Background: an optimization exercise with open tools, aiming at small area. Do not read the settings as production practice. At most, simulation tests tie the RTL to the original design; equivalence was not proved. Some runs may be left out. An edit can pass the tests and still lose a function that they never use. No functional check of the RTL was part of runs 2 to 4. Power is estimated from default activity; no workload was simulated.

run_1/logic_types.png
Scale: 3 px per um.
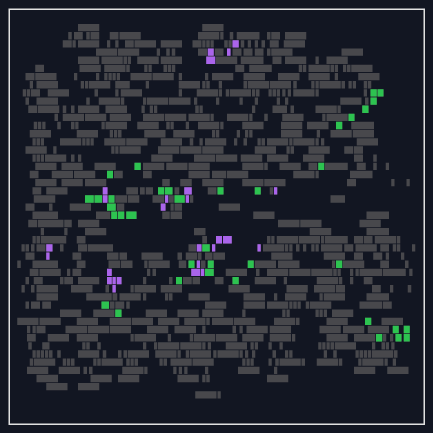
run_1/placement.png
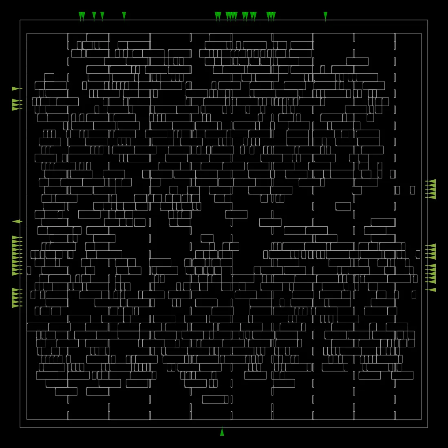
run_1/placement_by_type.png
Scale: 3 px per um.
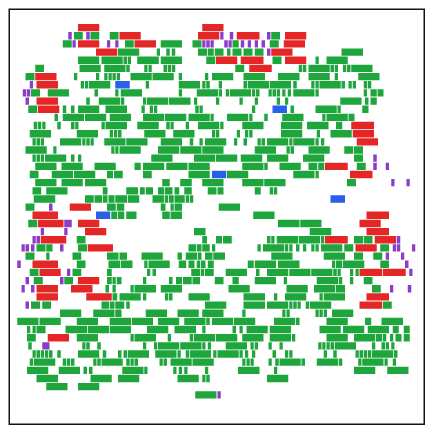
## flow/design.v in outline (module list and top-level ports)
// module HandwashSensor: 749 lines
module HandwashSensor(
    input clk,
    input reset,
    input acceptLeftHandDistance,
    input [15:0] leftHandDistance,
    input acceptLeftHandGain,
    input [7:0] leftHandGain,
    input acceptRightHandDistance,
    input [15:0] rightHandDistance,
    input acceptRightHandGain,
    input [7:0] rightHandGain,
    output waterOn
);
  // ...
==> flow/flow/run.sh <==
#!/bin/bash
# Own layout flow: the standard synthesis, then its combinational logic
# is rebuilt as an explicit gate netlist (flow/mulgen.py: the same adder
# tree as the RTL, with inverted partial products so the full adders chain
# without inverters, and carry-selected test flags), then the standard
# layout steps from floorplan to finish, with buf_1 port buffers and a
# clock tree of clkbuf_4/clkbuf_8 without dummy loads.
set -euo pipefail
BOUNDS=11,17
RES=orfs/results/${FLOW_PLATFORM}/HandwashSensor/base
LIB=${FLOW_HOME}/platforms/${FLOW_PLATFORM}/lib/sky130_fd_sc_hd__tt_025C_1v80.lib
YOSYS=$(command -v yosys || echo "${FLOW_HOME}/../tools/install/yosys/bin/yosys")

bash standard.sh synth > 1_standard_synth.log 2>&1
cp "$RES/1_2_yosys.v" standard_netlist.v
python3 flow/mulgen.py net "$BOUNDS" standard_netlist.v net_pre.v > 2_mulgen.log 2>&1
MAP_LIB="$LIB" MAP_IN=net_pre.v MAP_TOP="$FLOW_TOP" MAP_OUT=net_post.v \
  "$YOSYS" -c flow/map.ys.tcl > 3_map_yosys.log 2>&1
cp net_post.v "$RES/1_2_yosys.v"
rm -f "$RES/1_synth.odb" "$RES/1_synth.sdc"
bash standard.sh finish \
  "BUFFER_PORTS_ARGS=-buffer_cell sky130_fd_sc_hd__buf_1" \
  "CTS_ARGS=-sink_clustering_enable -repair_clock_nets -dont_use_dummy_load -buf_list {sky130_fd_sc_hd__clkbuf_4 sky130_fd_sc_hd__clkbuf_8}" \
  > 4_layout.log 2>&1
==> flow/flow/map.ys.tcl <==
# Map the tail logic of the rewritten netlist; cells already instantiated stay as they are.
set lib $::env(MAP_LIB)
yosys read_liberty -lib $lib
yosys read_verilog $::env(MAP_IN)
yosys hierarchy -check -top $::env(MAP_TOP)
yosys proc
yosys opt -fast
yosys techmap
yosys opt -fast
yosys abc -liberty $lib -dont_use sky130_fd_sc_hd__probe_p_8 -dont_use sky130_fd_sc_hd__probec_p_8 -dont_use sky130_fd_sc_hd__lpflow_* -D 7000
yosys scratchpad -set flatten.separator _
yosys flatten
yosys opt_clean -purge
yosys hilomap -singleton -hicell sky130_fd_sc_hd__conb_1 HI -locell sky130_fd_sc_hd__conb_1 LO
yosys splitnets
yosys opt_clean -purge
yosys stat -liberty $lib
yosys check -assert
yosys write_verilog -noattr -nohex -nodec $::env(MAP_OUT)
==> flow/standard.sh <==
#!/bin/bash
# synth_recipe.tcl (not shown) runs the flow's synth.tcl, then flattens the netlist and writes it again
# the make line also repeats each setting of config.mk as NAME=value (left out here)
make -C /OpenROAD-flow-scripts/flow DESIGN_CONFIG=/design/flow/config.mk WORK_HOME=/design/flow/orfs CLKGATE_MAP_FILE= SYNTH_SCRIPT=/design/flow/synth_recipe.tcl "${@:-finish}"
==> flow/config.mk <==
export PLATFORM = sky130hd
export DESIGN_NAME = HandwashSensor
export DESIGN_NICKNAME = HandwashSensor
export VERILOG_FILES = /design/flow/design.v
export SDC_FILE = /design/flow/constraint.sdc
export NUM_CORES = 4
export LEC_CHECK = 0
export CAP_MARGIN = 20
export CORE_MARGIN = 2
export CORE_UTILIZATION = 40
export GPL_TIMING_DRIVEN = 0
export SLEW_MARGIN = 20
==> flow/constraint.sdc <==
create_clock -name core_clock -period 7.0 [get_ports {clk}]
set_input_delay 1.4000 -clock core_clock [delete_from_list [all_inputs] [get_ports {clk}]]
set_output_delay 1.4000 -clock core_clock [all_outputs]
set_load 0.01 [all_outputs]
Not shown: flow/flow/mulgen.py
==> impl_metrics.json, run 1 <==
{
  "outcome": "finished clean",
  "pwr-share-clk": 0.210,
  "routed_wl_um": 17400,
  "timing.reg2reg.setup_slack_ns": 0.26,
  "cts_root_buffer": "clkbuf_8",
  "wl_per_cell_um": 18.3,
  "met3_length_um": 1060,
  "synthCells": 666,
  "avgSynthCellArea_um2": 10.8,
  "intPower_mw": 0.473,
  "placed_cell_area_um2": 7640,
  "cp_cell_sequence": "nand2_1 -> fa_1 -> fa_1 -> fa_1 -> fa_1 -> or2_1 -> fa_1 -> fa_1 -> fa_1 -> fa_1 -> xnor2_1 -> or4_1 -> or3_1 -> o21a_1 -> mux2_1 -> a21o_1 -> or2_1 -> and4b_1",
  "p_per_area_nw_per_um2": 98.1,
  "synthToLayoutAreaGrowth_pct": 8.61,
  "combPwrFrac": 0.314,
  "netSwitchingPower_mw": 0.290,
  "final_common_cell": "nand2_1",
  "multi_input_area_um2": 6190,
  "finalHoldViolCount": 0,
  "drt_iter0_markers": 246,
  "crit_type": "reg -> reg",
  "p_comb_mw": 0.239,
  "n_all_inverters": 0,
  "wl_met1_um": 7570,
  "drive_above_1_share": 0.0413,
  "arrival_ns": 6.97,
  "ios": 55,
  "hold_path_class": "reg -> reg",
  "critPathTopFamily": "adder cells",
  "crit_slowest_cell": "or4_1",
  "p_seq_mw": 0.363,
  "grt_pass1_wl_um": 29700,
  "fmax_ghz": 0.148,
  "holdBufCountCts": 0,
  "antennaDiodeCount": 0,
  "start_util": 0.411,
  "fillers": 1696,
  "nonClkBufAreaFrac": 0.0280,
  "grtUsageTotal": 0.204,
  "holdWs_ns": 0.618,
  "startpoint_type": "flop",
  "leakage_nw": 1.47,
  "slew_violations": 0,
  "die_w_um": 138,
  "ctsResizeCount": 6,
  "mostFrequentLayoutCells": "nand2_1, fa_1, buf_1, a22o_1, dfxtp_1",
  "clock_area_frac": 0.00885,
  "period_needed_ns": 6.74,
  "cts_tree": "built",
  "grt_pass1_vias": 5883,
  "clkbuf_count": 5,
  "grt_max_degree": 18,
  "p_clk_mw": 0.160,
  "seqCellArea_um2": 1020,
  "endpoint_kind": "flop",
  "finalCritPeriodShare": 0.963,
  "final-setup-viol-count": 0,
  "nets": 985,
  "holdPathStages": 1,
  "fin_skew_ns": 0.0132,
  "ant_nets": 0,
  "multi_input_cells": 617,
  "grt_util_met1": 0.288,
  "power.group.top": "sequential cells",
  "swShare": 0.380,
  "antenna_found_initial": 0,
  "finalSetupTns_ns": 0,
  "rr_worst_depth": 18,
  "dp_slack_ns": -0.166,
  "routed-via-count": 5297,
  "dp_hpwl_um": 13700,
  "dr.pass1.iters": 4,
  "post_cts_buffers": 0,
  "buffers": 56,
  "die_y_um": 138,
  "required_ns": 7.22,
  "worstPathBufferInverterCount": 0,
  "grt_util_met2": 0.330,
  "syn_area_um2": 7160,
  "rows": 48,
  "drcViolationCount": 0,
  "dieArea_um2": 19000,
  "place.gp.congestion": 0.831,
  "clock_path_buffers": 2,
  "cts.sinks": 49,
  "vias_per_cell": 5.56,
  "crit_cells": 18,
  "overflow": 0,
  "syn_nets": 922,
  "seq_power_share": 0.477,
  "largest_class": "multi-input gates",
  "rsz0062_at_grt": "no",
  "tightestPinTransition_ns": 0.802,
  "busiest_layer": "met2",
  "dp.cells": 945,
  "io_buffer_count": 54,
  "wl_met2_um": 8580,
  "path_common_cell": "fa_1",
  "worstPathMaxFanout": 16,
  "vdd_drop_max_uv": 86.6,
  "ys_warn_count": 1,
  "top_layer_used": "met4",
  "met3_usage": 0.0408,
  "fin_total_pwr_mw": 0.763,
  "finalWorstSetupSlack_ns": 0.258,
  "cts_max_level": 2,
  "cts_buffers": 5,
  "layout.cell_area.non_filler_um2": 7780,
  "relSlewSlack": 0.463,
  "path_clk_slew_ns": 0.09,
  "clk_latency_ns": 0.33,
  "maxCapViolCount": 0,
  "slowest_delay_ns": 0.60,
  "post-route-util": 0.447
}
Back to the opening pictures, logic_types.png:
| color | family | cells | most used |
|---|---|---|---|
| green | and/or cells | 37 | or2_1 |
| purple | nor cells | 26 | nor2_1 |
fraction of area in multi-input gates: 0.796
final std cells w/o fill: 952

Back to the opening pictures, placement.png:
core area: 17400 um2
# Taps: 225
Seq/total area: 0.131
FF+latch count: 49

Back to the opening pictures, placement_by_type.png:
| color | class | cells |
|---|---|---|
| purple | remaining buffers and delay cells | 56 |
| green | combinational and other logic | 617 |
| blue | clock drivers | 5 |
| red | sequential cells | 49 |

==> run 1 -> run 2 <==
--- a/flow/design.v
+++ b/flow/design.v
@@ -246,8 +246,8 @@
 wire l_s88 = l_c69 ^ l_c71 ^ l_s84;
 wire l_c89 = (l_s86 & l_c73) | ((l_s86 | l_c73) & l_s88);
 wire l_s90 = l_s86 ^ l_c73 ^ l_s88;
-wire l_c91 = (l_c75 & l_s90) | ((l_c75 | l_s90) & l_c77);
-wire l_s92 = l_c75 ^ l_s90 ^ l_c77;
+wire l_c91 = l_c75 & l_s90;
+wire l_s92 = l_c75 ^ l_s90;
 wire l_c93 = (l_pp_4_7 & l_pp_5_6) | ((l_pp_4_7 | l_pp_5_6) & l_pp_6_5);
 wire l_s94 = l_pp_4_7 ^ l_pp_5_6 ^ l_pp_6_5;
 wire l_c95 = (l_pp_7_4 & l_pp_8_3) | ((l_pp_7_4 | l_pp_8_3) & l_pp_9_2);
@@ -260,8 +260,8 @@
 wire l_s102 = l_c83 ^ l_c85 ^ l_s98;
 wire l_c103 = (l_s100 & l_c87) | ((l_s100 | l_c87) & l_s102);
 wire l_s104 = l_s100 ^ l_c87 ^ l_s102;
-wire l_c105 = l_c89 & l_s104;
-wire l_s106 = l_c89 ^ l_s104;
+wire l_c105 = (l_c89 & l_s104) | ((l_c89 | l_s104) & l_c91);
+wire l_s106 = l_c89 ^ l_s104 ^ l_c91;
 wire l_c107 = (l_pp_5_7 & l_pp_6_6) | ((l_pp_5_7 | l_pp_6_6) & l_pp_7_5);
 wire l_s108 = l_pp_5_7 ^ l_pp_6_6 ^ l_pp_7_5;
 wire l_c109 = (l_pp_8_4 & l_pp_9_3) | ((l_pp_8_4 | l_pp_9_3) & l_pp_10_2);
@@ -302,8 +302,8 @@
 wire l_s144 = l_c125 ^ l_c127 ^ l_s140;
 wire l_c145 = (l_s142 & l_c129) | ((l_s142 | l_c129) & l_s144);
 wire l_s146 = l_s142 ^ l_c129 ^ l_s144;
-wire l_c147 = (l_c131 & l_s146) | ((l_c131 | l_s146) & l_c133);
-wire l_s148 = l_c131 ^ l_s146 ^ l_c133;
+wire l_c147 = l_c131 & l_s146;
+wire l_s148 = l_c131 ^ l_s146;
 wire l_c149 = (l_pp_8_7 & l_pp_9_6) | ((l_pp_8_7 | l_pp_9_6) & l_pp_10_5);
 wire l_s150 = l_pp_8_7 ^ l_pp_9_6 ^ l_pp_10_5;
 wire l_c151 = (l_pp_11_4 & l_pp_12_3) | ((l_pp_11_4 | l_pp_12_3) & l_pp_13_2);
@@ -342,8 +342,8 @@
 wire l_s184 = l_s180 ^ l_c167 ^ l_c169;
 wire l_c185 = (l_s182 & l_c171) | ((l_s182 | l_c171) & l_s184);
 wire l_s186 = l_s182 ^ l_c171 ^ l_s184;
-wire l_c187 = l_c173 & l_s186;
-wire l_s188 = l_c173 ^ l_s186;
+wire l_c187 = (l_c173 & l_s186) | ((l_c173 | l_s186) & l_c175);
+wire l_s188 = l_c173 ^ l_s186 ^ l_c175;
 wire l_c189 = (l_pp_11_7 & l_pp_12_6) | ((l_pp_11_7 | l_pp_12_6) & l_pp_13_5);
 wire l_s190 = l_pp_11_7 ^ l_pp_12_6 ^ l_pp_13_5;
 wire l_c191 = (l_pp_14_4 & l_pp_15_3) | ((l_pp_14_4 | l_pp_15_3) & l_c177);
@@ -352,8 +352,8 @@
 wire l_s194 = l_c179 ^ l_s190 ^ l_c181;
 wire l_c195 = (l_s192 & l_c183) | ((l_s192 | l_c183) & l_s194);
 wire l_s196 = l_s192 ^ l_c183 ^ l_s194;
-wire l_c197 = (l_c185 & l_s196) | ((l_c185 | l_s196) & l_c187);
-wire l_s198 = l_c185 ^ l_s196 ^ l_c187;
+wire l_c197 = l_c185 & l_s196;
+wire l_s198 = l_c185 ^ l_s196;
 wire l_c199 = (l_pp_12_7 & l_pp_13_6) | ((l_pp_12_7 | l_pp_13_6) & l_pp_14_5);
 wire l_s200 = l_pp_12_7 ^ l_pp_13_6 ^ l_pp_14_5;
 wire l_c201 = (l_pp_15_4 & l_c189) | ((l_pp_15_4 | l_c189) & l_s200);
@@ -373,14 +373,17 @@
 wire l_c215 = (l_s214 & l_c209) | ((l_s214 | l_c209) & l_c211);
 wire l_s216 = l_s214 ^ l_c209 ^ l_c211;
 wire l_s217 = l_pp_15_7 ^ l_c213 ^ l_c215;
-wire [3:0] l_sec0 = {l_s92, l_s78, l_s64, l_s50};
-wire l_cin1 = l_c91;
-wire [6:0] l_sec1_sum = {l_s176, l_s162, l_s148, l_s134, l_s120, l_s106} + l_cin1;
-wire [5:0] l_sec1 = l_sec1_sum[5:0];
-wire l_cin2 = l_c175 | l_sec1_sum[6];
-wire [6:0] l_sec2_sum = {l_s217, l_s216, l_s212, l_s206, l_s198, l_s188} + l_cin2;
-wire [5:0] l_sec2 = l_sec2_sum[5:0];
-wire [15:0] lHand = {l_sec2, l_sec1, l_sec0};
+wire [2:0] l_sec0 = {l_s78, l_s64, l_s50};
+wire l_cin1 = l_c77;
+wire [4:0] l_sec1_sum = {l_s134, l_s120, l_s106, l_s92} + l_cin1;
+wire [3:0] l_sec1 = l_sec1_sum[3:0];
+wire l_cin2 = l_c133 | l_sec1_sum[4];
+wire [4:0] l_sec2_sum = {l_s188, l_s176, l_s162, l_s148} + l_cin2;
+wire [3:0] l_sec2 = l_sec2_sum[3:0];
+wire l_cin3 = l_c187 | l_sec2_sum[4];
+wire [5:0] l_sec3_sum = {l_s217, l_s216, l_s212, l_s206, l_s198} + l_cin3;
+wire [4:0] l_sec3 = l_sec3_sum[4:0];
+wire [15:0] lHand = {l_sec3, l_sec2, l_sec1, l_sec0};
 wire l_nonZero = lHand != 16'd0;
 wire l_belowThreshold = lHand < 16'd1500;
 wire r_pp_0_0 = rightHandDistanceHeld[0] & rightHandGainHeld[0];
@@ -601,8 +604,8 @@
 wire r_s88 = r_c69 ^ r_c71 ^ r_s84;
 wire r_c89 = (r_s86 & r_c73) | ((r_s86 | r_c73) & r_s88);
 wire r_s90 = r_s86 ^ r_c73 ^ r_s88;
-wire r_c91 = (r_c75 & r_s90) | ((r_c75 | r_s90) & r_c77);
-wire r_s92 = r_c75 ^ r_s90 ^ r_c77;
+wire r_c91 = r_c75 & r_s90;
+wire r_s92 = r_c75 ^ r_s90;
 wire r_c93 = (r_pp_4_7 & r_pp_5_6) | ((r_pp_4_7 | r_pp_5_6) & r_pp_6_5);
 wire r_s94 = r_pp_4_7 ^ r_pp_5_6 ^ r_pp_6_5;
 wire r_c95 = (r_pp_7_4 & r_pp_8_3) | ((r_pp_7_4 | r_pp_8_3) & r_pp_9_2);
@@ -615,8 +618,8 @@
 wire r_s102 = r_c83 ^ r_c85 ^ r_s98;
 wire r_c103 = (r_s100 & r_c87) | ((r_s100 | r_c87) & r_s102);
 wire r_s104 = r_s100 ^ r_c87 ^ r_s102;
-wire r_c105 = r_c89 & r_s104;
-wire r_s106 = r_c89 ^ r_s104;
+wire r_c105 = (r_c89 & r_s104) | ((r_c89 | r_s104) & r_c91);
+wire r_s106 = r_c89 ^ r_s104 ^ r_c91;
 wire r_c107 = (r_pp_5_7 & r_pp_6_6) | ((r_pp_5_7 | r_pp_6_6) & r_pp_7_5);
 wire r_s108 = r_pp_5_7 ^ r_pp_6_6 ^ r_pp_7_5;
 wire r_c109 = (r_pp_8_4 & r_pp_9_3) | ((r_pp_8_4 | r_pp_9_3) & r_pp_10_2);
@@ -657,8 +660,8 @@
 wire r_s144 = r_c125 ^ r_c127 ^ r_s140;
 wire r_c145 = (r_s142 & r_c129) | ((r_s142 | r_c129) & r_s144);
 wire r_s146 = r_s142 ^ r_c129 ^ r_s144;
-wire r_c147 = (r_c131 & r_s146) | ((r_c131 | r_s146) & r_c133);
-wire r_s148 = r_c131 ^ r_s146 ^ r_c133;
+wire r_c147 = r_c131 & r_s146;
+wire r_s148 = r_c131 ^ r_s146;
 wire r_c149 = (r_pp_8_7 & r_pp_9_6) | ((r_pp_8_7 | r_pp_9_6) & r_pp_10_5);
 wire r_s150 = r_pp_8_7 ^ r_pp_9_6 ^ r_pp_10_5;
 wire r_c151 = (r_pp_11_4 & r_pp_12_3) | ((r_pp_11_4 | r_pp_12_3) & r_pp_13_2);
@@ -697,8 +700,8 @@
 wire r_s184 = r_s180 ^ r_c167 ^ r_c169;
 wire r_c185 = (r_s182 & r_c171) | ((r_s182 | r_c171) & r_s184);
 wire r_s186 = r_s182 ^ r_c171 ^ r_s184;
-wire r_c187 = r_c173 & r_s186;
-wire r_s188 = r_c173 ^ r_s186;
+wire r_c187 = (r_c173 & r_s186) | ((r_c173 | r_s186) & r_c175);
+wire r_s188 = r_c173 ^ r_s186 ^ r_c175;
 wire r_c189 = (r_pp_11_7 & r_pp_12_6) | ((r_pp_11_7 | r_pp_12_6) & r_pp_13_5);
 wire r_s190 = r_pp_11_7 ^ r_pp_12_6 ^ r_pp_13_5;
 wire r_c191 = (r_pp_14_4 & r_pp_15_3) | ((r_pp_14_4 | r_pp_15_3) & r_c177);
@@ -707,8 +710,8 @@
 wire r_s194 = r_c179 ^ r_s190 ^ r_c181;
 wire r_c195 = (r_s192 & r_c183) | ((r_s192 | r_c183) & r_s194);
 wire r_s196 = r_s192 ^ r_c183 ^ r_s194;
-wire r_c197 = (r_c185 & r_s196) | ((r_c185 | r_s196) & r_c187);
-wire r_s198 = r_c185 ^ r_s196 ^ r_c187;
+wire r_c197 = r_c185 & r_s196;
+wire r_s198 = r_c185 ^ r_s196;
 wire r_c199 = (r_pp_12_7 & r_pp_13_6) | ((r_pp_12_7 | r_pp_13_6) & r_pp_14_5);
 wire r_s200 = r_pp_12_7 ^ r_pp_13_6 ^ r_pp_14_5;
 wire r_c201 = (r_pp_15_4 & r_c189) | ((r_pp_15_4 | r_c189) & r_s200);
@@ -728,14 +731,17 @@
 wire r_c215 = (r_s214 & r_c209) | ((r_s214 | r_c209) & r_c211);
 wire r_s216 = r_s214 ^ r_c209 ^ r_c211;
 wire r_s217 = r_pp_15_7 ^ r_c213 ^ r_c215;
-wire [3:0] r_sec0 = {r_s92, r_s78, r_s64, r_s50};
-wire r_cin1 = r_c91;
-wire [6:0] r_sec1_sum = {r_s176, r_s162, r_s148, r_s134, r_s120, r_s106} + r_cin1;
-wire [5:0] r_sec1 = r_sec1_sum[5:0];
-wire r_cin2 = r_c175 | r_sec1_sum[6];
-wire [6:0] r_sec2_sum = {r_s217, r_s216, r_s212, r_s206, r_s198, r_s188} + r_cin2;
-wire [5:0] r_sec2 = r_sec2_sum[5:0];
-wire [15:0] rHand = {r_sec2, r_sec1, r_sec0};
+wire [2:0] r_sec0 = {r_s78, r_s64, r_s50};
+wire r_cin1 = r_c77;
+wire [4:0] r_sec1_sum = {r_s134, r_s120, r_s106, r_s92} + r_cin1;
+wire [3:0] r_sec1 = r_sec1_sum[3:0];
+wire r_cin2 = r_c133 | r_sec1_sum[4];
+wire [4:0] r_sec2_sum = {r_s188, r_s176, r_s162, r_s148} + r_cin2;
+wire [3:0] r_sec2 = r_sec2_sum[3:0];
+wire r_cin3 = r_c187 | r_sec2_sum[4];
+wire [5:0] r_sec3_sum = {r_s217, r_s216, r_s212, r_s206, r_s198} + r_cin3;
+wire [4:0] r_sec3 = r_sec3_sum[4:0];
+wire [15:0] rHand = {r_sec3, r_sec2, r_sec1, r_sec0};
 wire r_nonZero = rHand != 16'd0;
 wire r_belowThreshold = rHand < 16'd1500;
 reg waterOnReg;
--- a/flow/flow/run.sh
+++ b/flow/flow/run.sh
@@ -6,7 +6,7 @@
 # layout steps from floorplan to finish, with buf_1 port buffers and a
 # clock tree of clkbuf_4/clkbuf_8 without dummy loads.
 set -euo pipefail
-BOUNDS=11,17
+BOUNDS=10,14,18
 RES=orfs/results/${FLOW_PLATFORM}/HandwashSensor/base
 LIB=${FLOW_HOME}/platforms/${FLOW_PLATFORM}/lib/sky130_fd_sc_hd__tt_025C_1v80.lib
 YOSYS=$(command -v yosys || echo "${FLOW_HOME}/../tools/install/yosys/bin/yosys")
--- a/flow/flow/map.ys.tcl
+++ b/flow/flow/map.ys.tcl
@@ -7,7 +7,8 @@
 yosys opt -fast
 yosys techmap
 yosys opt -fast
-yosys abc -liberty $lib -dont_use sky130_fd_sc_hd__probe_p_8 -dont_use sky130_fd_sc_hd__probec_p_8 -dont_use sky130_fd_sc_hd__lpflow_* -D 7000
+yosys abc -liberty $lib -dont_use sky130_fd_sc_hd__probe_p_8 -dont_use sky130_fd_sc_hd__probec_p_8 -dont_use sky130_fd_sc_hd__lpflow_* -D 100 mgcar_*
+yosys abc -liberty $lib -dont_use sky130_fd_sc_hd__probe_p_8 -dont_use sky130_fd_sc_hd__probec_p_8 -dont_use sky130_fd_sc_hd__lpflow_* -D 7000 $::env(MAP_TOP) mgfin_*
 yosys scratchpad -set flatten.separator _
 yosys flatten
 yosys opt_clean -purge
--- a/flow/flow/mulgen.py
+++ b/flow/flow/mulgen.py
@@ -166,7 +166,7 @@
         return w
 
 
-def net_tail(N, p, bounds, final, cuts, pol, early, fin):
+def net_tail(N, p, bounds, final, cuts, pol, early, fin, cars, carinst):
     """Test flags of one hand.  early: assigns of constant comparisons on
     each section's carry-free sum (mapped by ABC, off the critical path);
     explicit cells for the carry recurrence and the carry-selected flags;
@@ -178,6 +178,7 @@
         return f"~{net}" if inv else net
     carry = None        # (net, inverted) carry into the current section
     fins = []           # per section: (Z, L, E) net names, or None for constant
+    flags, muxes = {}, {}
     for j, (a, w, k) in enumerate(secs):
         S = N.named(f"{p}_s{j}")
         bits = [sig(final[c][1]) for c in range(a, a + w)]
@@ -185,9 +186,11 @@
         all1 = (1 << w) - 1
 
         def flag(name, expr):
-            n = N.named(f"{p}_{name}{j}")
-            early.append(f"assign {n} = {expr};")
-            return n
+            if expr not in flags:
+                n = N.named(f"{p}_{name}{j}")
+                early.append(f"assign {n} = {expr};")
+                flags[expr] = n
+            return flags[expr]
         if j == 0:
             z = flag("Z", f"{S} == {w}'d0")
             l = flag("L", f"{S} < {w}'d{k}") if k else None
@@ -203,11 +206,14 @@
             cnet, cinv = carry
 
             def mux(f0, f1, name):
-                o = N.named(f"{p}_{name}{j}")
                 if cinv:
                     f0, f1 = f1, f0
-                N.cell("mux2_1", {"A0": f0, "A1": f1, "S": cnet, "X": o})
-                return o
+                key = (f0, f1, cnet)
+                if key not in muxes:
+                    o = N.named(f"{p}_{name}{j}")
+                    N.cell("mux2_1", {"A0": f0, "A1": f1, "S": cnet, "X": o})
+                    muxes[key] = o
+                return muxes[key]
             z = mux(z0, z1, "Z")
             if k:
                 l = mux(l0, l1, "L")
@@ -221,37 +227,33 @@
             if j == 0:
                 carry = (co_net, co_inv)
             else:
-                # c_next = cout0 | (c & allones)
-                A = flag("A", f"{S} == {w}'d{all1}")
-                nc = N.named(f"{p}_c{j+1}")
+                # c_next = cout0 | (c & all bits of the section's sum set),
+                # in a module of its own that ABC maps for speed
                 cnet, cinv = carry
-                if not cinv and not co_inv:
-                    N.cell("a21o_1", {"A1": cnet, "A2": A, "B1": co_net, "X": nc})
-                    carry = (nc, False)
-                elif cinv and co_inv:
-                    # ~c_next = ~cout0 & (~c | ~A)
-                    An = flag("An", f"~({S} == {w}'d{all1})")
-                    N.cell("o21a_1", {"A1": cnet, "A2": An, "B1": co_net, "X": nc})
-                    carry = (nc, True)
-                else:
-                    # mixed polarity: let one inverter fix the carry in
-                    t = N.wire("ci")
-                    N.cell("inv_1", {"A": cnet, "Y": t})
-                    cnet = t
-                    cinv = not cinv
-                    if not cinv:
-                        N.cell("a21o_1", {"A1": cnet, "A2": A, "B1": co_net, "X": nc})
-                        carry = (nc, False)
-                    else:
-                        An = flag("An", f"~({S} == {w}'d{all1})")
-                        N.cell("o21a_1", {"A1": cnet, "A2": An, "B1": co_net, "X": nc})
-                        carry = (nc, True)
+                nc = N.named(f"{p}_c{j+1}")
+                ins = [("ci", cnet, cinv), ("co", co_net, co_inv)] + \
+                      [(f"b{i}",) + pol[final[c][1]] for i, c in enumerate(range(a, a + w))]
+                expr = lambda n, v: f"~{n}" if v else n
+                body = " & ".join(expr(x[0], x[2]) for x in ins[2:])
+                cars.append(
+                    f"module mgcar_{p}{j}({', '.join(x[0] for x in ins)}, c);\n"
+                    f"  input {', '.join(x[0] for x in ins)};\n  output c;\n"
+                    f"  assign c = {expr('co', co_inv)} | ({expr('ci', cinv)} & {body});\n"
+                    f"endmodule\n")
+                pl = ", ".join(f".{x[0]}({x[1]})" for x in ins)
+                carinst.append(f"  mgcar_{p}{j} mgcar_{p}{j}_u ({pl}, .c({nc}));")
+                carry = (nc, False)
     # LT = L_top | E_top & (L_.. | E_.. & (...))
     lt = "1'b0"
     for z, l, e in fins:
         lt = f"({l} | ({e} & {lt}))" if l else f"({e} & {lt})"
     nz = " & ".join(z for z, _, _ in fins)
-    fin.append((p, [x for f in fins for x in f if x], lt, f"~({nz})"))
+    ins = []
+    for f in fins:
+        for x in f:
+            if x and x not in ins:
+                ins.append(x)
+    fin.append((p, ins, lt, f"~({nz})"))
 
 
 def pol_or(x, pol):
@@ -286,7 +288,7 @@
             b = f"{held}[{i}]"
             N.cell("a22o_1", {"A1": load, "A2": f"{inp}[{i}]", "B1": keep,
                               "B2": regs[b][2]["Q"], "X": dnet[b]})
-    early, fin = [], []
+    early, fin, cars, carinst = [], [], [], []
     for p, d, g in HANDS:
         ops, final, cuts = build(p, bounds)
         pol = {}    # signal -> (net, inverted)
@@ -349,7 +351,7 @@
                         ns = N.wire("s")
                         N.cell("xnor2_1", {"A": a, "B": b, "Y": ns})
                         pol[s] = (ns, True)
-        net_tail(N, p, bounds, final, cuts, pol, early, fin)
+        net_tail(N, p, bounds, final, cuts, pol, early, fin, cars, carinst)
     # final combination per hand in its own module (mapped by ABC apart)
     mods = []
     for p, ins, lt, nz in fin:
@@ -382,9 +384,10 @@
         lines.append(f"  {typ} {name} (.CLK({pins['CLK']}), .D({dnet[base]}), .Q({q}));")
     lines += N.cells
     lines += insts
+    lines += carinst
     lines += ["  " + x for x in early]
     lines.append("endmodule")
-    open(out, "w").write("\n".join(lines) + "\n\n" + "\n".join(mods))
+    open(out, "w").write("\n".join(lines) + "\n\n" + "\n".join(mods + cars))
 
 
 if __name__ == "__main__":
run_2/logic_types.png
Scale: 3 px per um.
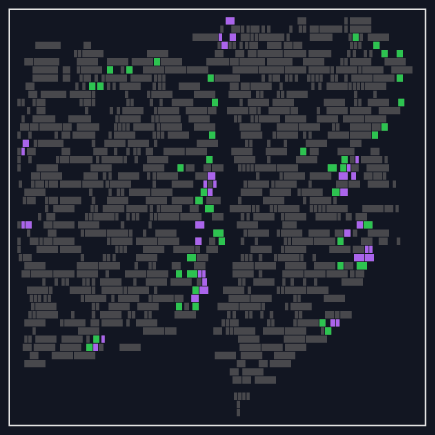
| color | family | cells | most used |
|---|---|---|---|
| purple | nor cells | 34 | nor2_1 |
| green | and/or cells | 42 | or2_1 |
fraction of area in multi-input gates: 0.789
most common cell after layout, fill and taps aside: nand2_1

run_2/io_fan.png
Scale: 3 px per um.
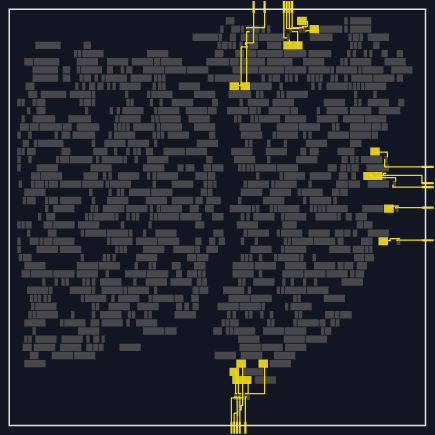
| color | port | direction | end cells | buffers | wire |
|---|---|---|---|---|---|
| yellow | `leftHandDistance` | input | 16 | 16 | 300 um |

run_2/clk_routes.png
Scale: 3 px per um.
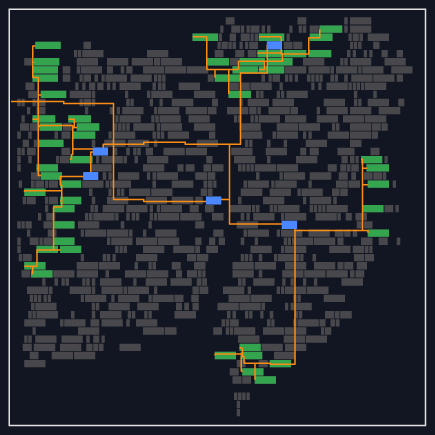
[green] flip-flops | count: 49
[blue] clock drivers | count: 5
[orange] clock wires | length: 666 um
flops lie: widely spread
routed clock nets: 6
worst skew pair latency: 0.32 ns
power in the clock group: 0.152 mW
clock power share: 0.204
Fin Clk Skew: 0.0181 ns

==> run 2 against run 1 <==
  * First-iteration DRC count grew 18%
  * Sequential power is 3% lower
  * Cell count up 1.9%
  * Combinational power hardly changed
  * Critical path depth fell by 1
  * Total power is 2.3% lower
  * Global-route usage is 1.8 points lower
  * Synthesized cell count up 1.1%
  * Sequential cell count stayed put
  * Maximum frequency rose by 0.74%
  * Critical endpoint unchanged
  * Routed wire length shrank 2.7%
==> impl_metrics.json, run 2 <==
{
  "start_util": 0.404,
  "fillers": 1709,
  "wl_per_cell_um": 17.5,
  "n_all_inverters": 0,
  "vias_per_cell": 5.49,
  "period_needed_ns": 6.69,
  "required_ns": 7.21,
  "nets": 997,
  "rows": 49,
  "seq_cells": 49,
  "finalWorstSetupSlack_ns": 0.307,
  "grt_pass1_wl_um": 29100,
  "ys_warn_count": 1,
  "timing.reg2reg.setup_slack_ns": 0.31,
  "routed_wl_um": 17000,
  "finalHoldViolCount": 0,
  "hold_path_class": "reg -> reg",
  "cts_tree": "built",
  "die_y_um": 138,
  "antennaDiodeCount": 0,
  "holdPathStages": 1,
  "layout.cell_area.non_filler_um2": 7930,
  "finalCritPeriodShare": 0.956,
  "fmax_ghz": 0.149,
  "syn_nets": 927,
  "grtUsageTotal": 0.186,
  "p_seq_mw": 0.353,
  "maxCapViolCount": 0,
  "tightestPinTransition_ns": 0.962,
  "dp_slack_ns": -0.439,
  "drive_above_1_share": 0.0607,
  "placed_cell_area_um2": 7710,
  "wl_met2_um": 8840,
  "crit_slowest_cell": "or4_1",
  "dr.pass1.iters": 6,
  "antenna_found_initial": 0,
  "sh_seq_area": 0.132,
  "crit_type": "reg -> reg",
  "slowest_delay_ns": 0.57,
  "p_per_area_nw_per_um2": 94.0,
  "final-setup-viol-count": 0,
  "netSwitchingPower_mw": 0.272,
  "wl_met1_um": 7020,
  "relSlewSlack": 0.357,
  "startpoint_type": "flop",
  "core_area_um2": 17800,
  "finalSetupTns_ns": 0,
  "largest_class": "multi-input gates",
  "endpoint_kind": "flop",
  "io_buffer_count": 54,
  "cp_cell_sequence": "nand2_1 -> fa_1 -> fa_1 -> fa_1 -> fa_1 -> or2_1 -> fa_1 -> fa_1 -> fa_1 -> or4_1 -> o21ai_2 -> or4b_1 -> o21ai_0 -> mux2_1 -> nor2b_1 -> or2_1 -> and4b_1",
  "intPower_mw": 0.473,
  "ios": 55,
  "seqCellArea_um2": 1050,
  "fin_total_pwr_mw": 0.745,
  "busiest_layer": "met2",
  "path_common_cell": "fa_1",
  "syn_area_um2": 7210,
  "overflow": 0,
  "cts_max_level": 2,
  "rr_worst_depth": 17,
  "multi_input_area_um2": 6250,
  "ctsResizeCount": 19,
  "dp_hpwl_um": 13500,
  "clock_path_buffers": 2,
  "slew_violations": 0,
  "holdBufCountCts": 0,
  "swShare": 0.365,
  "outcome": "finished clean",
  "post-route-util": 0.444,
  "nonClkBufAreaFrac": 0.0341,
  "grt_pass1_vias": 5942,
  "grt_util_met1": 0.239,
  "met3_usage": 0.0322,
  "ant_nets": 0,
  "n_tap_cell": 229,
  "synthCells": 673,
  "top_layer_used": "met4",
  "routed-via-count": 5324,
  "synthToLayoutAreaGrowth_pct": 9.90,
  "combPwrFrac": 0.321,
  "vdd_drop_max_uv": 78.8,
  "drt_iter0_markers": 291,
  "mostFrequentLayoutCells": "nand2_1, fa_1, buf_1, a22o_1, or2_1",
  "grt_max_degree": 18,
  "drcViolationCount": 0,
  "clkbuf_count": 5,
  "layout.cells.non_filler": 970,
  "multi_input_cells": 624,
  "post_cts_buffers": 0,
  "power.group.top": "sequential cells",
  "dieArea_um2": 19100,
  "seq_power_share": 0.474,
  "worstPathBufferInverterCount": 0,
  "p_comb_mw": 0.239,
  "die_w_um": 138,
  "critPathTopFamily": "adder cells",
  "clock_area_frac": 0.00868,
  "dp.cells": 956,
  "grt_util_met2": 0.327,
  "cts.sinks": 49,
  "met3_length_um": 817,
  "path_clk_slew_ns": 0.09,
  "rsz0062_at_grt": "no",
  "buffers": 63,
  "worstPathMaxFanout": 17,
  "place.gp.congestion": 0.797,
  "arrival_ns": 6.90,
  "holdWs_ns": 0.568,
  "leakage_nw": 1.48,
  "crit_cells": 17,
  "avgSynthCellArea_um2": 10.7,
  "cts_buffers": 5,
  "cts_root_buffer": "clkbuf_8"
}
==> run 2 -> run 3 <==
--- a/flow/design.v
+++ b/flow/design.v
@@ -302,8 +302,8 @@
 wire l_s144 = l_c125 ^ l_c127 ^ l_s140;
 wire l_c145 = (l_s142 & l_c129) | ((l_s142 | l_c129) & l_s144);
 wire l_s146 = l_s142 ^ l_c129 ^ l_s144;
-wire l_c147 = l_c131 & l_s146;
-wire l_s148 = l_c131 ^ l_s146;
+wire l_c147 = (l_c131 & l_s146) | ((l_c131 | l_s146) & l_c133);
+wire l_s148 = l_c131 ^ l_s146 ^ l_c133;
 wire l_c149 = (l_pp_8_7 & l_pp_9_6) | ((l_pp_8_7 | l_pp_9_6) & l_pp_10_5);
 wire l_s150 = l_pp_8_7 ^ l_pp_9_6 ^ l_pp_10_5;
 wire l_c151 = (l_pp_11_4 & l_pp_12_3) | ((l_pp_11_4 | l_pp_12_3) & l_pp_13_2);
@@ -330,60 +330,55 @@
 wire l_s172 = l_c155 ^ l_s168 ^ l_c157;
 wire l_c173 = (l_s170 & l_c159) | ((l_s170 | l_c159) & l_s172);
 wire l_s174 = l_s170 ^ l_c159 ^ l_s172;
-wire l_c175 = l_s174 & l_c161;
-wire l_s176 = l_s174 ^ l_c161;
-wire l_c177 = (l_pp_10_7 & l_pp_11_6) | ((l_pp_10_7 | l_pp_11_6) & l_pp_12_5);
-wire l_s178 = l_pp_10_7 ^ l_pp_11_6 ^ l_pp_12_5;
-wire l_c179 = (l_pp_13_4 & l_pp_14_3) | ((l_pp_13_4 | l_pp_14_3) & l_pp_15_2);
-wire l_s180 = l_pp_13_4 ^ l_pp_14_3 ^ l_pp_15_2;
-wire l_c181 = (l_c163 & l_c165) | ((l_c163 | l_c165) & l_s178);
-wire l_s182 = l_c163 ^ l_c165 ^ l_s178;
-wire l_c183 = (l_s180 & l_c167) | ((l_s180 | l_c167) & l_c169);
-wire l_s184 = l_s180 ^ l_c167 ^ l_c169;
-wire l_c185 = (l_s182 & l_c171) | ((l_s182 | l_c171) & l_s184);
-wire l_s186 = l_s182 ^ l_c171 ^ l_s184;
-wire l_c187 = (l_c173 & l_s186) | ((l_c173 | l_s186) & l_c175);
-wire l_s188 = l_c173 ^ l_s186 ^ l_c175;
-wire l_c189 = (l_pp_11_7 & l_pp_12_6) | ((l_pp_11_7 | l_pp_12_6) & l_pp_13_5);
-wire l_s190 = l_pp_11_7 ^ l_pp_12_6 ^ l_pp_13_5;
-wire l_c191 = (l_pp_14_4 & l_pp_15_3) | ((l_pp_14_4 | l_pp_15_3) & l_c177);
-wire l_s192 = l_pp_14_4 ^ l_pp_15_3 ^ l_c177;
-wire l_c193 = (l_c179 & l_s190) | ((l_c179 | l_s190) & l_c181);
-wire l_s194 = l_c179 ^ l_s190 ^ l_c181;
-wire l_c195 = (l_s192 & l_c183) | ((l_s192 | l_c183) & l_s194);
-wire l_s196 = l_s192 ^ l_c183 ^ l_s194;
-wire l_c197 = l_c185 & l_s196;
-wire l_s198 = l_c185 ^ l_s196;
-wire l_c199 = (l_pp_12_7 & l_pp_13_6) | ((l_pp_12_7 | l_pp_13_6) & l_pp_14_5);
-wire l_s200 = l_pp_12_7 ^ l_pp_13_6 ^ l_pp_14_5;
-wire l_c201 = (l_pp_15_4 & l_c189) | ((l_pp_15_4 | l_c189) & l_s200);
-wire l_s202 = l_pp_15_4 ^ l_c189 ^ l_s200;
-wire l_c203 = (l_c191 & l_s202) | ((l_c191 | l_s202) & l_c193);
-wire l_s204 = l_c191 ^ l_s202 ^ l_c193;
-wire l_c205 = (l_c195 & l_s204) | ((l_c195 | l_s204) & l_c197);
-wire l_s206 = l_c195 ^ l_s204 ^ l_c197;
-wire l_c207 = (l_pp_13_7 & l_pp_14_6) | ((l_pp_13_7 | l_pp_14_6) & l_pp_15_5);
-wire l_s208 = l_pp_13_7 ^ l_pp_14_6 ^ l_pp_15_5;
-wire l_c209 = (l_c199 & l_s208) | ((l_c199 | l_s208) & l_c201);
-wire l_s210 = l_c199 ^ l_s208 ^ l_c201;
-wire l_c211 = (l_s210 & l_c203) | ((l_s210 | l_c203) & l_c205);
-wire l_s212 = l_s210 ^ l_c203 ^ l_c205;
-wire l_c213 = (l_pp_14_7 & l_pp_15_6) | ((l_pp_14_7 | l_pp_15_6) & l_c207);
-wire l_s214 = l_pp_14_7 ^ l_pp_15_6 ^ l_c207;
-wire l_c215 = (l_s214 & l_c209) | ((l_s214 | l_c209) & l_c211);
-wire l_s216 = l_s214 ^ l_c209 ^ l_c211;
-wire l_s217 = l_pp_15_7 ^ l_c213 ^ l_c215;
+wire l_c175 = (l_pp_10_7 & l_pp_11_6) | ((l_pp_10_7 | l_pp_11_6) & l_pp_12_5);
+wire l_s176 = l_pp_10_7 ^ l_pp_11_6 ^ l_pp_12_5;
+wire l_c177 = (l_pp_13_4 & l_pp_14_3) | ((l_pp_13_4 | l_pp_14_3) & l_pp_15_2);
+wire l_s178 = l_pp_13_4 ^ l_pp_14_3 ^ l_pp_15_2;
+wire l_c179 = (l_c163 & l_c165) | ((l_c163 | l_c165) & l_s176);
+wire l_s180 = l_c163 ^ l_c165 ^ l_s176;
+wire l_c181 = (l_s178 & l_c167) | ((l_s178 | l_c167) & l_c169);
+wire l_s182 = l_s178 ^ l_c167 ^ l_c169;
+wire l_c183 = (l_s180 & l_c171) | ((l_s180 | l_c171) & l_s182);
+wire l_s184 = l_s180 ^ l_c171 ^ l_s182;
+wire l_c185 = l_c173 & l_s184;
+wire l_s186 = l_c173 ^ l_s184;
+wire l_c187 = (l_pp_11_7 & l_pp_12_6) | ((l_pp_11_7 | l_pp_12_6) & l_pp_13_5);
+wire l_s188 = l_pp_11_7 ^ l_pp_12_6 ^ l_pp_13_5;
+wire l_c189 = (l_pp_14_4 & l_pp_15_3) | ((l_pp_14_4 | l_pp_15_3) & l_c175);
+wire l_s190 = l_pp_14_4 ^ l_pp_15_3 ^ l_c175;
+wire l_c191 = (l_c177 & l_s188) | ((l_c177 | l_s188) & l_c179);
+wire l_s192 = l_c177 ^ l_s188 ^ l_c179;
+wire l_c193 = (l_s190 & l_c181) | ((l_s190 | l_c181) & l_s192);
+wire l_s194 = l_s190 ^ l_c181 ^ l_s192;
+wire l_c195 = (l_c183 & l_s194) | ((l_c183 | l_s194) & l_c185);
+wire l_s196 = l_c183 ^ l_s194 ^ l_c185;
+wire l_c197 = (l_pp_12_7 & l_pp_13_6) | ((l_pp_12_7 | l_pp_13_6) & l_pp_14_5);
+wire l_s198 = l_pp_12_7 ^ l_pp_13_6 ^ l_pp_14_5;
+wire l_c199 = (l_pp_15_4 & l_c187) | ((l_pp_15_4 | l_c187) & l_s198);
+wire l_s200 = l_pp_15_4 ^ l_c187 ^ l_s198;
+wire l_c201 = (l_c189 & l_s200) | ((l_c189 | l_s200) & l_c191);
+wire l_s202 = l_c189 ^ l_s200 ^ l_c191;
+wire l_c203 = (l_c193 & l_s202) | ((l_c193 | l_s202) & l_c195);
+wire l_s204 = l_c193 ^ l_s202 ^ l_c195;
+wire l_c205 = (l_pp_13_7 & l_pp_14_6) | ((l_pp_13_7 | l_pp_14_6) & l_pp_15_5);
+wire l_s206 = l_pp_13_7 ^ l_pp_14_6 ^ l_pp_15_5;
+wire l_c207 = (l_c197 & l_s206) | ((l_c197 | l_s206) & l_c199);
+wire l_s208 = l_c197 ^ l_s206 ^ l_c199;
+wire l_c209 = (l_s208 & l_c201) | ((l_s208 | l_c201) & l_c203);
+wire l_s210 = l_s208 ^ l_c201 ^ l_c203;
+wire l_c211 = (l_pp_14_7 & l_pp_15_6) | ((l_pp_14_7 | l_pp_15_6) & l_c205);
+wire l_s212 = l_pp_14_7 ^ l_pp_15_6 ^ l_c205;
+wire l_c213 = (l_s212 & l_c207) | ((l_s212 | l_c207) & l_c209);
+wire l_s214 = l_s212 ^ l_c207 ^ l_c209;
+wire l_s215 = l_pp_15_7 ^ l_c211 ^ l_c213;
 wire [2:0] l_sec0 = {l_s78, l_s64, l_s50};
 wire l_cin1 = l_c77;
-wire [4:0] l_sec1_sum = {l_s134, l_s120, l_s106, l_s92} + l_cin1;
-wire [3:0] l_sec1 = l_sec1_sum[3:0];
-wire l_cin2 = l_c133 | l_sec1_sum[4];
-wire [4:0] l_sec2_sum = {l_s188, l_s176, l_s162, l_s148} + l_cin2;
-wire [3:0] l_sec2 = l_sec2_sum[3:0];
-wire l_cin3 = l_c187 | l_sec2_sum[4];
-wire [5:0] l_sec3_sum = {l_s217, l_s216, l_s212, l_s206, l_s198} + l_cin3;
-wire [4:0] l_sec3 = l_sec3_sum[4:0];
-wire [15:0] lHand = {l_sec3, l_sec2, l_sec1, l_sec0};
+wire [6:0] l_sec1_sum = {l_s162, l_s148, l_s134, l_s120, l_s106, l_s92} + l_cin1;
+wire [5:0] l_sec1 = l_sec1_sum[5:0];
+wire l_cin2 = l_c161 | l_sec1_sum[6];
+wire [7:0] l_sec2_sum = {l_s215, l_s214, l_s210, l_s204, l_s196, l_s186, l_s174} + l_cin2;
+wire [6:0] l_sec2 = l_sec2_sum[6:0];
+wire [15:0] lHand = {l_sec2, l_sec1, l_sec0};
 wire l_nonZero = lHand != 16'd0;
 wire l_belowThreshold = lHand < 16'd1500;
 wire r_pp_0_0 = rightHandDistanceHeld[0] & rightHandGainHeld[0];
@@ -660,8 +655,8 @@
 wire r_s144 = r_c125 ^ r_c127 ^ r_s140;
 wire r_c145 = (r_s142 & r_c129) | ((r_s142 | r_c129) & r_s144);
 wire r_s146 = r_s142 ^ r_c129 ^ r_s144;
-wire r_c147 = r_c131 & r_s146;
-wire r_s148 = r_c131 ^ r_s146;
+wire r_c147 = (r_c131 & r_s146) | ((r_c131 | r_s146) & r_c133);
+wire r_s148 = r_c131 ^ r_s146 ^ r_c133;
 wire r_c149 = (r_pp_8_7 & r_pp_9_6) | ((r_pp_8_7 | r_pp_9_6) & r_pp_10_5);
 wire r_s150 = r_pp_8_7 ^ r_pp_9_6 ^ r_pp_10_5;
 wire r_c151 = (r_pp_11_4 & r_pp_12_3) | ((r_pp_11_4 | r_pp_12_3) & r_pp_13_2);
@@ -688,60 +683,55 @@
 wire r_s172 = r_c155 ^ r_s168 ^ r_c157;
 wire r_c173 = (r_s170 & r_c159) | ((r_s170 | r_c159) & r_s172);
 wire r_s174 = r_s170 ^ r_c159 ^ r_s172;
-wire r_c175 = r_s174 & r_c161;
-wire r_s176 = r_s174 ^ r_c161;
-wire r_c177 = (r_pp_10_7 & r_pp_11_6) | ((r_pp_10_7 | r_pp_11_6) & r_pp_12_5);
-wire r_s178 = r_pp_10_7 ^ r_pp_11_6 ^ r_pp_12_5;
-wire r_c179 = (r_pp_13_4 & r_pp_14_3) | ((r_pp_13_4 | r_pp_14_3) & r_pp_15_2);
-wire r_s180 = r_pp_13_4 ^ r_pp_14_3 ^ r_pp_15_2;
-wire r_c181 = (r_c163 & r_c165) | ((r_c163 | r_c165) & r_s178);
-wire r_s182 = r_c163 ^ r_c165 ^ r_s178;
-wire r_c183 = (r_s180 & r_c167) | ((r_s180 | r_c167) & r_c169);
-wire r_s184 = r_s180 ^ r_c167 ^ r_c169;
-wire r_c185 = (r_s182 & r_c171) | ((r_s182 | r_c171) & r_s184);
-wire r_s186 = r_s182 ^ r_c171 ^ r_s184;
-wire r_c187 = (r_c173 & r_s186) | ((r_c173 | r_s186) & r_c175);
-wire r_s188 = r_c173 ^ r_s186 ^ r_c175;
-wire r_c189 = (r_pp_11_7 & r_pp_12_6) | ((r_pp_11_7 | r_pp_12_6) & r_pp_13_5);
-wire r_s190 = r_pp_11_7 ^ r_pp_12_6 ^ r_pp_13_5;
-wire r_c191 = (r_pp_14_4 & r_pp_15_3) | ((r_pp_14_4 | r_pp_15_3) & r_c177);
-wire r_s192 = r_pp_14_4 ^ r_pp_15_3 ^ r_c177;
-wire r_c193 = (r_c179 & r_s190) | ((r_c179 | r_s190) & r_c181);
-wire r_s194 = r_c179 ^ r_s190 ^ r_c181;
-wire r_c195 = (r_s192 & r_c183) | ((r_s192 | r_c183) & r_s194);
-wire r_s196 = r_s192 ^ r_c183 ^ r_s194;
-wire r_c197 = r_c185 & r_s196;
-wire r_s198 = r_c185 ^ r_s196;
-wire r_c199 = (r_pp_12_7 & r_pp_13_6) | ((r_pp_12_7 | r_pp_13_6) & r_pp_14_5);
-wire r_s200 = r_pp_12_7 ^ r_pp_13_6 ^ r_pp_14_5;
-wire r_c201 = (r_pp_15_4 & r_c189) | ((r_pp_15_4 | r_c189) & r_s200);
-wire r_s202 = r_pp_15_4 ^ r_c189 ^ r_s200;
-wire r_c203 = (r_c191 & r_s202) | ((r_c191 | r_s202) & r_c193);
-wire r_s204 = r_c191 ^ r_s202 ^ r_c193;
-wire r_c205 = (r_c195 & r_s204) | ((r_c195 | r_s204) & r_c197);
-wire r_s206 = r_c195 ^ r_s204 ^ r_c197;
-wire r_c207 = (r_pp_13_7 & r_pp_14_6) | ((r_pp_13_7 | r_pp_14_6) & r_pp_15_5);
-wire r_s208 = r_pp_13_7 ^ r_pp_14_6 ^ r_pp_15_5;
-wire r_c209 = (r_c199 & r_s208) | ((r_c199 | r_s208) & r_c201);
-wire r_s210 = r_c199 ^ r_s208 ^ r_c201;
-wire r_c211 = (r_s210 & r_c203) | ((r_s210 | r_c203) & r_c205);
-wire r_s212 = r_s210 ^ r_c203 ^ r_c205;
-wire r_c213 = (r_pp_14_7 & r_pp_15_6) | ((r_pp_14_7 | r_pp_15_6) & r_c207);
-wire r_s214 = r_pp_14_7 ^ r_pp_15_6 ^ r_c207;
-wire r_c215 = (r_s214 & r_c209) | ((r_s214 | r_c209) & r_c211);
-wire r_s216 = r_s214 ^ r_c209 ^ r_c211;
-wire r_s217 = r_pp_15_7 ^ r_c213 ^ r_c215;
+wire r_c175 = (r_pp_10_7 & r_pp_11_6) | ((r_pp_10_7 | r_pp_11_6) & r_pp_12_5);
+wire r_s176 = r_pp_10_7 ^ r_pp_11_6 ^ r_pp_12_5;
+wire r_c177 = (r_pp_13_4 & r_pp_14_3) | ((r_pp_13_4 | r_pp_14_3) & r_pp_15_2);
+wire r_s178 = r_pp_13_4 ^ r_pp_14_3 ^ r_pp_15_2;
+wire r_c179 = (r_c163 & r_c165) | ((r_c163 | r_c165) & r_s176);
+wire r_s180 = r_c163 ^ r_c165 ^ r_s176;
+wire r_c181 = (r_s178 & r_c167) | ((r_s178 | r_c167) & r_c169);
+wire r_s182 = r_s178 ^ r_c167 ^ r_c169;
+wire r_c183 = (r_s180 & r_c171) | ((r_s180 | r_c171) & r_s182);
+wire r_s184 = r_s180 ^ r_c171 ^ r_s182;
+wire r_c185 = r_c173 & r_s184;
+wire r_s186 = r_c173 ^ r_s184;
+wire r_c187 = (r_pp_11_7 & r_pp_12_6) | ((r_pp_11_7 | r_pp_12_6) & r_pp_13_5);
+wire r_s188 = r_pp_11_7 ^ r_pp_12_6 ^ r_pp_13_5;
+wire r_c189 = (r_pp_14_4 & r_pp_15_3) | ((r_pp_14_4 | r_pp_15_3) & r_c175);
+wire r_s190 = r_pp_14_4 ^ r_pp_15_3 ^ r_c175;
+wire r_c191 = (r_c177 & r_s188) | ((r_c177 | r_s188) & r_c179);
+wire r_s192 = r_c177 ^ r_s188 ^ r_c179;
+wire r_c193 = (r_s190 & r_c181) | ((r_s190 | r_c181) & r_s192);
+wire r_s194 = r_s190 ^ r_c181 ^ r_s192;
+wire r_c195 = (r_c183 & r_s194) | ((r_c183 | r_s194) & r_c185);
+wire r_s196 = r_c183 ^ r_s194 ^ r_c185;
+wire r_c197 = (r_pp_12_7 & r_pp_13_6) | ((r_pp_12_7 | r_pp_13_6) & r_pp_14_5);
+wire r_s198 = r_pp_12_7 ^ r_pp_13_6 ^ r_pp_14_5;
+wire r_c199 = (r_pp_15_4 & r_c187) | ((r_pp_15_4 | r_c187) & r_s198);
+wire r_s200 = r_pp_15_4 ^ r_c187 ^ r_s198;
+wire r_c201 = (r_c189 & r_s200) | ((r_c189 | r_s200) & r_c191);
+wire r_s202 = r_c189 ^ r_s200 ^ r_c191;
+wire r_c203 = (r_c193 & r_s202) | ((r_c193 | r_s202) & r_c195);
+wire r_s204 = r_c193 ^ r_s202 ^ r_c195;
+wire r_c205 = (r_pp_13_7 & r_pp_14_6) | ((r_pp_13_7 | r_pp_14_6) & r_pp_15_5);
+wire r_s206 = r_pp_13_7 ^ r_pp_14_6 ^ r_pp_15_5;
+wire r_c207 = (r_c197 & r_s206) | ((r_c197 | r_s206) & r_c199);
+wire r_s208 = r_c197 ^ r_s206 ^ r_c199;
+wire r_c209 = (r_s208 & r_c201) | ((r_s208 | r_c201) & r_c203);
+wire r_s210 = r_s208 ^ r_c201 ^ r_c203;
+wire r_c211 = (r_pp_14_7 & r_pp_15_6) | ((r_pp_14_7 | r_pp_15_6) & r_c205);
+wire r_s212 = r_pp_14_7 ^ r_pp_15_6 ^ r_c205;
+wire r_c213 = (r_s212 & r_c207) | ((r_s212 | r_c207) & r_c209);
+wire r_s214 = r_s212 ^ r_c207 ^ r_c209;
+wire r_s215 = r_pp_15_7 ^ r_c211 ^ r_c213;
 wire [2:0] r_sec0 = {r_s78, r_s64, r_s50};
 wire r_cin1 = r_c77;
-wire [4:0] r_sec1_sum = {r_s134, r_s120, r_s106, r_s92} + r_cin1;
-wire [3:0] r_sec1 = r_sec1_sum[3:0];
-wire r_cin2 = r_c133 | r_sec1_sum[4];
-wire [4:0] r_sec2_sum = {r_s188, r_s176, r_s162, r_s148} + r_cin2;
-wire [3:0] r_sec2 = r_sec2_sum[3:0];
-wire r_cin3 = r_c187 | r_sec2_sum[4];
-wire [5:0] r_sec3_sum = {r_s217, r_s216, r_s212, r_s206, r_s198} + r_cin3;
-wire [4:0] r_sec3 = r_sec3_sum[4:0];
-wire [15:0] rHand = {r_sec3, r_sec2, r_sec1, r_sec0};
+wire [6:0] r_sec1_sum = {r_s162, r_s148, r_s134, r_s120, r_s106, r_s92} + r_cin1;
+wire [5:0] r_sec1 = r_sec1_sum[5:0];
+wire r_cin2 = r_c161 | r_sec1_sum[6];
+wire [7:0] r_sec2_sum = {r_s215, r_s214, r_s210, r_s204, r_s196, r_s186, r_s174} + r_cin2;
+wire [6:0] r_sec2 = r_sec2_sum[6:0];
+wire [15:0] rHand = {r_sec2, r_sec1, r_sec0};
 wire r_nonZero = rHand != 16'd0;
 wire r_belowThreshold = rHand < 16'd1500;
 reg waterOnReg;
--- a/flow/flow/run.sh
+++ b/flow/flow/run.sh
@@ -6,7 +6,7 @@
 # layout steps from floorplan to finish, with buf_1 port buffers and a
 # clock tree of clkbuf_4/clkbuf_8 without dummy loads.
 set -euo pipefail
-BOUNDS=10,14,18
+BOUNDS=10,16
 RES=orfs/results/${FLOW_PLATFORM}/HandwashSensor/base
 LIB=${FLOW_HOME}/platforms/${FLOW_PLATFORM}/lib/sky130_fd_sc_hd__tt_025C_1v80.lib
 YOSYS=$(command -v yosys || echo "${FLOW_HOME}/../tools/install/yosys/bin/yosys")
--- a/flow/flow/mulgen.py
+++ b/flow/flow/mulgen.py
@@ -235,13 +235,55 @@
                       [(f"b{i}",) + pol[final[c][1]] for i, c in enumerate(range(a, a + w))]
                 expr = lambda n, v: f"~{n}" if v else n
                 body = " & ".join(expr(x[0], x[2]) for x in ins[2:])
+                # the section's own carry out is the latest input: it meets
+                # the rest (carry in and all-ones, mapped by ABC) in one gate
+                ins = [ins[0]] + ins[2:]
+                xn = N.named(f"{p}_x{j+1}")
+                top = ins[-1]
+                if co_inv and top[2] and cinv:
+                    # c = ~(co_net & (ci_net | top_net | ~x)), x = the other
+                    # bits all set: carry in, last sum bit and carry out,
+                    # the latest signals, meet in one o31ai
+                    ins = ins[1:-1]
+                    body = " & ".join(expr(x[0], x[2]) for x in ins)
+                    cars.append(
+                        f"module mgcar_{p}{j}({', '.join(x[0] for x in ins)}, x);\n"
+                        f"  input {', '.join(x[0] for x in ins)};\n  output x;\n"
+                        f"  assign x = ~({body});\n"
+                        f"endmodule\n")
+                    pl = ", ".join(f".{x[0]}({x[1]})" for x in ins)
+                    carinst.append(f"  mgcar_{p}{j} mgcar_{p}{j}_u ({pl}, .x({xn}));")
+                    N.cell("o31ai_1", {"A1": cnet, "A2": top[1], "A3": xn, "B1": co_net, "Y": nc})
+                    carry = (nc, False)
+                    continue
+                if co_inv and top[2]:
+                    # c = ~(co_net & (top_net | ~x)), x = carry in & the
+                    # other bits all set: the section's last sum bit and
+                    # carry out, its latest signals, meet in one o21ai
+                    ins = ins[:-1]
+                    body = " & ".join(expr(x[0], x[2]) for x in ins[1:])
+                    cars.append(
+                        f"module mgcar_{p}{j}({', '.join(x[0] for x in ins)}, x);\n"
+                        f"  input {', '.join(x[0] for x in ins)};\n  output x;\n"
+                        f"  assign x = ~({expr('ci', cinv)} & {body});\n"
+                        f"endmodule\n")
+                    pl = ", ".join(f".{x[0]}({x[1]})" for x in ins)
+                    carinst.append(f"  mgcar_{p}{j} mgcar_{p}{j}_u ({pl}, .x({xn}));")
+                    N.cell("o21ai_0", {"A1": top[1], "A2": xn, "B1": co_net, "Y": nc})
+                    carry = (nc, False)
+                    continue
                 cars.append(
-                    f"module mgcar_{p}{j}({', '.join(x[0] for x in ins)}, c);\n"
-                    f"  input {', '.join(x[0] for x in ins)};\n  output c;\n"
-                    f"  assign c = {expr('co', co_inv)} | ({expr('ci', cinv)} & {body});\n"
+                    f"module mgcar_{p}{j}({', '.join(x[0] for x in ins)}, x);\n"
+                    f"  input {', '.join(x[0] for x in ins)};\n  output x;\n"
+                    f"  assign x = {expr('ci', cinv)} & {body};\n"
                     f"endmodule\n")
                 pl = ", ".join(f".{x[0]}({x[1]})" for x in ins)
-                carinst.append(f"  mgcar_{p}{j} mgcar_{p}{j}_u ({pl}, .c({nc}));")
+                carinst.append(f"  mgcar_{p}{j} mgcar_{p}{j}_u ({pl}, .x({xn}));")
+                if co_inv:
+                    # c = x | ~co_net
+                    N.cell("nand2b_1", {"A_N": xn, "B": co_net, "Y": nc})
+                else:
+                    N.cell("or2_1", {"A": xn, "B": co_net, "X": nc})
                 carry = (nc, False)
     # LT = L_top | E_top & (L_.. | E_.. & (...))
     lt = "1'b0"
run_3/logic_types.png
Scale: 3 px per um.
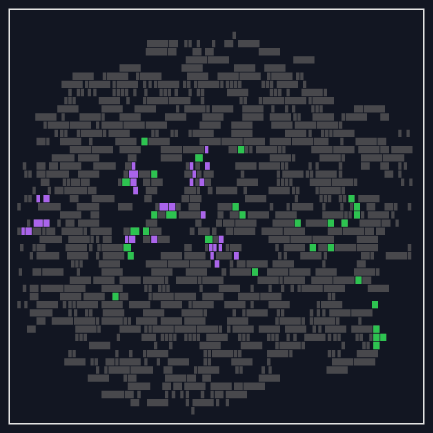
final std cells w/o fill: 950
fraction of area in multi-input gates: 0.799

run_3/placement.png
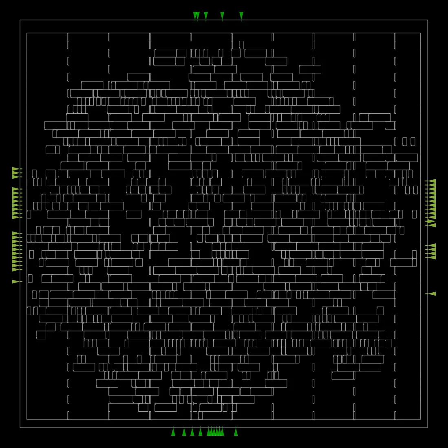
FP Rows: 48
share of the core filled with cells: 0.446
Fillers: 1659

run_3/clk_routes.png
Scale: 3 px per um.
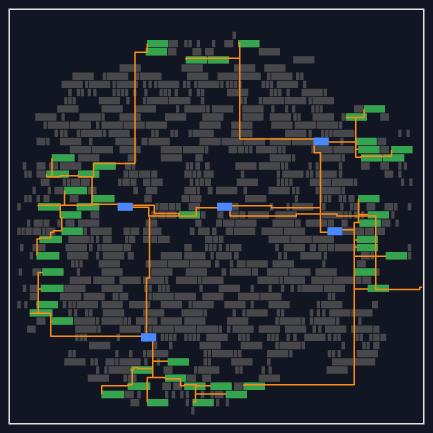
[orange] clock wires | length: 847 um
[blue] clock drivers | count: 5
[green] flip-flops | count: 49
routed clock nets: 6
flops lie: widely spread
clock power share: 0.216
worst skew pair latency: 0.33 ns
power in the clock group: 0.167 mW
Fin Clk Skew: 0.0233 ns

==> run 3 against run 2 <==
  * Highest routed layer unchanged
  * Clock skew increased by 0.0052 ns
  * First-iteration DRC count increased by 25%
  * Register-to-register slack gained 0.03 ns
  * Combinational power barely moved
  * Non-clock buffer count fell by 9
  * Sequential share of layout area is 0.33 points lower
==> impl_metrics.json, run 3 <==
{
  "outcome": "finished clean",
  "dr.pass1.iters": 5,
  "seq_power_share": 0.472,
  "p_per_area_nw_per_um2": 99.9,
  "synthCells": 666,
  "vdd_drop_max_uv": 94.5,
  "grtUsageTotal": 0.210,
  "dieArea_um2": 19000,
  "routed-via-count": 5299,
  "multi_input_cells": 617,
  "sh_seq_area": 0.129,
  "drt_iter0_markers": 365,
  "routed_wl_um": 17600,
  "cts_root_buffer": "clkbuf_8",
  "synthToLayoutAreaGrowth_pct": 8.23,
  "finalHoldViolCount": 0,
  "layout.cell_area.non_filler_um2": 7730,
  "wl_met1_um": 7490,
  "grt_pass1_wl_um": 30400,
  "seq_cells": 49,
  "ios": 55,
  "slew_violations": 0,
  "netSwitchingPower_mw": 0.296,
  "finalSetupTns_ns": 0,
  "met3_usage": 0.0390,
  "startpoint_type": "flop",
  "antennaDiodeCount": 0,
  "place.gp.congestion": 0.814,
  "vias_per_cell": 5.58,
  "mostFrequentLayoutCells": "nand2_1, fa_1, buf_1, a22o_1, dfxtp_1",
  "core_area_um2": 17400,
  "met3_length_um": 1340,
  "n_tap_cell": 225,
  "relSlewSlack": 0.404,
  "holdPathStages": 1,
  "wl_met2_um": 8550,
  "cp_cell_sequence": "nand2_1 -> fa_1 -> fa_1 -> fa_1 -> fa_1 -> or2_1 -> fa_1 -> fa_1 -> fa_1 -> fa_1 -> fa_1 -> a2111oi_1 -> nand2_1 -> mux2_1 -> a21o_1 -> a21o_1 -> or2_1 -> and4b_1",
  "multi_input_area_um2": 6180,
  "ys_warn_count": 1,
  "start_util": 0.412,
  "post_cts_buffers": 0,
  "busiest_layer": "met2",
  "p_seq_mw": 0.364,
  "grt_pass1_vias": 6037,
  "crit_type": "reg -> reg",
  "largest_class": "multi-input gates",
  "maxCapViolCount": 0,
  "ctsResizeCount": 6,
  "nonClkBufAreaFrac": 0.0262,
  "intPower_mw": 0.476,
  "arrival_ns": 6.90,
  "syn_nets": 922,
  "fmax_ghz": 0.150,
  "dp_hpwl_um": 13900,
  "io_buffer_count": 54,
  "top_layer_used": "met4",
  "required_ns": 7.24,
  "rsz0062_at_grt": "no",
  "clock_path_buffers": 2,
  "finalCritPeriodShare": 0.951,
  "fin_total_pwr_mw": 0.772,
  "wl_per_cell_um": 18.6,
  "worstPathBufferInverterCount": 0,
  "combPwrFrac": 0.313,
  "seqCellArea_um2": 998,
  "holdBufCountCts": 0,
  "path_common_cell": "fa_1",
  "slowest_delay_ns": 0.57,
  "leakage_nw": 1.43,
  "cts_max_level": 2,
  "crit_cells": 18,
  "clock_area_frac": 0.00890,
  "power.group.top": "sequential cells",
  "final-setup-viol-count": 0,
  "clkbuf_count": 5,
  "dp_slack_ns": -0.0907,
  "n_all_inverters": 0,
  "p_comb_mw": 0.241,
  "period_needed_ns": 6.66
}
==> run 3 -> run 4 <==
--- a/flow/design.v
+++ b/flow/design.v
@@ -246,8 +246,8 @@
 wire l_s88 = l_c69 ^ l_c71 ^ l_s84;
 wire l_c89 = (l_s86 & l_c73) | ((l_s86 | l_c73) & l_s88);
 wire l_s90 = l_s86 ^ l_c73 ^ l_s88;
-wire l_c91 = l_c75 & l_s90;
-wire l_s92 = l_c75 ^ l_s90;
+wire l_c91 = (l_c75 & l_s90) | ((l_c75 | l_s90) & l_c77);
+wire l_s92 = l_c75 ^ l_s90 ^ l_c77;
 wire l_c93 = (l_pp_4_7 & l_pp_5_6) | ((l_pp_4_7 | l_pp_5_6) & l_pp_6_5);
 wire l_s94 = l_pp_4_7 ^ l_pp_5_6 ^ l_pp_6_5;
 wire l_c95 = (l_pp_7_4 & l_pp_8_3) | ((l_pp_7_4 | l_pp_8_3) & l_pp_9_2);
@@ -274,8 +274,8 @@
 wire l_s116 = l_c97 ^ l_c99 ^ l_s112;
 wire l_c117 = (l_s114 & l_c101) | ((l_s114 | l_c101) & l_s116);
 wire l_s118 = l_s114 ^ l_c101 ^ l_s116;
-wire l_c119 = (l_c103 & l_s118) | ((l_c103 | l_s118) & l_c105);
-wire l_s120 = l_c103 ^ l_s118 ^ l_c105;
+wire l_c119 = l_c103 & l_s118;
+wire l_s120 = l_c103 ^ l_s118;
 wire l_c121 = (l_pp_6_7 & l_pp_7_6) | ((l_pp_6_7 | l_pp_7_6) & l_pp_8_5);
 wire l_s122 = l_pp_6_7 ^ l_pp_7_6 ^ l_pp_8_5;
 wire l_c123 = (l_pp_9_4 & l_pp_10_3) | ((l_pp_9_4 | l_pp_10_3) & l_pp_11_2);
@@ -371,11 +371,11 @@
 wire l_c213 = (l_s212 & l_c207) | ((l_s212 | l_c207) & l_c209);
 wire l_s214 = l_s212 ^ l_c207 ^ l_c209;
 wire l_s215 = l_pp_15_7 ^ l_c211 ^ l_c213;
-wire [2:0] l_sec0 = {l_s78, l_s64, l_s50};
-wire l_cin1 = l_c77;
-wire [6:0] l_sec1_sum = {l_s162, l_s148, l_s134, l_s120, l_s106, l_s92} + l_cin1;
-wire [5:0] l_sec1 = l_sec1_sum[5:0];
-wire l_cin2 = l_c161 | l_sec1_sum[6];
+wire [4:0] l_sec0 = {l_s106, l_s92, l_s78, l_s64, l_s50};
+wire l_cin1 = l_c105;
+wire [4:0] l_sec1_sum = {l_s162, l_s148, l_s134, l_s120} + l_cin1;
+wire [3:0] l_sec1 = l_sec1_sum[3:0];
+wire l_cin2 = l_c161 | l_sec1_sum[4];
 wire [7:0] l_sec2_sum = {l_s215, l_s214, l_s210, l_s204, l_s196, l_s186, l_s174} + l_cin2;
 wire [6:0] l_sec2 = l_sec2_sum[6:0];
 wire [15:0] lHand = {l_sec2, l_sec1, l_sec0};
@@ -599,8 +599,8 @@
 wire r_s88 = r_c69 ^ r_c71 ^ r_s84;
 wire r_c89 = (r_s86 & r_c73) | ((r_s86 | r_c73) & r_s88);
 wire r_s90 = r_s86 ^ r_c73 ^ r_s88;
-wire r_c91 = r_c75 & r_s90;
-wire r_s92 = r_c75 ^ r_s90;
+wire r_c91 = (r_c75 & r_s90) | ((r_c75 | r_s90) & r_c77);
+wire r_s92 = r_c75 ^ r_s90 ^ r_c77;
 wire r_c93 = (r_pp_4_7 & r_pp_5_6) | ((r_pp_4_7 | r_pp_5_6) & r_pp_6_5);
 wire r_s94 = r_pp_4_7 ^ r_pp_5_6 ^ r_pp_6_5;
 wire r_c95 = (r_pp_7_4 & r_pp_8_3) | ((r_pp_7_4 | r_pp_8_3) & r_pp_9_2);
@@ -627,8 +627,8 @@
 wire r_s116 = r_c97 ^ r_c99 ^ r_s112;
 wire r_c117 = (r_s114 & r_c101) | ((r_s114 | r_c101) & r_s116);
 wire r_s118 = r_s114 ^ r_c101 ^ r_s116;
-wire r_c119 = (r_c103 & r_s118) | ((r_c103 | r_s118) & r_c105);
-wire r_s120 = r_c103 ^ r_s118 ^ r_c105;
+wire r_c119 = r_c103 & r_s118;
+wire r_s120 = r_c103 ^ r_s118;
 wire r_c121 = (r_pp_6_7 & r_pp_7_6) | ((r_pp_6_7 | r_pp_7_6) & r_pp_8_5);
 wire r_s122 = r_pp_6_7 ^ r_pp_7_6 ^ r_pp_8_5;
 wire r_c123 = (r_pp_9_4 & r_pp_10_3) | ((r_pp_9_4 | r_pp_10_3) & r_pp_11_2);
@@ -724,11 +724,11 @@
 wire r_c213 = (r_s212 & r_c207) | ((r_s212 | r_c207) & r_c209);
 wire r_s214 = r_s212 ^ r_c207 ^ r_c209;
 wire r_s215 = r_pp_15_7 ^ r_c211 ^ r_c213;
-wire [2:0] r_sec0 = {r_s78, r_s64, r_s50};
-wire r_cin1 = r_c77;
-wire [6:0] r_sec1_sum = {r_s162, r_s148, r_s134, r_s120, r_s106, r_s92} + r_cin1;
-wire [5:0] r_sec1 = r_sec1_sum[5:0];
-wire r_cin2 = r_c161 | r_sec1_sum[6];
+wire [4:0] r_sec0 = {r_s106, r_s92, r_s78, r_s64, r_s50};
+wire r_cin1 = r_c105;
+wire [4:0] r_sec1_sum = {r_s162, r_s148, r_s134, r_s120} + r_cin1;
+wire [3:0] r_sec1 = r_sec1_sum[3:0];
+wire r_cin2 = r_c161 | r_sec1_sum[4];
 wire [7:0] r_sec2_sum = {r_s215, r_s214, r_s210, r_s204, r_s196, r_s186, r_s174} + r_cin2;
 wire [6:0] r_sec2 = r_sec2_sum[6:0];
 wire [15:0] rHand = {r_sec2, r_sec1, r_sec0};
--- a/flow/flow/run.sh
+++ b/flow/flow/run.sh
@@ -6,7 +6,7 @@
 # layout steps from floorplan to finish, with buf_1 port buffers and a
 # clock tree of clkbuf_4/clkbuf_8 without dummy loads.
 set -euo pipefail
-BOUNDS=10,16
+BOUNDS=12,16
 RES=orfs/results/${FLOW_PLATFORM}/HandwashSensor/base
 LIB=${FLOW_HOME}/platforms/${FLOW_PLATFORM}/lib/sky130_fd_sc_hd__tt_025C_1v80.lib
 YOSYS=$(command -v yosys || echo "${FLOW_HOME}/../tools/install/yosys/bin/yosys")
run_4/io_fan.png
Scale: 3 px per um.
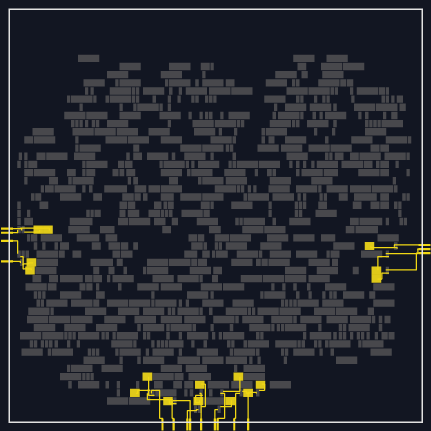
| color | port | direction | end cells | buffers | wire |
|---|---|---|---|---|---|
| yellow | `leftHandDistance` | input | 16 | 16 | 266 um |
# port buffers: 54
IO Count: 55

run_4/clk_routes.png
Scale: 3 px per um.
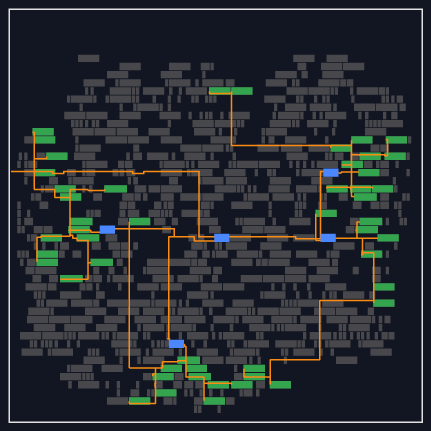
[orange] clock wires | length: 766 um
[blue] clock drivers | count: 5
[green] flip-flops | count: 49
routed clock nets: 6
Fin Clk Skew: 0.00965 ns
clock power share: 0.214
power in the clock group: 0.162 mW
worst skew pair latency: 0.32 ns

run_4/logic_types.png
Scale: 3 px per um.
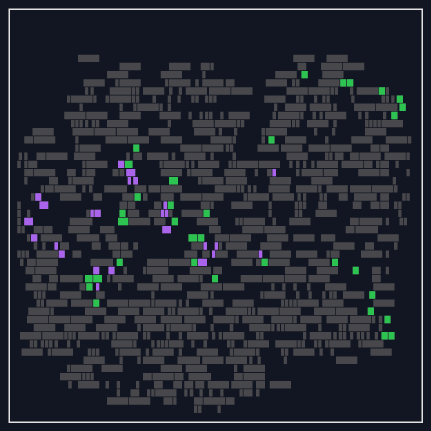
| color | family | cells | most used |
|---|---|---|---|
| purple | nor cells | 25 | nor2_1 |
| green | and/or cells | 34 | or2_1 |
fraction of area in multi-input gates: 0.798
final std cells w/o fill: 938

==> run 4 against run 3 <==
  * Clock skew fell by 0.014 ns
  * Sequential share of layout area barely moved
  * Critical path depth fell by 1
  * Routed wire length fell by 1.0%
  * Non-clock buffer count did not move
  * Critical path type unchanged
  * Still clean
  * First-iteration DRC count fell by 3.6%
  * Hold slack improved by 0.012 ns
  * Clock power fell by 3%
  * Setup slack got worse by 0.030 ns
  * Sequential power barely moved
  * Maximum frequency fell by 0.45%
  * Critical endpoint unchanged
==> impl_metrics.json, run 4 <==
{
  "busiest_layer": "met2",
  "synthCells": 654,
  "intPower_mw": 0.472,
  "multi_input_area_um2": 6120,
  "mostFrequentLayoutCells": "nand2_1, fa_1, buf_1, a22o_1, dfxtp_1",
  "nonClkBufAreaFrac": 0.0264,
  "final_common_cell": "nand2_1",
  "ant_nets": 0,
  "clock_path_buffers": 2,
  "endpoint_kind": "flop",
  "critPathTopFamily": "adder cells",
  "cts_max_level": 2,
  "grt_util_met2": 0.342,
  "fin_total_pwr_mw": 0.758,
  "layout.cell_area.non_filler_um2": 7680,
  "cts_tree": "built",
  "drcViolationCount": 0,
  "combPwrFrac": 0.307,
  "startpoint_type": "flop",
  "timing.reg2reg.setup_slack_ns": 0.31,
  "fillers": 1684,
  "finalHoldViolCount": 0,
  "final-setup-viol-count": 0,
  "rr_worst_depth": 17,
  "power.group.top": "sequential cells",
  "finalSetupTns_ns": 0,
  "grt_util_met1": 0.290,
  "top_layer_used": "met4",
  "overflow": 0,
  "rows": 48,
  "path_clk_slew_ns": 0.09,
  "p_seq_mw": 0.363,
  "grtUsageTotal": 0.208,
  "multi_input_cells": 603,
  "p_per_area_nw_per_um2": 98.7,
  "dp_slack_ns": -0.0604,
  "clock_area_frac": 0.00896,
  "worstPathBufferInverterCount": 0,
  "dp.cells": 933,
  "seqCellArea_um2": 993,
  "placed_cell_area_um2": 7580,
  "avgSynthCellArea_um2": 10.8,
  "netSwitchingPower_mw": 0.286,
  "grt_pass1_vias": 6011,
  "nets": 971,
  "dieArea_um2": 18800,
  "p_comb_mw": 0.233,
  "core_area_um2": 17300,
  "period_needed_ns": 6.69,
  "vdd_drop_max_uv": 79.9,
  "antenna_found_initial": 0,
  "cts_buffers": 5,
  "antennaDiodeCount": 0,
  "slew_violations": 0,
  "cp_cell_sequence": "nand2_1 -> fa_1 -> fa_1 -> fa_1 -> fa_1 -> fa_1 -> fa_1 -> or2_1 -> fa_1 -> fa_1 -> fa_1 -> fa_1 -> o31ai_2 -> mux2_1 -> a21o_1 -> or2_1 -> and4b_1",
  "routed_wl_um": 17500,
  "finalWorstSetupSlack_ns": 0.310,
  "met3_usage": 0.0356,
  "buffers": 54,
  "sh_seq_area": 0.129,
  "met3_length_um": 1170,
  "dp_hpwl_um": 13700,
  "fmax_ghz": 0.149,
  "required_ns": 7.21,
  "post-route-util": 0.444,
  "holdPathStages": 1,
  "crit_slowest_cell": "dfxtp_2",
  "holdWs_ns": 0.687,
  "die_w_um": 137,
  "syn_nets": 910,
  "wl_met1_um": 7440,
  "grt_pass1_wl_um": 30000,
  "tightestPinTransition_ns": 0.884,
  "start_util": 0.410,
  "maxCapViolCount": 0,
  "syn_area_um2": 7090,
  "wl_per_cell_um": 18.6,
  "post_cts_buffers": 0,
  "die_y_um": 137,
  "finalCritPeriodShare": 0.956,
  "worstPathMaxFanout": 17,
  "crit_cells": 17,
  "grt_max_degree": 18,
  "arrival_ns": 6.90,
  "synthToLayoutAreaGrowth_pct": 8.26,
  "leakage_nw": 1.43,
  "vias_per_cell": 5.54,
  "n_tap_cell": 225,
  "routed-via-count": 5200,
  "drt_iter0_markers": 352,
  "path_common_cell": "fa_1",
  "holdBufCountCts": 0,
  "cts_root_buffer": "clkbuf_8",
  "ctsResizeCount": 3,
  "largest_class": "multi-input gates",
  "hold_path_class": "reg -> reg",
  "cts.sinks": 49,
  "crit_type": "reg -> reg",
  "swShare": 0.377,
  "seq_power_share": 0.479,
  "seq_cells": 49,
  "ys_warn_count": 1,
  "relSlewSlack": 0.409,
  "outcome": "finished clean",
  "place.gp.congestion": 0.818,
  "slowest_delay_ns": 0.60,
  "n_all_inverters": 2,
  "drive_above_1_share": 0.0295,
  "rsz0062_at_grt": "no",
  "wl_met2_um": 8600,
  "dr.pass1.iters": 5,
  "clkbuf_count": 5
}
==> run 4 -> run 5 <==
--- a/flow/design.v
+++ b/flow/design.v
@@ -260,8 +260,8 @@
 wire l_s102 = l_c83 ^ l_c85 ^ l_s98;
 wire l_c103 = (l_s100 & l_c87) | ((l_s100 | l_c87) & l_s102);
 wire l_s104 = l_s100 ^ l_c87 ^ l_s102;
-wire l_c105 = (l_c89 & l_s104) | ((l_c89 | l_s104) & l_c91);
-wire l_s106 = l_c89 ^ l_s104 ^ l_c91;
+wire l_c105 = l_c89 & l_s104;
+wire l_s106 = l_c89 ^ l_s104;
 wire l_c107 = (l_pp_5_7 & l_pp_6_6) | ((l_pp_5_7 | l_pp_6_6) & l_pp_7_5);
 wire l_s108 = l_pp_5_7 ^ l_pp_6_6 ^ l_pp_7_5;
 wire l_c109 = (l_pp_8_4 & l_pp_9_3) | ((l_pp_8_4 | l_pp_9_3) & l_pp_10_2);
@@ -274,8 +274,8 @@
 wire l_s116 = l_c97 ^ l_c99 ^ l_s112;
 wire l_c117 = (l_s114 & l_c101) | ((l_s114 | l_c101) & l_s116);
 wire l_s118 = l_s114 ^ l_c101 ^ l_s116;
-wire l_c119 = l_c103 & l_s118;
-wire l_s120 = l_c103 ^ l_s118;
+wire l_c119 = (l_c103 & l_s118) | ((l_c103 | l_s118) & l_c105);
+wire l_s120 = l_c103 ^ l_s118 ^ l_c105;
 wire l_c121 = (l_pp_6_7 & l_pp_7_6) | ((l_pp_6_7 | l_pp_7_6) & l_pp_8_5);
 wire l_s122 = l_pp_6_7 ^ l_pp_7_6 ^ l_pp_8_5;
 wire l_c123 = (l_pp_9_4 & l_pp_10_3) | ((l_pp_9_4 | l_pp_10_3) & l_pp_11_2);
@@ -371,11 +371,11 @@
 wire l_c213 = (l_s212 & l_c207) | ((l_s212 | l_c207) & l_c209);
 wire l_s214 = l_s212 ^ l_c207 ^ l_c209;
 wire l_s215 = l_pp_15_7 ^ l_c211 ^ l_c213;
-wire [4:0] l_sec0 = {l_s106, l_s92, l_s78, l_s64, l_s50};
-wire l_cin1 = l_c105;
-wire [4:0] l_sec1_sum = {l_s162, l_s148, l_s134, l_s120} + l_cin1;
-wire [3:0] l_sec1 = l_sec1_sum[3:0];
-wire l_cin2 = l_c161 | l_sec1_sum[4];
+wire [3:0] l_sec0 = {l_s92, l_s78, l_s64, l_s50};
+wire l_cin1 = l_c91;
+wire [5:0] l_sec1_sum = {l_s162, l_s148, l_s134, l_s120, l_s106} + l_cin1;
+wire [4:0] l_sec1 = l_sec1_sum[4:0];
+wire l_cin2 = l_c161 | l_sec1_sum[5];
 wire [7:0] l_sec2_sum = {l_s215, l_s214, l_s210, l_s204, l_s196, l_s186, l_s174} + l_cin2;
 wire [6:0] l_sec2 = l_sec2_sum[6:0];
 wire [15:0] lHand = {l_sec2, l_sec1, l_sec0};
@@ -613,8 +613,8 @@
 wire r_s102 = r_c83 ^ r_c85 ^ r_s98;
 wire r_c103 = (r_s100 & r_c87) | ((r_s100 | r_c87) & r_s102);
 wire r_s104 = r_s100 ^ r_c87 ^ r_s102;
-wire r_c105 = (r_c89 & r_s104) | ((r_c89 | r_s104) & r_c91);
-wire r_s106 = r_c89 ^ r_s104 ^ r_c91;
+wire r_c105 = r_c89 & r_s104;
+wire r_s106 = r_c89 ^ r_s104;
 wire r_c107 = (r_pp_5_7 & r_pp_6_6) | ((r_pp_5_7 | r_pp_6_6) & r_pp_7_5);
 wire r_s108 = r_pp_5_7 ^ r_pp_6_6 ^ r_pp_7_5;
 wire r_c109 = (r_pp_8_4 & r_pp_9_3) | ((r_pp_8_4 | r_pp_9_3) & r_pp_10_2);
@@ -627,8 +627,8 @@
 wire r_s116 = r_c97 ^ r_c99 ^ r_s112;
 wire r_c117 = (r_s114 & r_c101) | ((r_s114 | r_c101) & r_s116);
 wire r_s118 = r_s114 ^ r_c101 ^ r_s116;
-wire r_c119 = r_c103 & r_s118;
-wire r_s120 = r_c103 ^ r_s118;
+wire r_c119 = (r_c103 & r_s118) | ((r_c103 | r_s118) & r_c105);
+wire r_s120 = r_c103 ^ r_s118 ^ r_c105;
 wire r_c121 = (r_pp_6_7 & r_pp_7_6) | ((r_pp_6_7 | r_pp_7_6) & r_pp_8_5);
 wire r_s122 = r_pp_6_7 ^ r_pp_7_6 ^ r_pp_8_5;
 wire r_c123 = (r_pp_9_4 & r_pp_10_3) | ((r_pp_9_4 | r_pp_10_3) & r_pp_11_2);
@@ -724,11 +724,11 @@
 wire r_c213 = (r_s212 & r_c207) | ((r_s212 | r_c207) & r_c209);
 wire r_s214 = r_s212 ^ r_c207 ^ r_c209;
 wire r_s215 = r_pp_15_7 ^ r_c211 ^ r_c213;
-wire [4:0] r_sec0 = {r_s106, r_s92, r_s78, r_s64, r_s50};
-wire r_cin1 = r_c105;
-wire [4:0] r_sec1_sum = {r_s162, r_s148, r_s134, r_s120} + r_cin1;
-wire [3:0] r_sec1 = r_sec1_sum[3:0];
-wire r_cin2 = r_c161 | r_sec1_sum[4];
+wire [3:0] r_sec0 = {r_s92, r_s78, r_s64, r_s50};
+wire r_cin1 = r_c91;
+wire [5:0] r_sec1_sum = {r_s162, r_s148, r_s134, r_s120, r_s106} + r_cin1;
+wire [4:0] r_sec1 = r_sec1_sum[4:0];
+wire r_cin2 = r_c161 | r_sec1_sum[5];
 wire [7:0] r_sec2_sum = {r_s215, r_s214, r_s210, r_s204, r_s196, r_s186, r_s174} + r_cin2;
 wire [6:0] r_sec2 = r_sec2_sum[6:0];
 wire [15:0] rHand = {r_sec2, r_sec1, r_sec0};
--- a/flow/flow/run.sh
+++ b/flow/flow/run.sh
@@ -6,7 +6,7 @@
 # layout steps from floorplan to finish, with buf_1 port buffers and a
 # clock tree of clkbuf_4/clkbuf_8 without dummy loads.
 set -euo pipefail
-BOUNDS=12,16
+BOUNDS=11,16
 RES=orfs/results/${FLOW_PLATFORM}/HandwashSensor/base
 LIB=${FLOW_HOME}/platforms/${FLOW_PLATFORM}/lib/sky130_fd_sc_hd__tt_025C_1v80.lib
 YOSYS=$(command -v yosys || echo "${FLOW_HOME}/../tools/install/yosys/bin/yosys")
@@ -20,5 +20,5 @@
 rm -f "$RES/1_synth.odb" "$RES/1_synth.sdc"
 bash standard.sh finish \
   "BUFFER_PORTS_ARGS=-buffer_cell sky130_fd_sc_hd__buf_1" \
-  "CTS_ARGS=-sink_clustering_enable -repair_clock_nets -dont_use_dummy_load -buf_list {sky130_fd_sc_hd__clkbuf_4 sky130_fd_sc_hd__clkbuf_8}" \
+  "CTS_ARGS=-sink_clustering_enable -repair_clock_nets -dont_use_dummy_load -sink_clustering_size 25 -sink_clustering_max_diameter 150 -buf_list {sky130_fd_sc_hd__clkbuf_8}" \
   > 4_layout.log 2>&1
run_5/io_fan.png
Scale: 3 px per um.
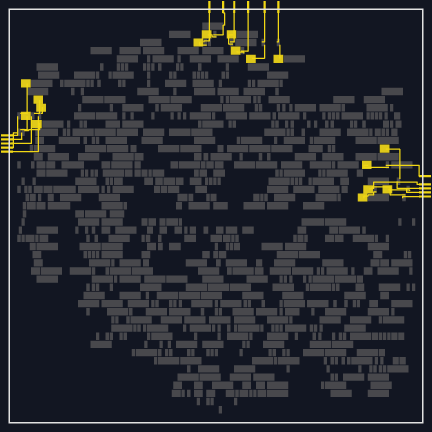
| color | port | direction | end cells | buffers | wire |
|---|---|---|---|---|---|
| yellow | `leftHandDistance` | input | 16 | 16 | 304 um |

run_5/clk_routes.png
Scale: 3 px per um.
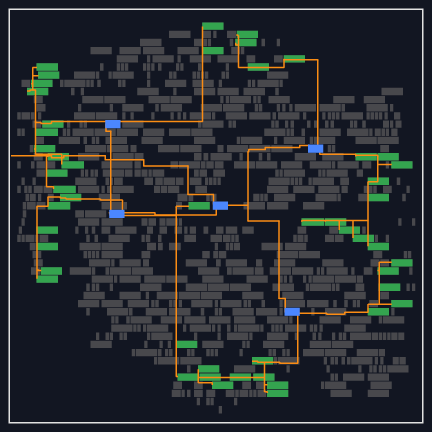
power in the clock group: 0.168 mW
clock power share: 0.221
worst skew pair latency: 0.33 ns
Fin Clk Skew: 0.0176 ns

run_5/logic_types.png
Scale: 3 px per um.
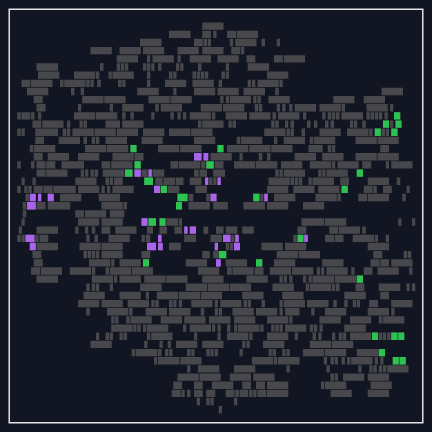
| color | family | cells | most used |
|---|---|---|---|
| purple | nor cells | 27 | nor2_1 |
| green | and/or cells | 30 | or2_1 |
fraction of area in multi-input gates: 0.799
final std cells w/o fill: 944

==> run 5 against run 4 <==
  * Clock skew is 0.0080 ns higher
  * Cell count increased by 0.64%
  * Largest cell class unchanged
  * Synthesized area increased by 0.25%
  * Total power about the same
  * Utilization fell by 0.15 points
  * Count of clock-buffer cells in the layout did not move
  * Still clean
  * Clock power increased by 4%
  * Routed wire length is 2.7% lower
  * Combinational power about the same
  * Die area increased by 0.24%
  * Critical endpoint unchanged
==> impl_metrics.json, run 5 <==
{
  "synthToLayoutAreaGrowth_pct": 8.01,
  "slowest_delay_ns": 0.79,
  "worstPathMaxFanout": 17,
  "multi_input_area_um2": 6140,
  "die_w_um": 137,
  "p_seq_mw": 0.360,
  "drcViolationCount": 0,
  "cts_buffers": 5,
  "cts.sinks": 49,
  "finalCritPeriodShare": 0.963,
  "dp_hpwl_um": 13700,
  "grt_pass1_wl_um": 29000,
  "drt_iter0_markers": 296,
  "grt_pass1_vias": 5912,
  "dp_slack_ns": 0.228,
  "path_common_cell": "fa_1",
  "nonClkBufAreaFrac": 0.0264,
  "die_y_um": 137,
  "rows": 48,
  "placed_cell_area_um2": 7600,
  "holdBufCountCts": 0,
  "antenna_found_initial": 1,
  "avgSynthCellArea_um2": 10.8,
  "path_clk_slew_ns": 0.10,
  "grt_max_degree": 18,
  "io_buffer_count": 54,
  "busiest_layer": "met2",
  "top_layer_used": "met5",
  "seq_cells": 49,
  "rr_worst_depth": 19,
  "largest_class": "multi-input gates",
  "p_comb_mw": 0.231,
  "crit_slowest_cell": "dfxtp_1",
  "synthCells": 660,
  "netSwitchingPower_mw": 0.288,
  "multi_input_cells": 611,
  "post-route-util": 0.442,
  "n_all_inverters": 0,
  "cts_tree": "built",
  "finalHoldViolCount": 0,
  "grtUsageTotal": 0.199,
  "maxCapViolCount": 0,
  "tightestPinTransition_ns": 0.976,
  "holdPathStages": 1,
  "met3_usage": 0.0353,
  "power.group.top": "sequential cells",
  "cp_cell_sequence": "nand2_1 -> fa_1 -> fa_1 -> fa_1 -> fa_1 -> fa_1 -> or2_1 -> fa_1 -> fa_1 -> fa_1 -> fa_1 -> xor2_1 -> and3_1 -> and4_1 -> a21o_1 -> mux2_1 -> a21o_1 -> or2_1 -> and4b_1",
  "antennaDiodeCount": 0,
  "routed-via-count": 5182,
  "relSlewSlack": 0.347,
  "place.gp.congestion": 0.817,
  "endpoint_kind": "flop",
  "routed_wl_um": 17000,
  "leakage_nw": 1.44,
  "hold_path_class": "reg -> reg",
  "drive_above_1_share": 0.0195,
  "final_common_cell": "nand2_1",
  "buffers": 54,
  "syn_nets": 916,
  "fin_total_pwr_mw": 0.759,
  "seq_power_share": 0.475,
  "holdWs_ns": 0.673,
  "required_ns": 7.21,
  "start_util": 0.410,
  "vdd_drop_max_uv": 85.4,
  "vias_per_cell": 5.49,
  "finalSetupTns_ns": 0,
  "fillers": 1670,
  "syn_area_um2": 7110,
  "period_needed_ns": 6.74,
  "combPwrFrac": 0.304,
  "core_area_um2": 17400,
  "mostFrequentLayoutCells": "nand2_1, fa_1, buf_1, a22o_1, dfxtp_1",
  "wl_per_cell_um": 18.0,
  "nets": 977,
  "cts_root_buffer": "clkbuf_8",
  "layout.cell_area.non_filler_um2": 7680,
  "critPathTopFamily": "adder cells",
  "clock_path_buffers": 2,
  "post_cts_buffers": 0,
  "dr.pass1.iters": 5,
  "ctsResizeCount": 0,
  "final-setup-viol-count": 0,
  "timing.reg2reg.setup_slack_ns": 0.26,
  "dp.cells": 939,
  "overflow": 0,
  "sh_seq_area": 0.129,
  "wl_met1_um": 7390,
  "worstPathBufferInverterCount": 0,
  "intPower_mw": 0.470,
  "clock_area_frac": 0.00896,
  "n_tap_cell": 225,
  "rsz0062_at_grt": "no",
  "arrival_ns": 6.95,
  "ios": 55,
  "cts_max_level": 2,
  "swShare": 0.380,
  "grt_util_met2": 0.343,
  "met3_length_um": 902,
  "fmax_ghz": 0.148,
  "ys_warn_count": 1,
  "finalWorstSetupSlack_ns": 0.259,
  "outcome": "finished clean",
  "p_per_area_nw_per_um2": 98.8,
  "wl_met2_um": 8500,
  "dieArea_um2": 18900,
  "crit_cells": 19,
  "grt_util_met1": 0.263,
  "seqCellArea_um2": 987,
  "ant_nets": 0,
  "slew_violations": 0,
  "startpoint_type": "flop",
  "clkbuf_count": 5,
  "crit_type": "reg -> reg"
}
==> run 5 -> run 6 <==
--- a/flow/flow/run.sh
+++ b/flow/flow/run.sh
@@ -20,5 +20,5 @@
 rm -f "$RES/1_synth.odb" "$RES/1_synth.sdc"
 bash standard.sh finish \
   "BUFFER_PORTS_ARGS=-buffer_cell sky130_fd_sc_hd__buf_1" \
-  "CTS_ARGS=-sink_clustering_enable -repair_clock_nets -dont_use_dummy_load -sink_clustering_size 25 -sink_clustering_max_diameter 150 -buf_list {sky130_fd_sc_hd__clkbuf_8}" \
+  "CTS_ARGS=-sink_clustering_enable -repair_clock_nets -dont_use_dummy_load -sink_clustering_size 50 -sink_clustering_max_diameter 300 -buf_list {sky130_fd_sc_hd__clkbuf_16}" \
   > 4_layout.log 2>&1
run_6/clk_routes.png
Scale: 3 px per um.
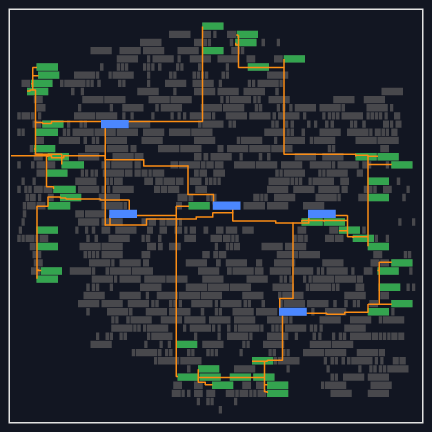
[blue] clock drivers | count: 5
[green] flip-flops | count: 49
[orange] clock wires | length: 820 um
routed clock nets: 6
flops lie: widely spread

run_6/placement.png
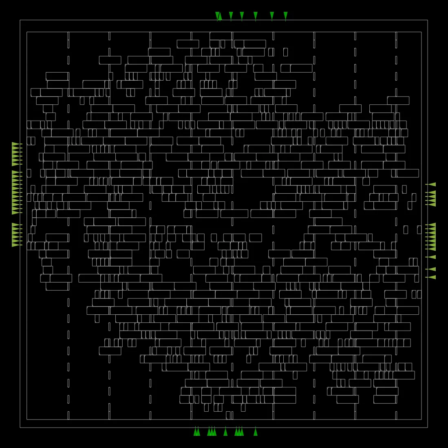
Seq/total area: 0.127
core area: 17400 um2
Fillers: 1661
share of the core filled with cells: 0.446

run_6/placement_by_type.png
Scale: 3 px per um.
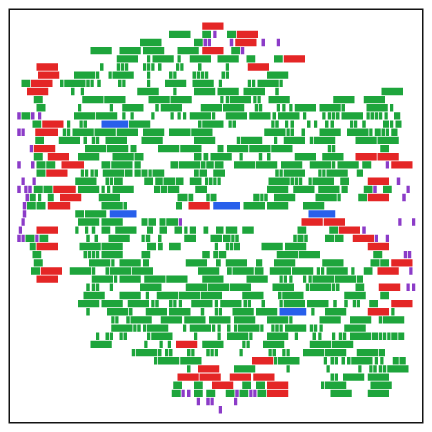
| color | class | cells |
|---|---|---|
| green | combinational and other logic | 611 |
| blue | clock drivers | 5 |
| red | sequential cells | 49 |
| purple | remaining buffers and delay cells | 54 |

==> run 6 against run 5 <==
  * Sequential power hardly changed
  * Cell count stayed put
  * Critical path depth stayed put
  * Setup slack worse by 0.0040 ns
  * Via count is 0.19% higher
  * Utilization is 0.32 points higher
  * Clock skew is 0.0027 ns lower
  * Count of clock-buffer cells in the layout stayed put
  * Highest routed layer unchanged
==> impl_metrics.json, run 6 <==
{
  "outcome": "finished clean",
  "crit_slowest_cell": "dfxtp_1",
  "startpoint_type": "flop",
  "ios": 55,
  "drive_above_1_share": 0.0181,
  "ant_nets": 0,
  "seq_power_share": 0.436,
  "hold_path_class": "reg -> reg",
  "p_per_area_nw_per_um2": 107,
  "io_buffer_count": 54,
  "multi_input_area_um2": 6140,
  "leakage_nw": 1.47,
  "avgSynthCellArea_um2": 10.8,
  "final-setup-viol-count": 0,
  "die_y_um": 137,
  "p_seq_mw": 0.361,
  "finalCritPeriodShare": 0.964,
  "fin_total_pwr_mw": 0.827,
  "grt_pass1_vias": 5898,
  "grt_max_degree": 18,
  "cts.sinks": 49,
  "worstPathMaxFanout": 17,
  "rsz0062_at_grt": "no",
  "cts_tree": "built",
  "ctsResizeCount": 0,
  "tightestPinTransition_ns": 0.978,
  "p_clk_mw": 0.236,
  "slowest_delay_ns": 0.78,
  "grt_util_met2": 0.345,
  "nonClkBufAreaFrac": 0.0262,
  "fmax_ghz": 0.148,
  "fin_skew_ns": 0.0149,
  "period_needed_ns": 6.75,
  "antenna_found_initial": 1,
  "drt_iter0_markers": 257,
  "p_comb_mw": 0.230,
  "place.gp.congestion": 0.817,
  "routed_wl_um": 17000,
  "finalWorstSetupSlack_ns": 0.255,
  "largest_class": "multi-input gates",
  "intPower_mw": 0.533,
  "cts_buffers": 5,
  "vdd_drop_max_uv": 104,
  "pwr-share-clk": 0.286,
  "synthCells": 660,
  "wl_met2_um": 8530,
  "swShare": 0.356,
  "wl_per_cell_um": 18.0,
  "buffers": 54,
  "clock_path_buffers": 2,
  "arrival_ns": 6.93,
  "syn_nets": 916,
  "vias_per_cell": 5.50,
  "n_tap_cell": 225,
  "crit_cells": 19,
  "clkbuf_count": 5,
  "dp_slack_ns": 0.228,
  "syn_area_um2": 7110,
  "routed-via-count": 5192,
  "path_common_cell": "fa_1",
  "slew_violations": 0,
  "dp_hpwl_um": 13700,
  "die_w_um": 137,
  "multi_input_cells": 611,
  "grtUsageTotal": 0.198,
  "dr.pass1.iters": 5,
  "met3_length_um": 942,
  "start_util": 0.410,
  "final_common_cell": "nand2_1",
  "cts_root_buffer": "clkbuf_16",
  "rows": 48,
  "seqCellArea_um2": 986,
  "holdWs_ns": 0.671,
  "busiest_layer": "met2",
  "path_clk_slew_ns": 0.07,
  "holdBufCountCts": 0,
  "maxCapViolCount": 0,
  "grt_pass1_wl_um": 29000,
  "post_cts_buffers": 0,
  "finalHoldViolCount": 0,
  "top_layer_used": "met5",
  "synthToLayoutAreaGrowth_pct": 8.78,
  "clock_area_frac": 0.0162,
  "layout.cells.non_filler": 944,
  "combPwrFrac": 0.279,
  "critPathTopFamily": "adder cells",
  "mostFrequentLayoutCells": "nand2_1, fa_1, buf_1, a22o_1, dfxtp_1",
  "required_ns": 7.19,
  "worstPathBufferInverterCount": 0,
  "placed_cell_area_um2": 7600,
  "holdPathStages": 1,
  "ys_warn_count": 1,
  "power.group.top": "sequential cells",
  "dieArea_um2": 18900,
  "crit_type": "reg -> reg",
  "drcViolationCount": 0,
  "met3_usage": 0.0346,
  "n_all_inverters": 0,
  "dp.cells": 939,
  "multi_input_area_share": 0.794,
  "wl_met1_um": 7350,
  "cts_max_level": 2,
  "relSlewSlack": 0.345,
  "cp_cell_sequence": "nand2_1 -> fa_1 -> fa_1 -> fa_1 -> fa_1 -> fa_1 -> or2_1 -> fa_1 -> fa_1 -> fa_1 -> fa_1 -> xor2_1 -> and3_1 -> and4_1 -> a21o_1 -> mux2_1 -> a21o_1 -> or2_1 -> and4b_1",
  "overflow": 0,
  "endpoint_kind": "flop",
  "grt_util_met1": 0.264,
  "antennaDiodeCount": 0,
  "nets": 977,
  "rr_worst_depth": 19,
  "finalSetupTns_ns": 0,
  "timing.reg2reg.setup_slack_ns": 0.25,
  "layout.cell_area.non_filler_um2": 7730,
  "netSwitchingPower_mw": 0.295,
  "clk_latency_ns": 0.30,
  "seq_cells": 49
}
==> run 6 -> run 7 <==
--- a/flow/flow/run.sh
+++ b/flow/flow/run.sh
@@ -20,5 +20,5 @@
 rm -f "$RES/1_synth.odb" "$RES/1_synth.sdc"
 bash standard.sh finish \
   "BUFFER_PORTS_ARGS=-buffer_cell sky130_fd_sc_hd__buf_1" \
-  "CTS_ARGS=-sink_clustering_enable -repair_clock_nets -dont_use_dummy_load -sink_clustering_size 50 -sink_clustering_max_diameter 300 -buf_list {sky130_fd_sc_hd__clkbuf_16}" \
+  "CTS_ARGS=-sink_clustering_enable -repair_clock_nets -dont_use_dummy_load -buf_list {sky130_fd_sc_hd__clkbuf_4 sky130_fd_sc_hd__clkbuf_8}" \
   > 4_layout.log 2>&1
run_7/placement.png
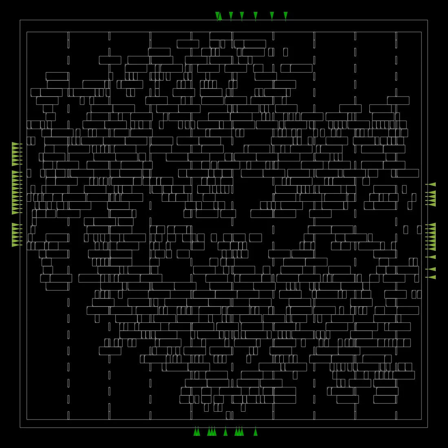
Fillers: 1670
share of the core filled with cells: 0.442

run_7/placement_by_type.png
Scale: 3 px per um.
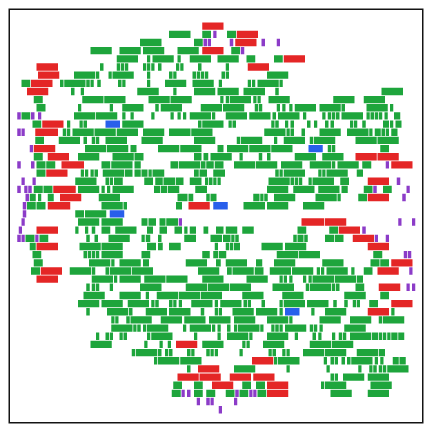
final instance area: 7680 um2
Seq/total area: 0.129

==> run 7 against run 6 <==
  * Register-to-register slack about the same
  * Critical path depth unchanged
  * Largest cell class unchanged
  * Count of clock-buffer cells in the layout unchanged
  * Maximum frequency about the same
  * Sequential power about the same
  * Critical path type unchanged
  * Cell area decreased by 0.71%
  * Sequential share of layout area increased by 0.11 points
  * Critical endpoint unchanged
  * Sequential cell count unchanged
  * Die area unchanged
  * Non-clock buffer count unchanged
==> impl_metrics.json, run 7 <==
{
  "outcome": "finished clean",
  "clkbuf_count": 5,
  "routed_wl_um": 17000,
  "ys_warn_count": 1,
  "holdWs_ns": 0.673,
  "die_y_um": 137,
  "required_ns": 7.21,
  "leakage_nw": 1.44,
  "drive_above_1_share": 0.0195,
  "fmax_ghz": 0.148,
  "finalSetupTns_ns": 0,
  "clock_path_buffers": 2,
  "cts.sinks": 49,
  "crit_slowest_cell": "dfxtp_1",
  "wl_met2_um": 8500,
  "overflow": 0,
  "crit_type": "reg -> reg",
  "critPathTopFamily": "adder cells",
  "slew_violations": 0,
  "p_seq_mw": 0.360,
  "dp_hpwl_um": 13700,
  "n_tap_cell": 225,
  "avgSynthCellArea_um2": 10.8,
  "place.gp.congestion": 0.817,
  "start_util": 0.410,
  "path_clk_slew_ns": 0.10,
  "endpoint_kind": "flop",
  "power.group.top": "sequential cells",
  "io_buffer_count": 54,
  "cts_max_level": 2,
  "dieArea_um2": 18900,
  "dp.cells": 939,
  "combPwrFrac": 0.304,
  "post_cts_buffers": 0,
  "vias_per_cell": 5.49,
  "vdd_drop_max_uv": 85.4,
  "relSlewSlack": 0.347,
  "grt_util_met1": 0.263,
  "synthCells": 660,
  "cts_tree": "built",
  "multi_input_area_share": 0.799,
  "multi_input_area_um2": 6140,
  "seqCellArea_um2": 987,
  "largest_class": "multi-input gates",
  "final_common_cell": "nand2_1",
  "ant_nets": 0,
  "p_clk_mw": 0.168,
  "worstPathBufferInverterCount": 0,
  "grt_util_met2": 0.343,
  "core_area_um2": 17400,
  "nonClkBufAreaFrac": 0.0264,
  "routed-via-count": 5182,
  "intPower_mw": 0.470,
  "rows": 48,
  "holdBufCountCts": 0,
  "path_common_cell": "fa_1",
  "rr_worst_depth": 19,
  "p_comb_mw": 0.231,
  "met3_usage": 0.0353,
  "grtUsageTotal": 0.199,
  "antennaDiodeCount": 0,
  "cts_buffers": 5,
  "cp_cell_sequence": "nand2_1 -> fa_1 -> fa_1 -> fa_1 -> fa_1 -> fa_1 -> or2_1 -> fa_1 -> fa_1 -> fa_1 -> fa_1 -> xor2_1 -> and3_1 -> and4_1 -> a21o_1 -> mux2_1 -> a21o_1 -> or2_1 -> and4b_1",
  "ctsResizeCount": 0,
  "ios": 55,
  "n_all_inverters": 0,
  "finalHoldViolCount": 0,
  "multi_input_cells": 611,
  "startpoint_type": "flop",
  "seq_cells": 49,
  "clock_area_frac": 0.00896,
  "arrival_ns": 6.95,
  "die_w_um": 137,
  "clk_latency_ns": 0.33,
  "finalWorstSetupSlack_ns": 0.259,
  "hold_path_class": "reg -> reg",
  "grt_pass1_vias": 5912,
  "placed_cell_area_um2": 7600,
  "rsz0062_at_grt": "no",
  "met3_length_um": 902,
  "tightestPinTransition_ns": 0.976,
  "busiest_layer": "met2",
  "period_needed_ns": 6.74,
  "wl_per_cell_um": 18.0,
  "slowest_delay_ns": 0.79,
  "syn_nets": 916,
  "top_layer_used": "met5",
  "netSwitchingPower_mw": 0.288,
  "swShare": 0.380,
  "layout.cells.non_filler": 944,
  "holdPathStages": 1,
  "crit_cells": 19,
  "dr.pass1.iters": 5,
  "finalCritPeriodShare": 0.963,
  "fin_skew_ns": 0.0176,
  "maxCapViolCount": 0,
  "buffers": 54,
  "cts_root_buffer": "clkbuf_8",
  "timing.reg2reg.setup_slack_ns": 0.26,
  "grt_pass1_wl_um": 29000,
  "mostFrequentLayoutCells": "nand2_1, fa_1, buf_1, a22o_1, dfxtp_1",
  "p_per_area_nw_per_um2": 98.8,
  "drt_iter0_markers": 296,
  "syn_area_um2": 7110,
  "final-setup-viol-count": 0,
  "worstPathMaxFanout": 17,
  "synthToLayoutAreaGrowth_pct": 8.01,
  "drcViolationCount": 0,
  "seq_power_share": 0.475,
  "grt_max_degree": 18,
  "pwr-share-clk": 0.221,
  "wl_met1_um": 7390,
  "antenna_found_initial": 1,
  "dp_slack_ns": 0.228,
  "fin_total_pwr_mw": 0.759,
  "nets": 977
}

-- re-timing with driven ports --
The results above use ideal ports. As a check the final layouts listed here were re-extracted and re-timed, cells and wires unchanged. Step 1 assumes that a clkbuf_16 drives the clock port and a buf_2 every other input. Step 2 adds t to the input delays and takes it off the output delays; t is the mean of the earliest and latest rising clock arrival at the registers after step 1. Input paths then give back, and output paths get back, about the clock's delay inside the block. Three values: ideal, step 1, step 2; two values: the first two.
run	t (ns)	slack for setup (ns)	hold slack, ns
run 1	0.351	0.258 / 0.258 / 0.258	0.618 / 0.618 / 0.618
run 2	0.343	0.307 / 0.307 / 0.307	0.568 / 0.568 / 0.568
run 3	0.354	0.341 / 0.341 / 0.341	0.676 / 0.676 / 0.676
run 4	0.345	0.310 / 0.310 / 0.310	0.687 / 0.687 / 0.687
run 5	0.353	0.259 / 0.259 / 0.259	0.673 / 0.673 / 0.673
run 6	0.334	0.255 / 0.255 / 0.255	0.671 / 0.671 / 0.671
run 7	0.353	0.259 / 0.259 / 0.259	0.673 / 0.673 / 0.673
After both steps setup and hold are still met in every run listed.
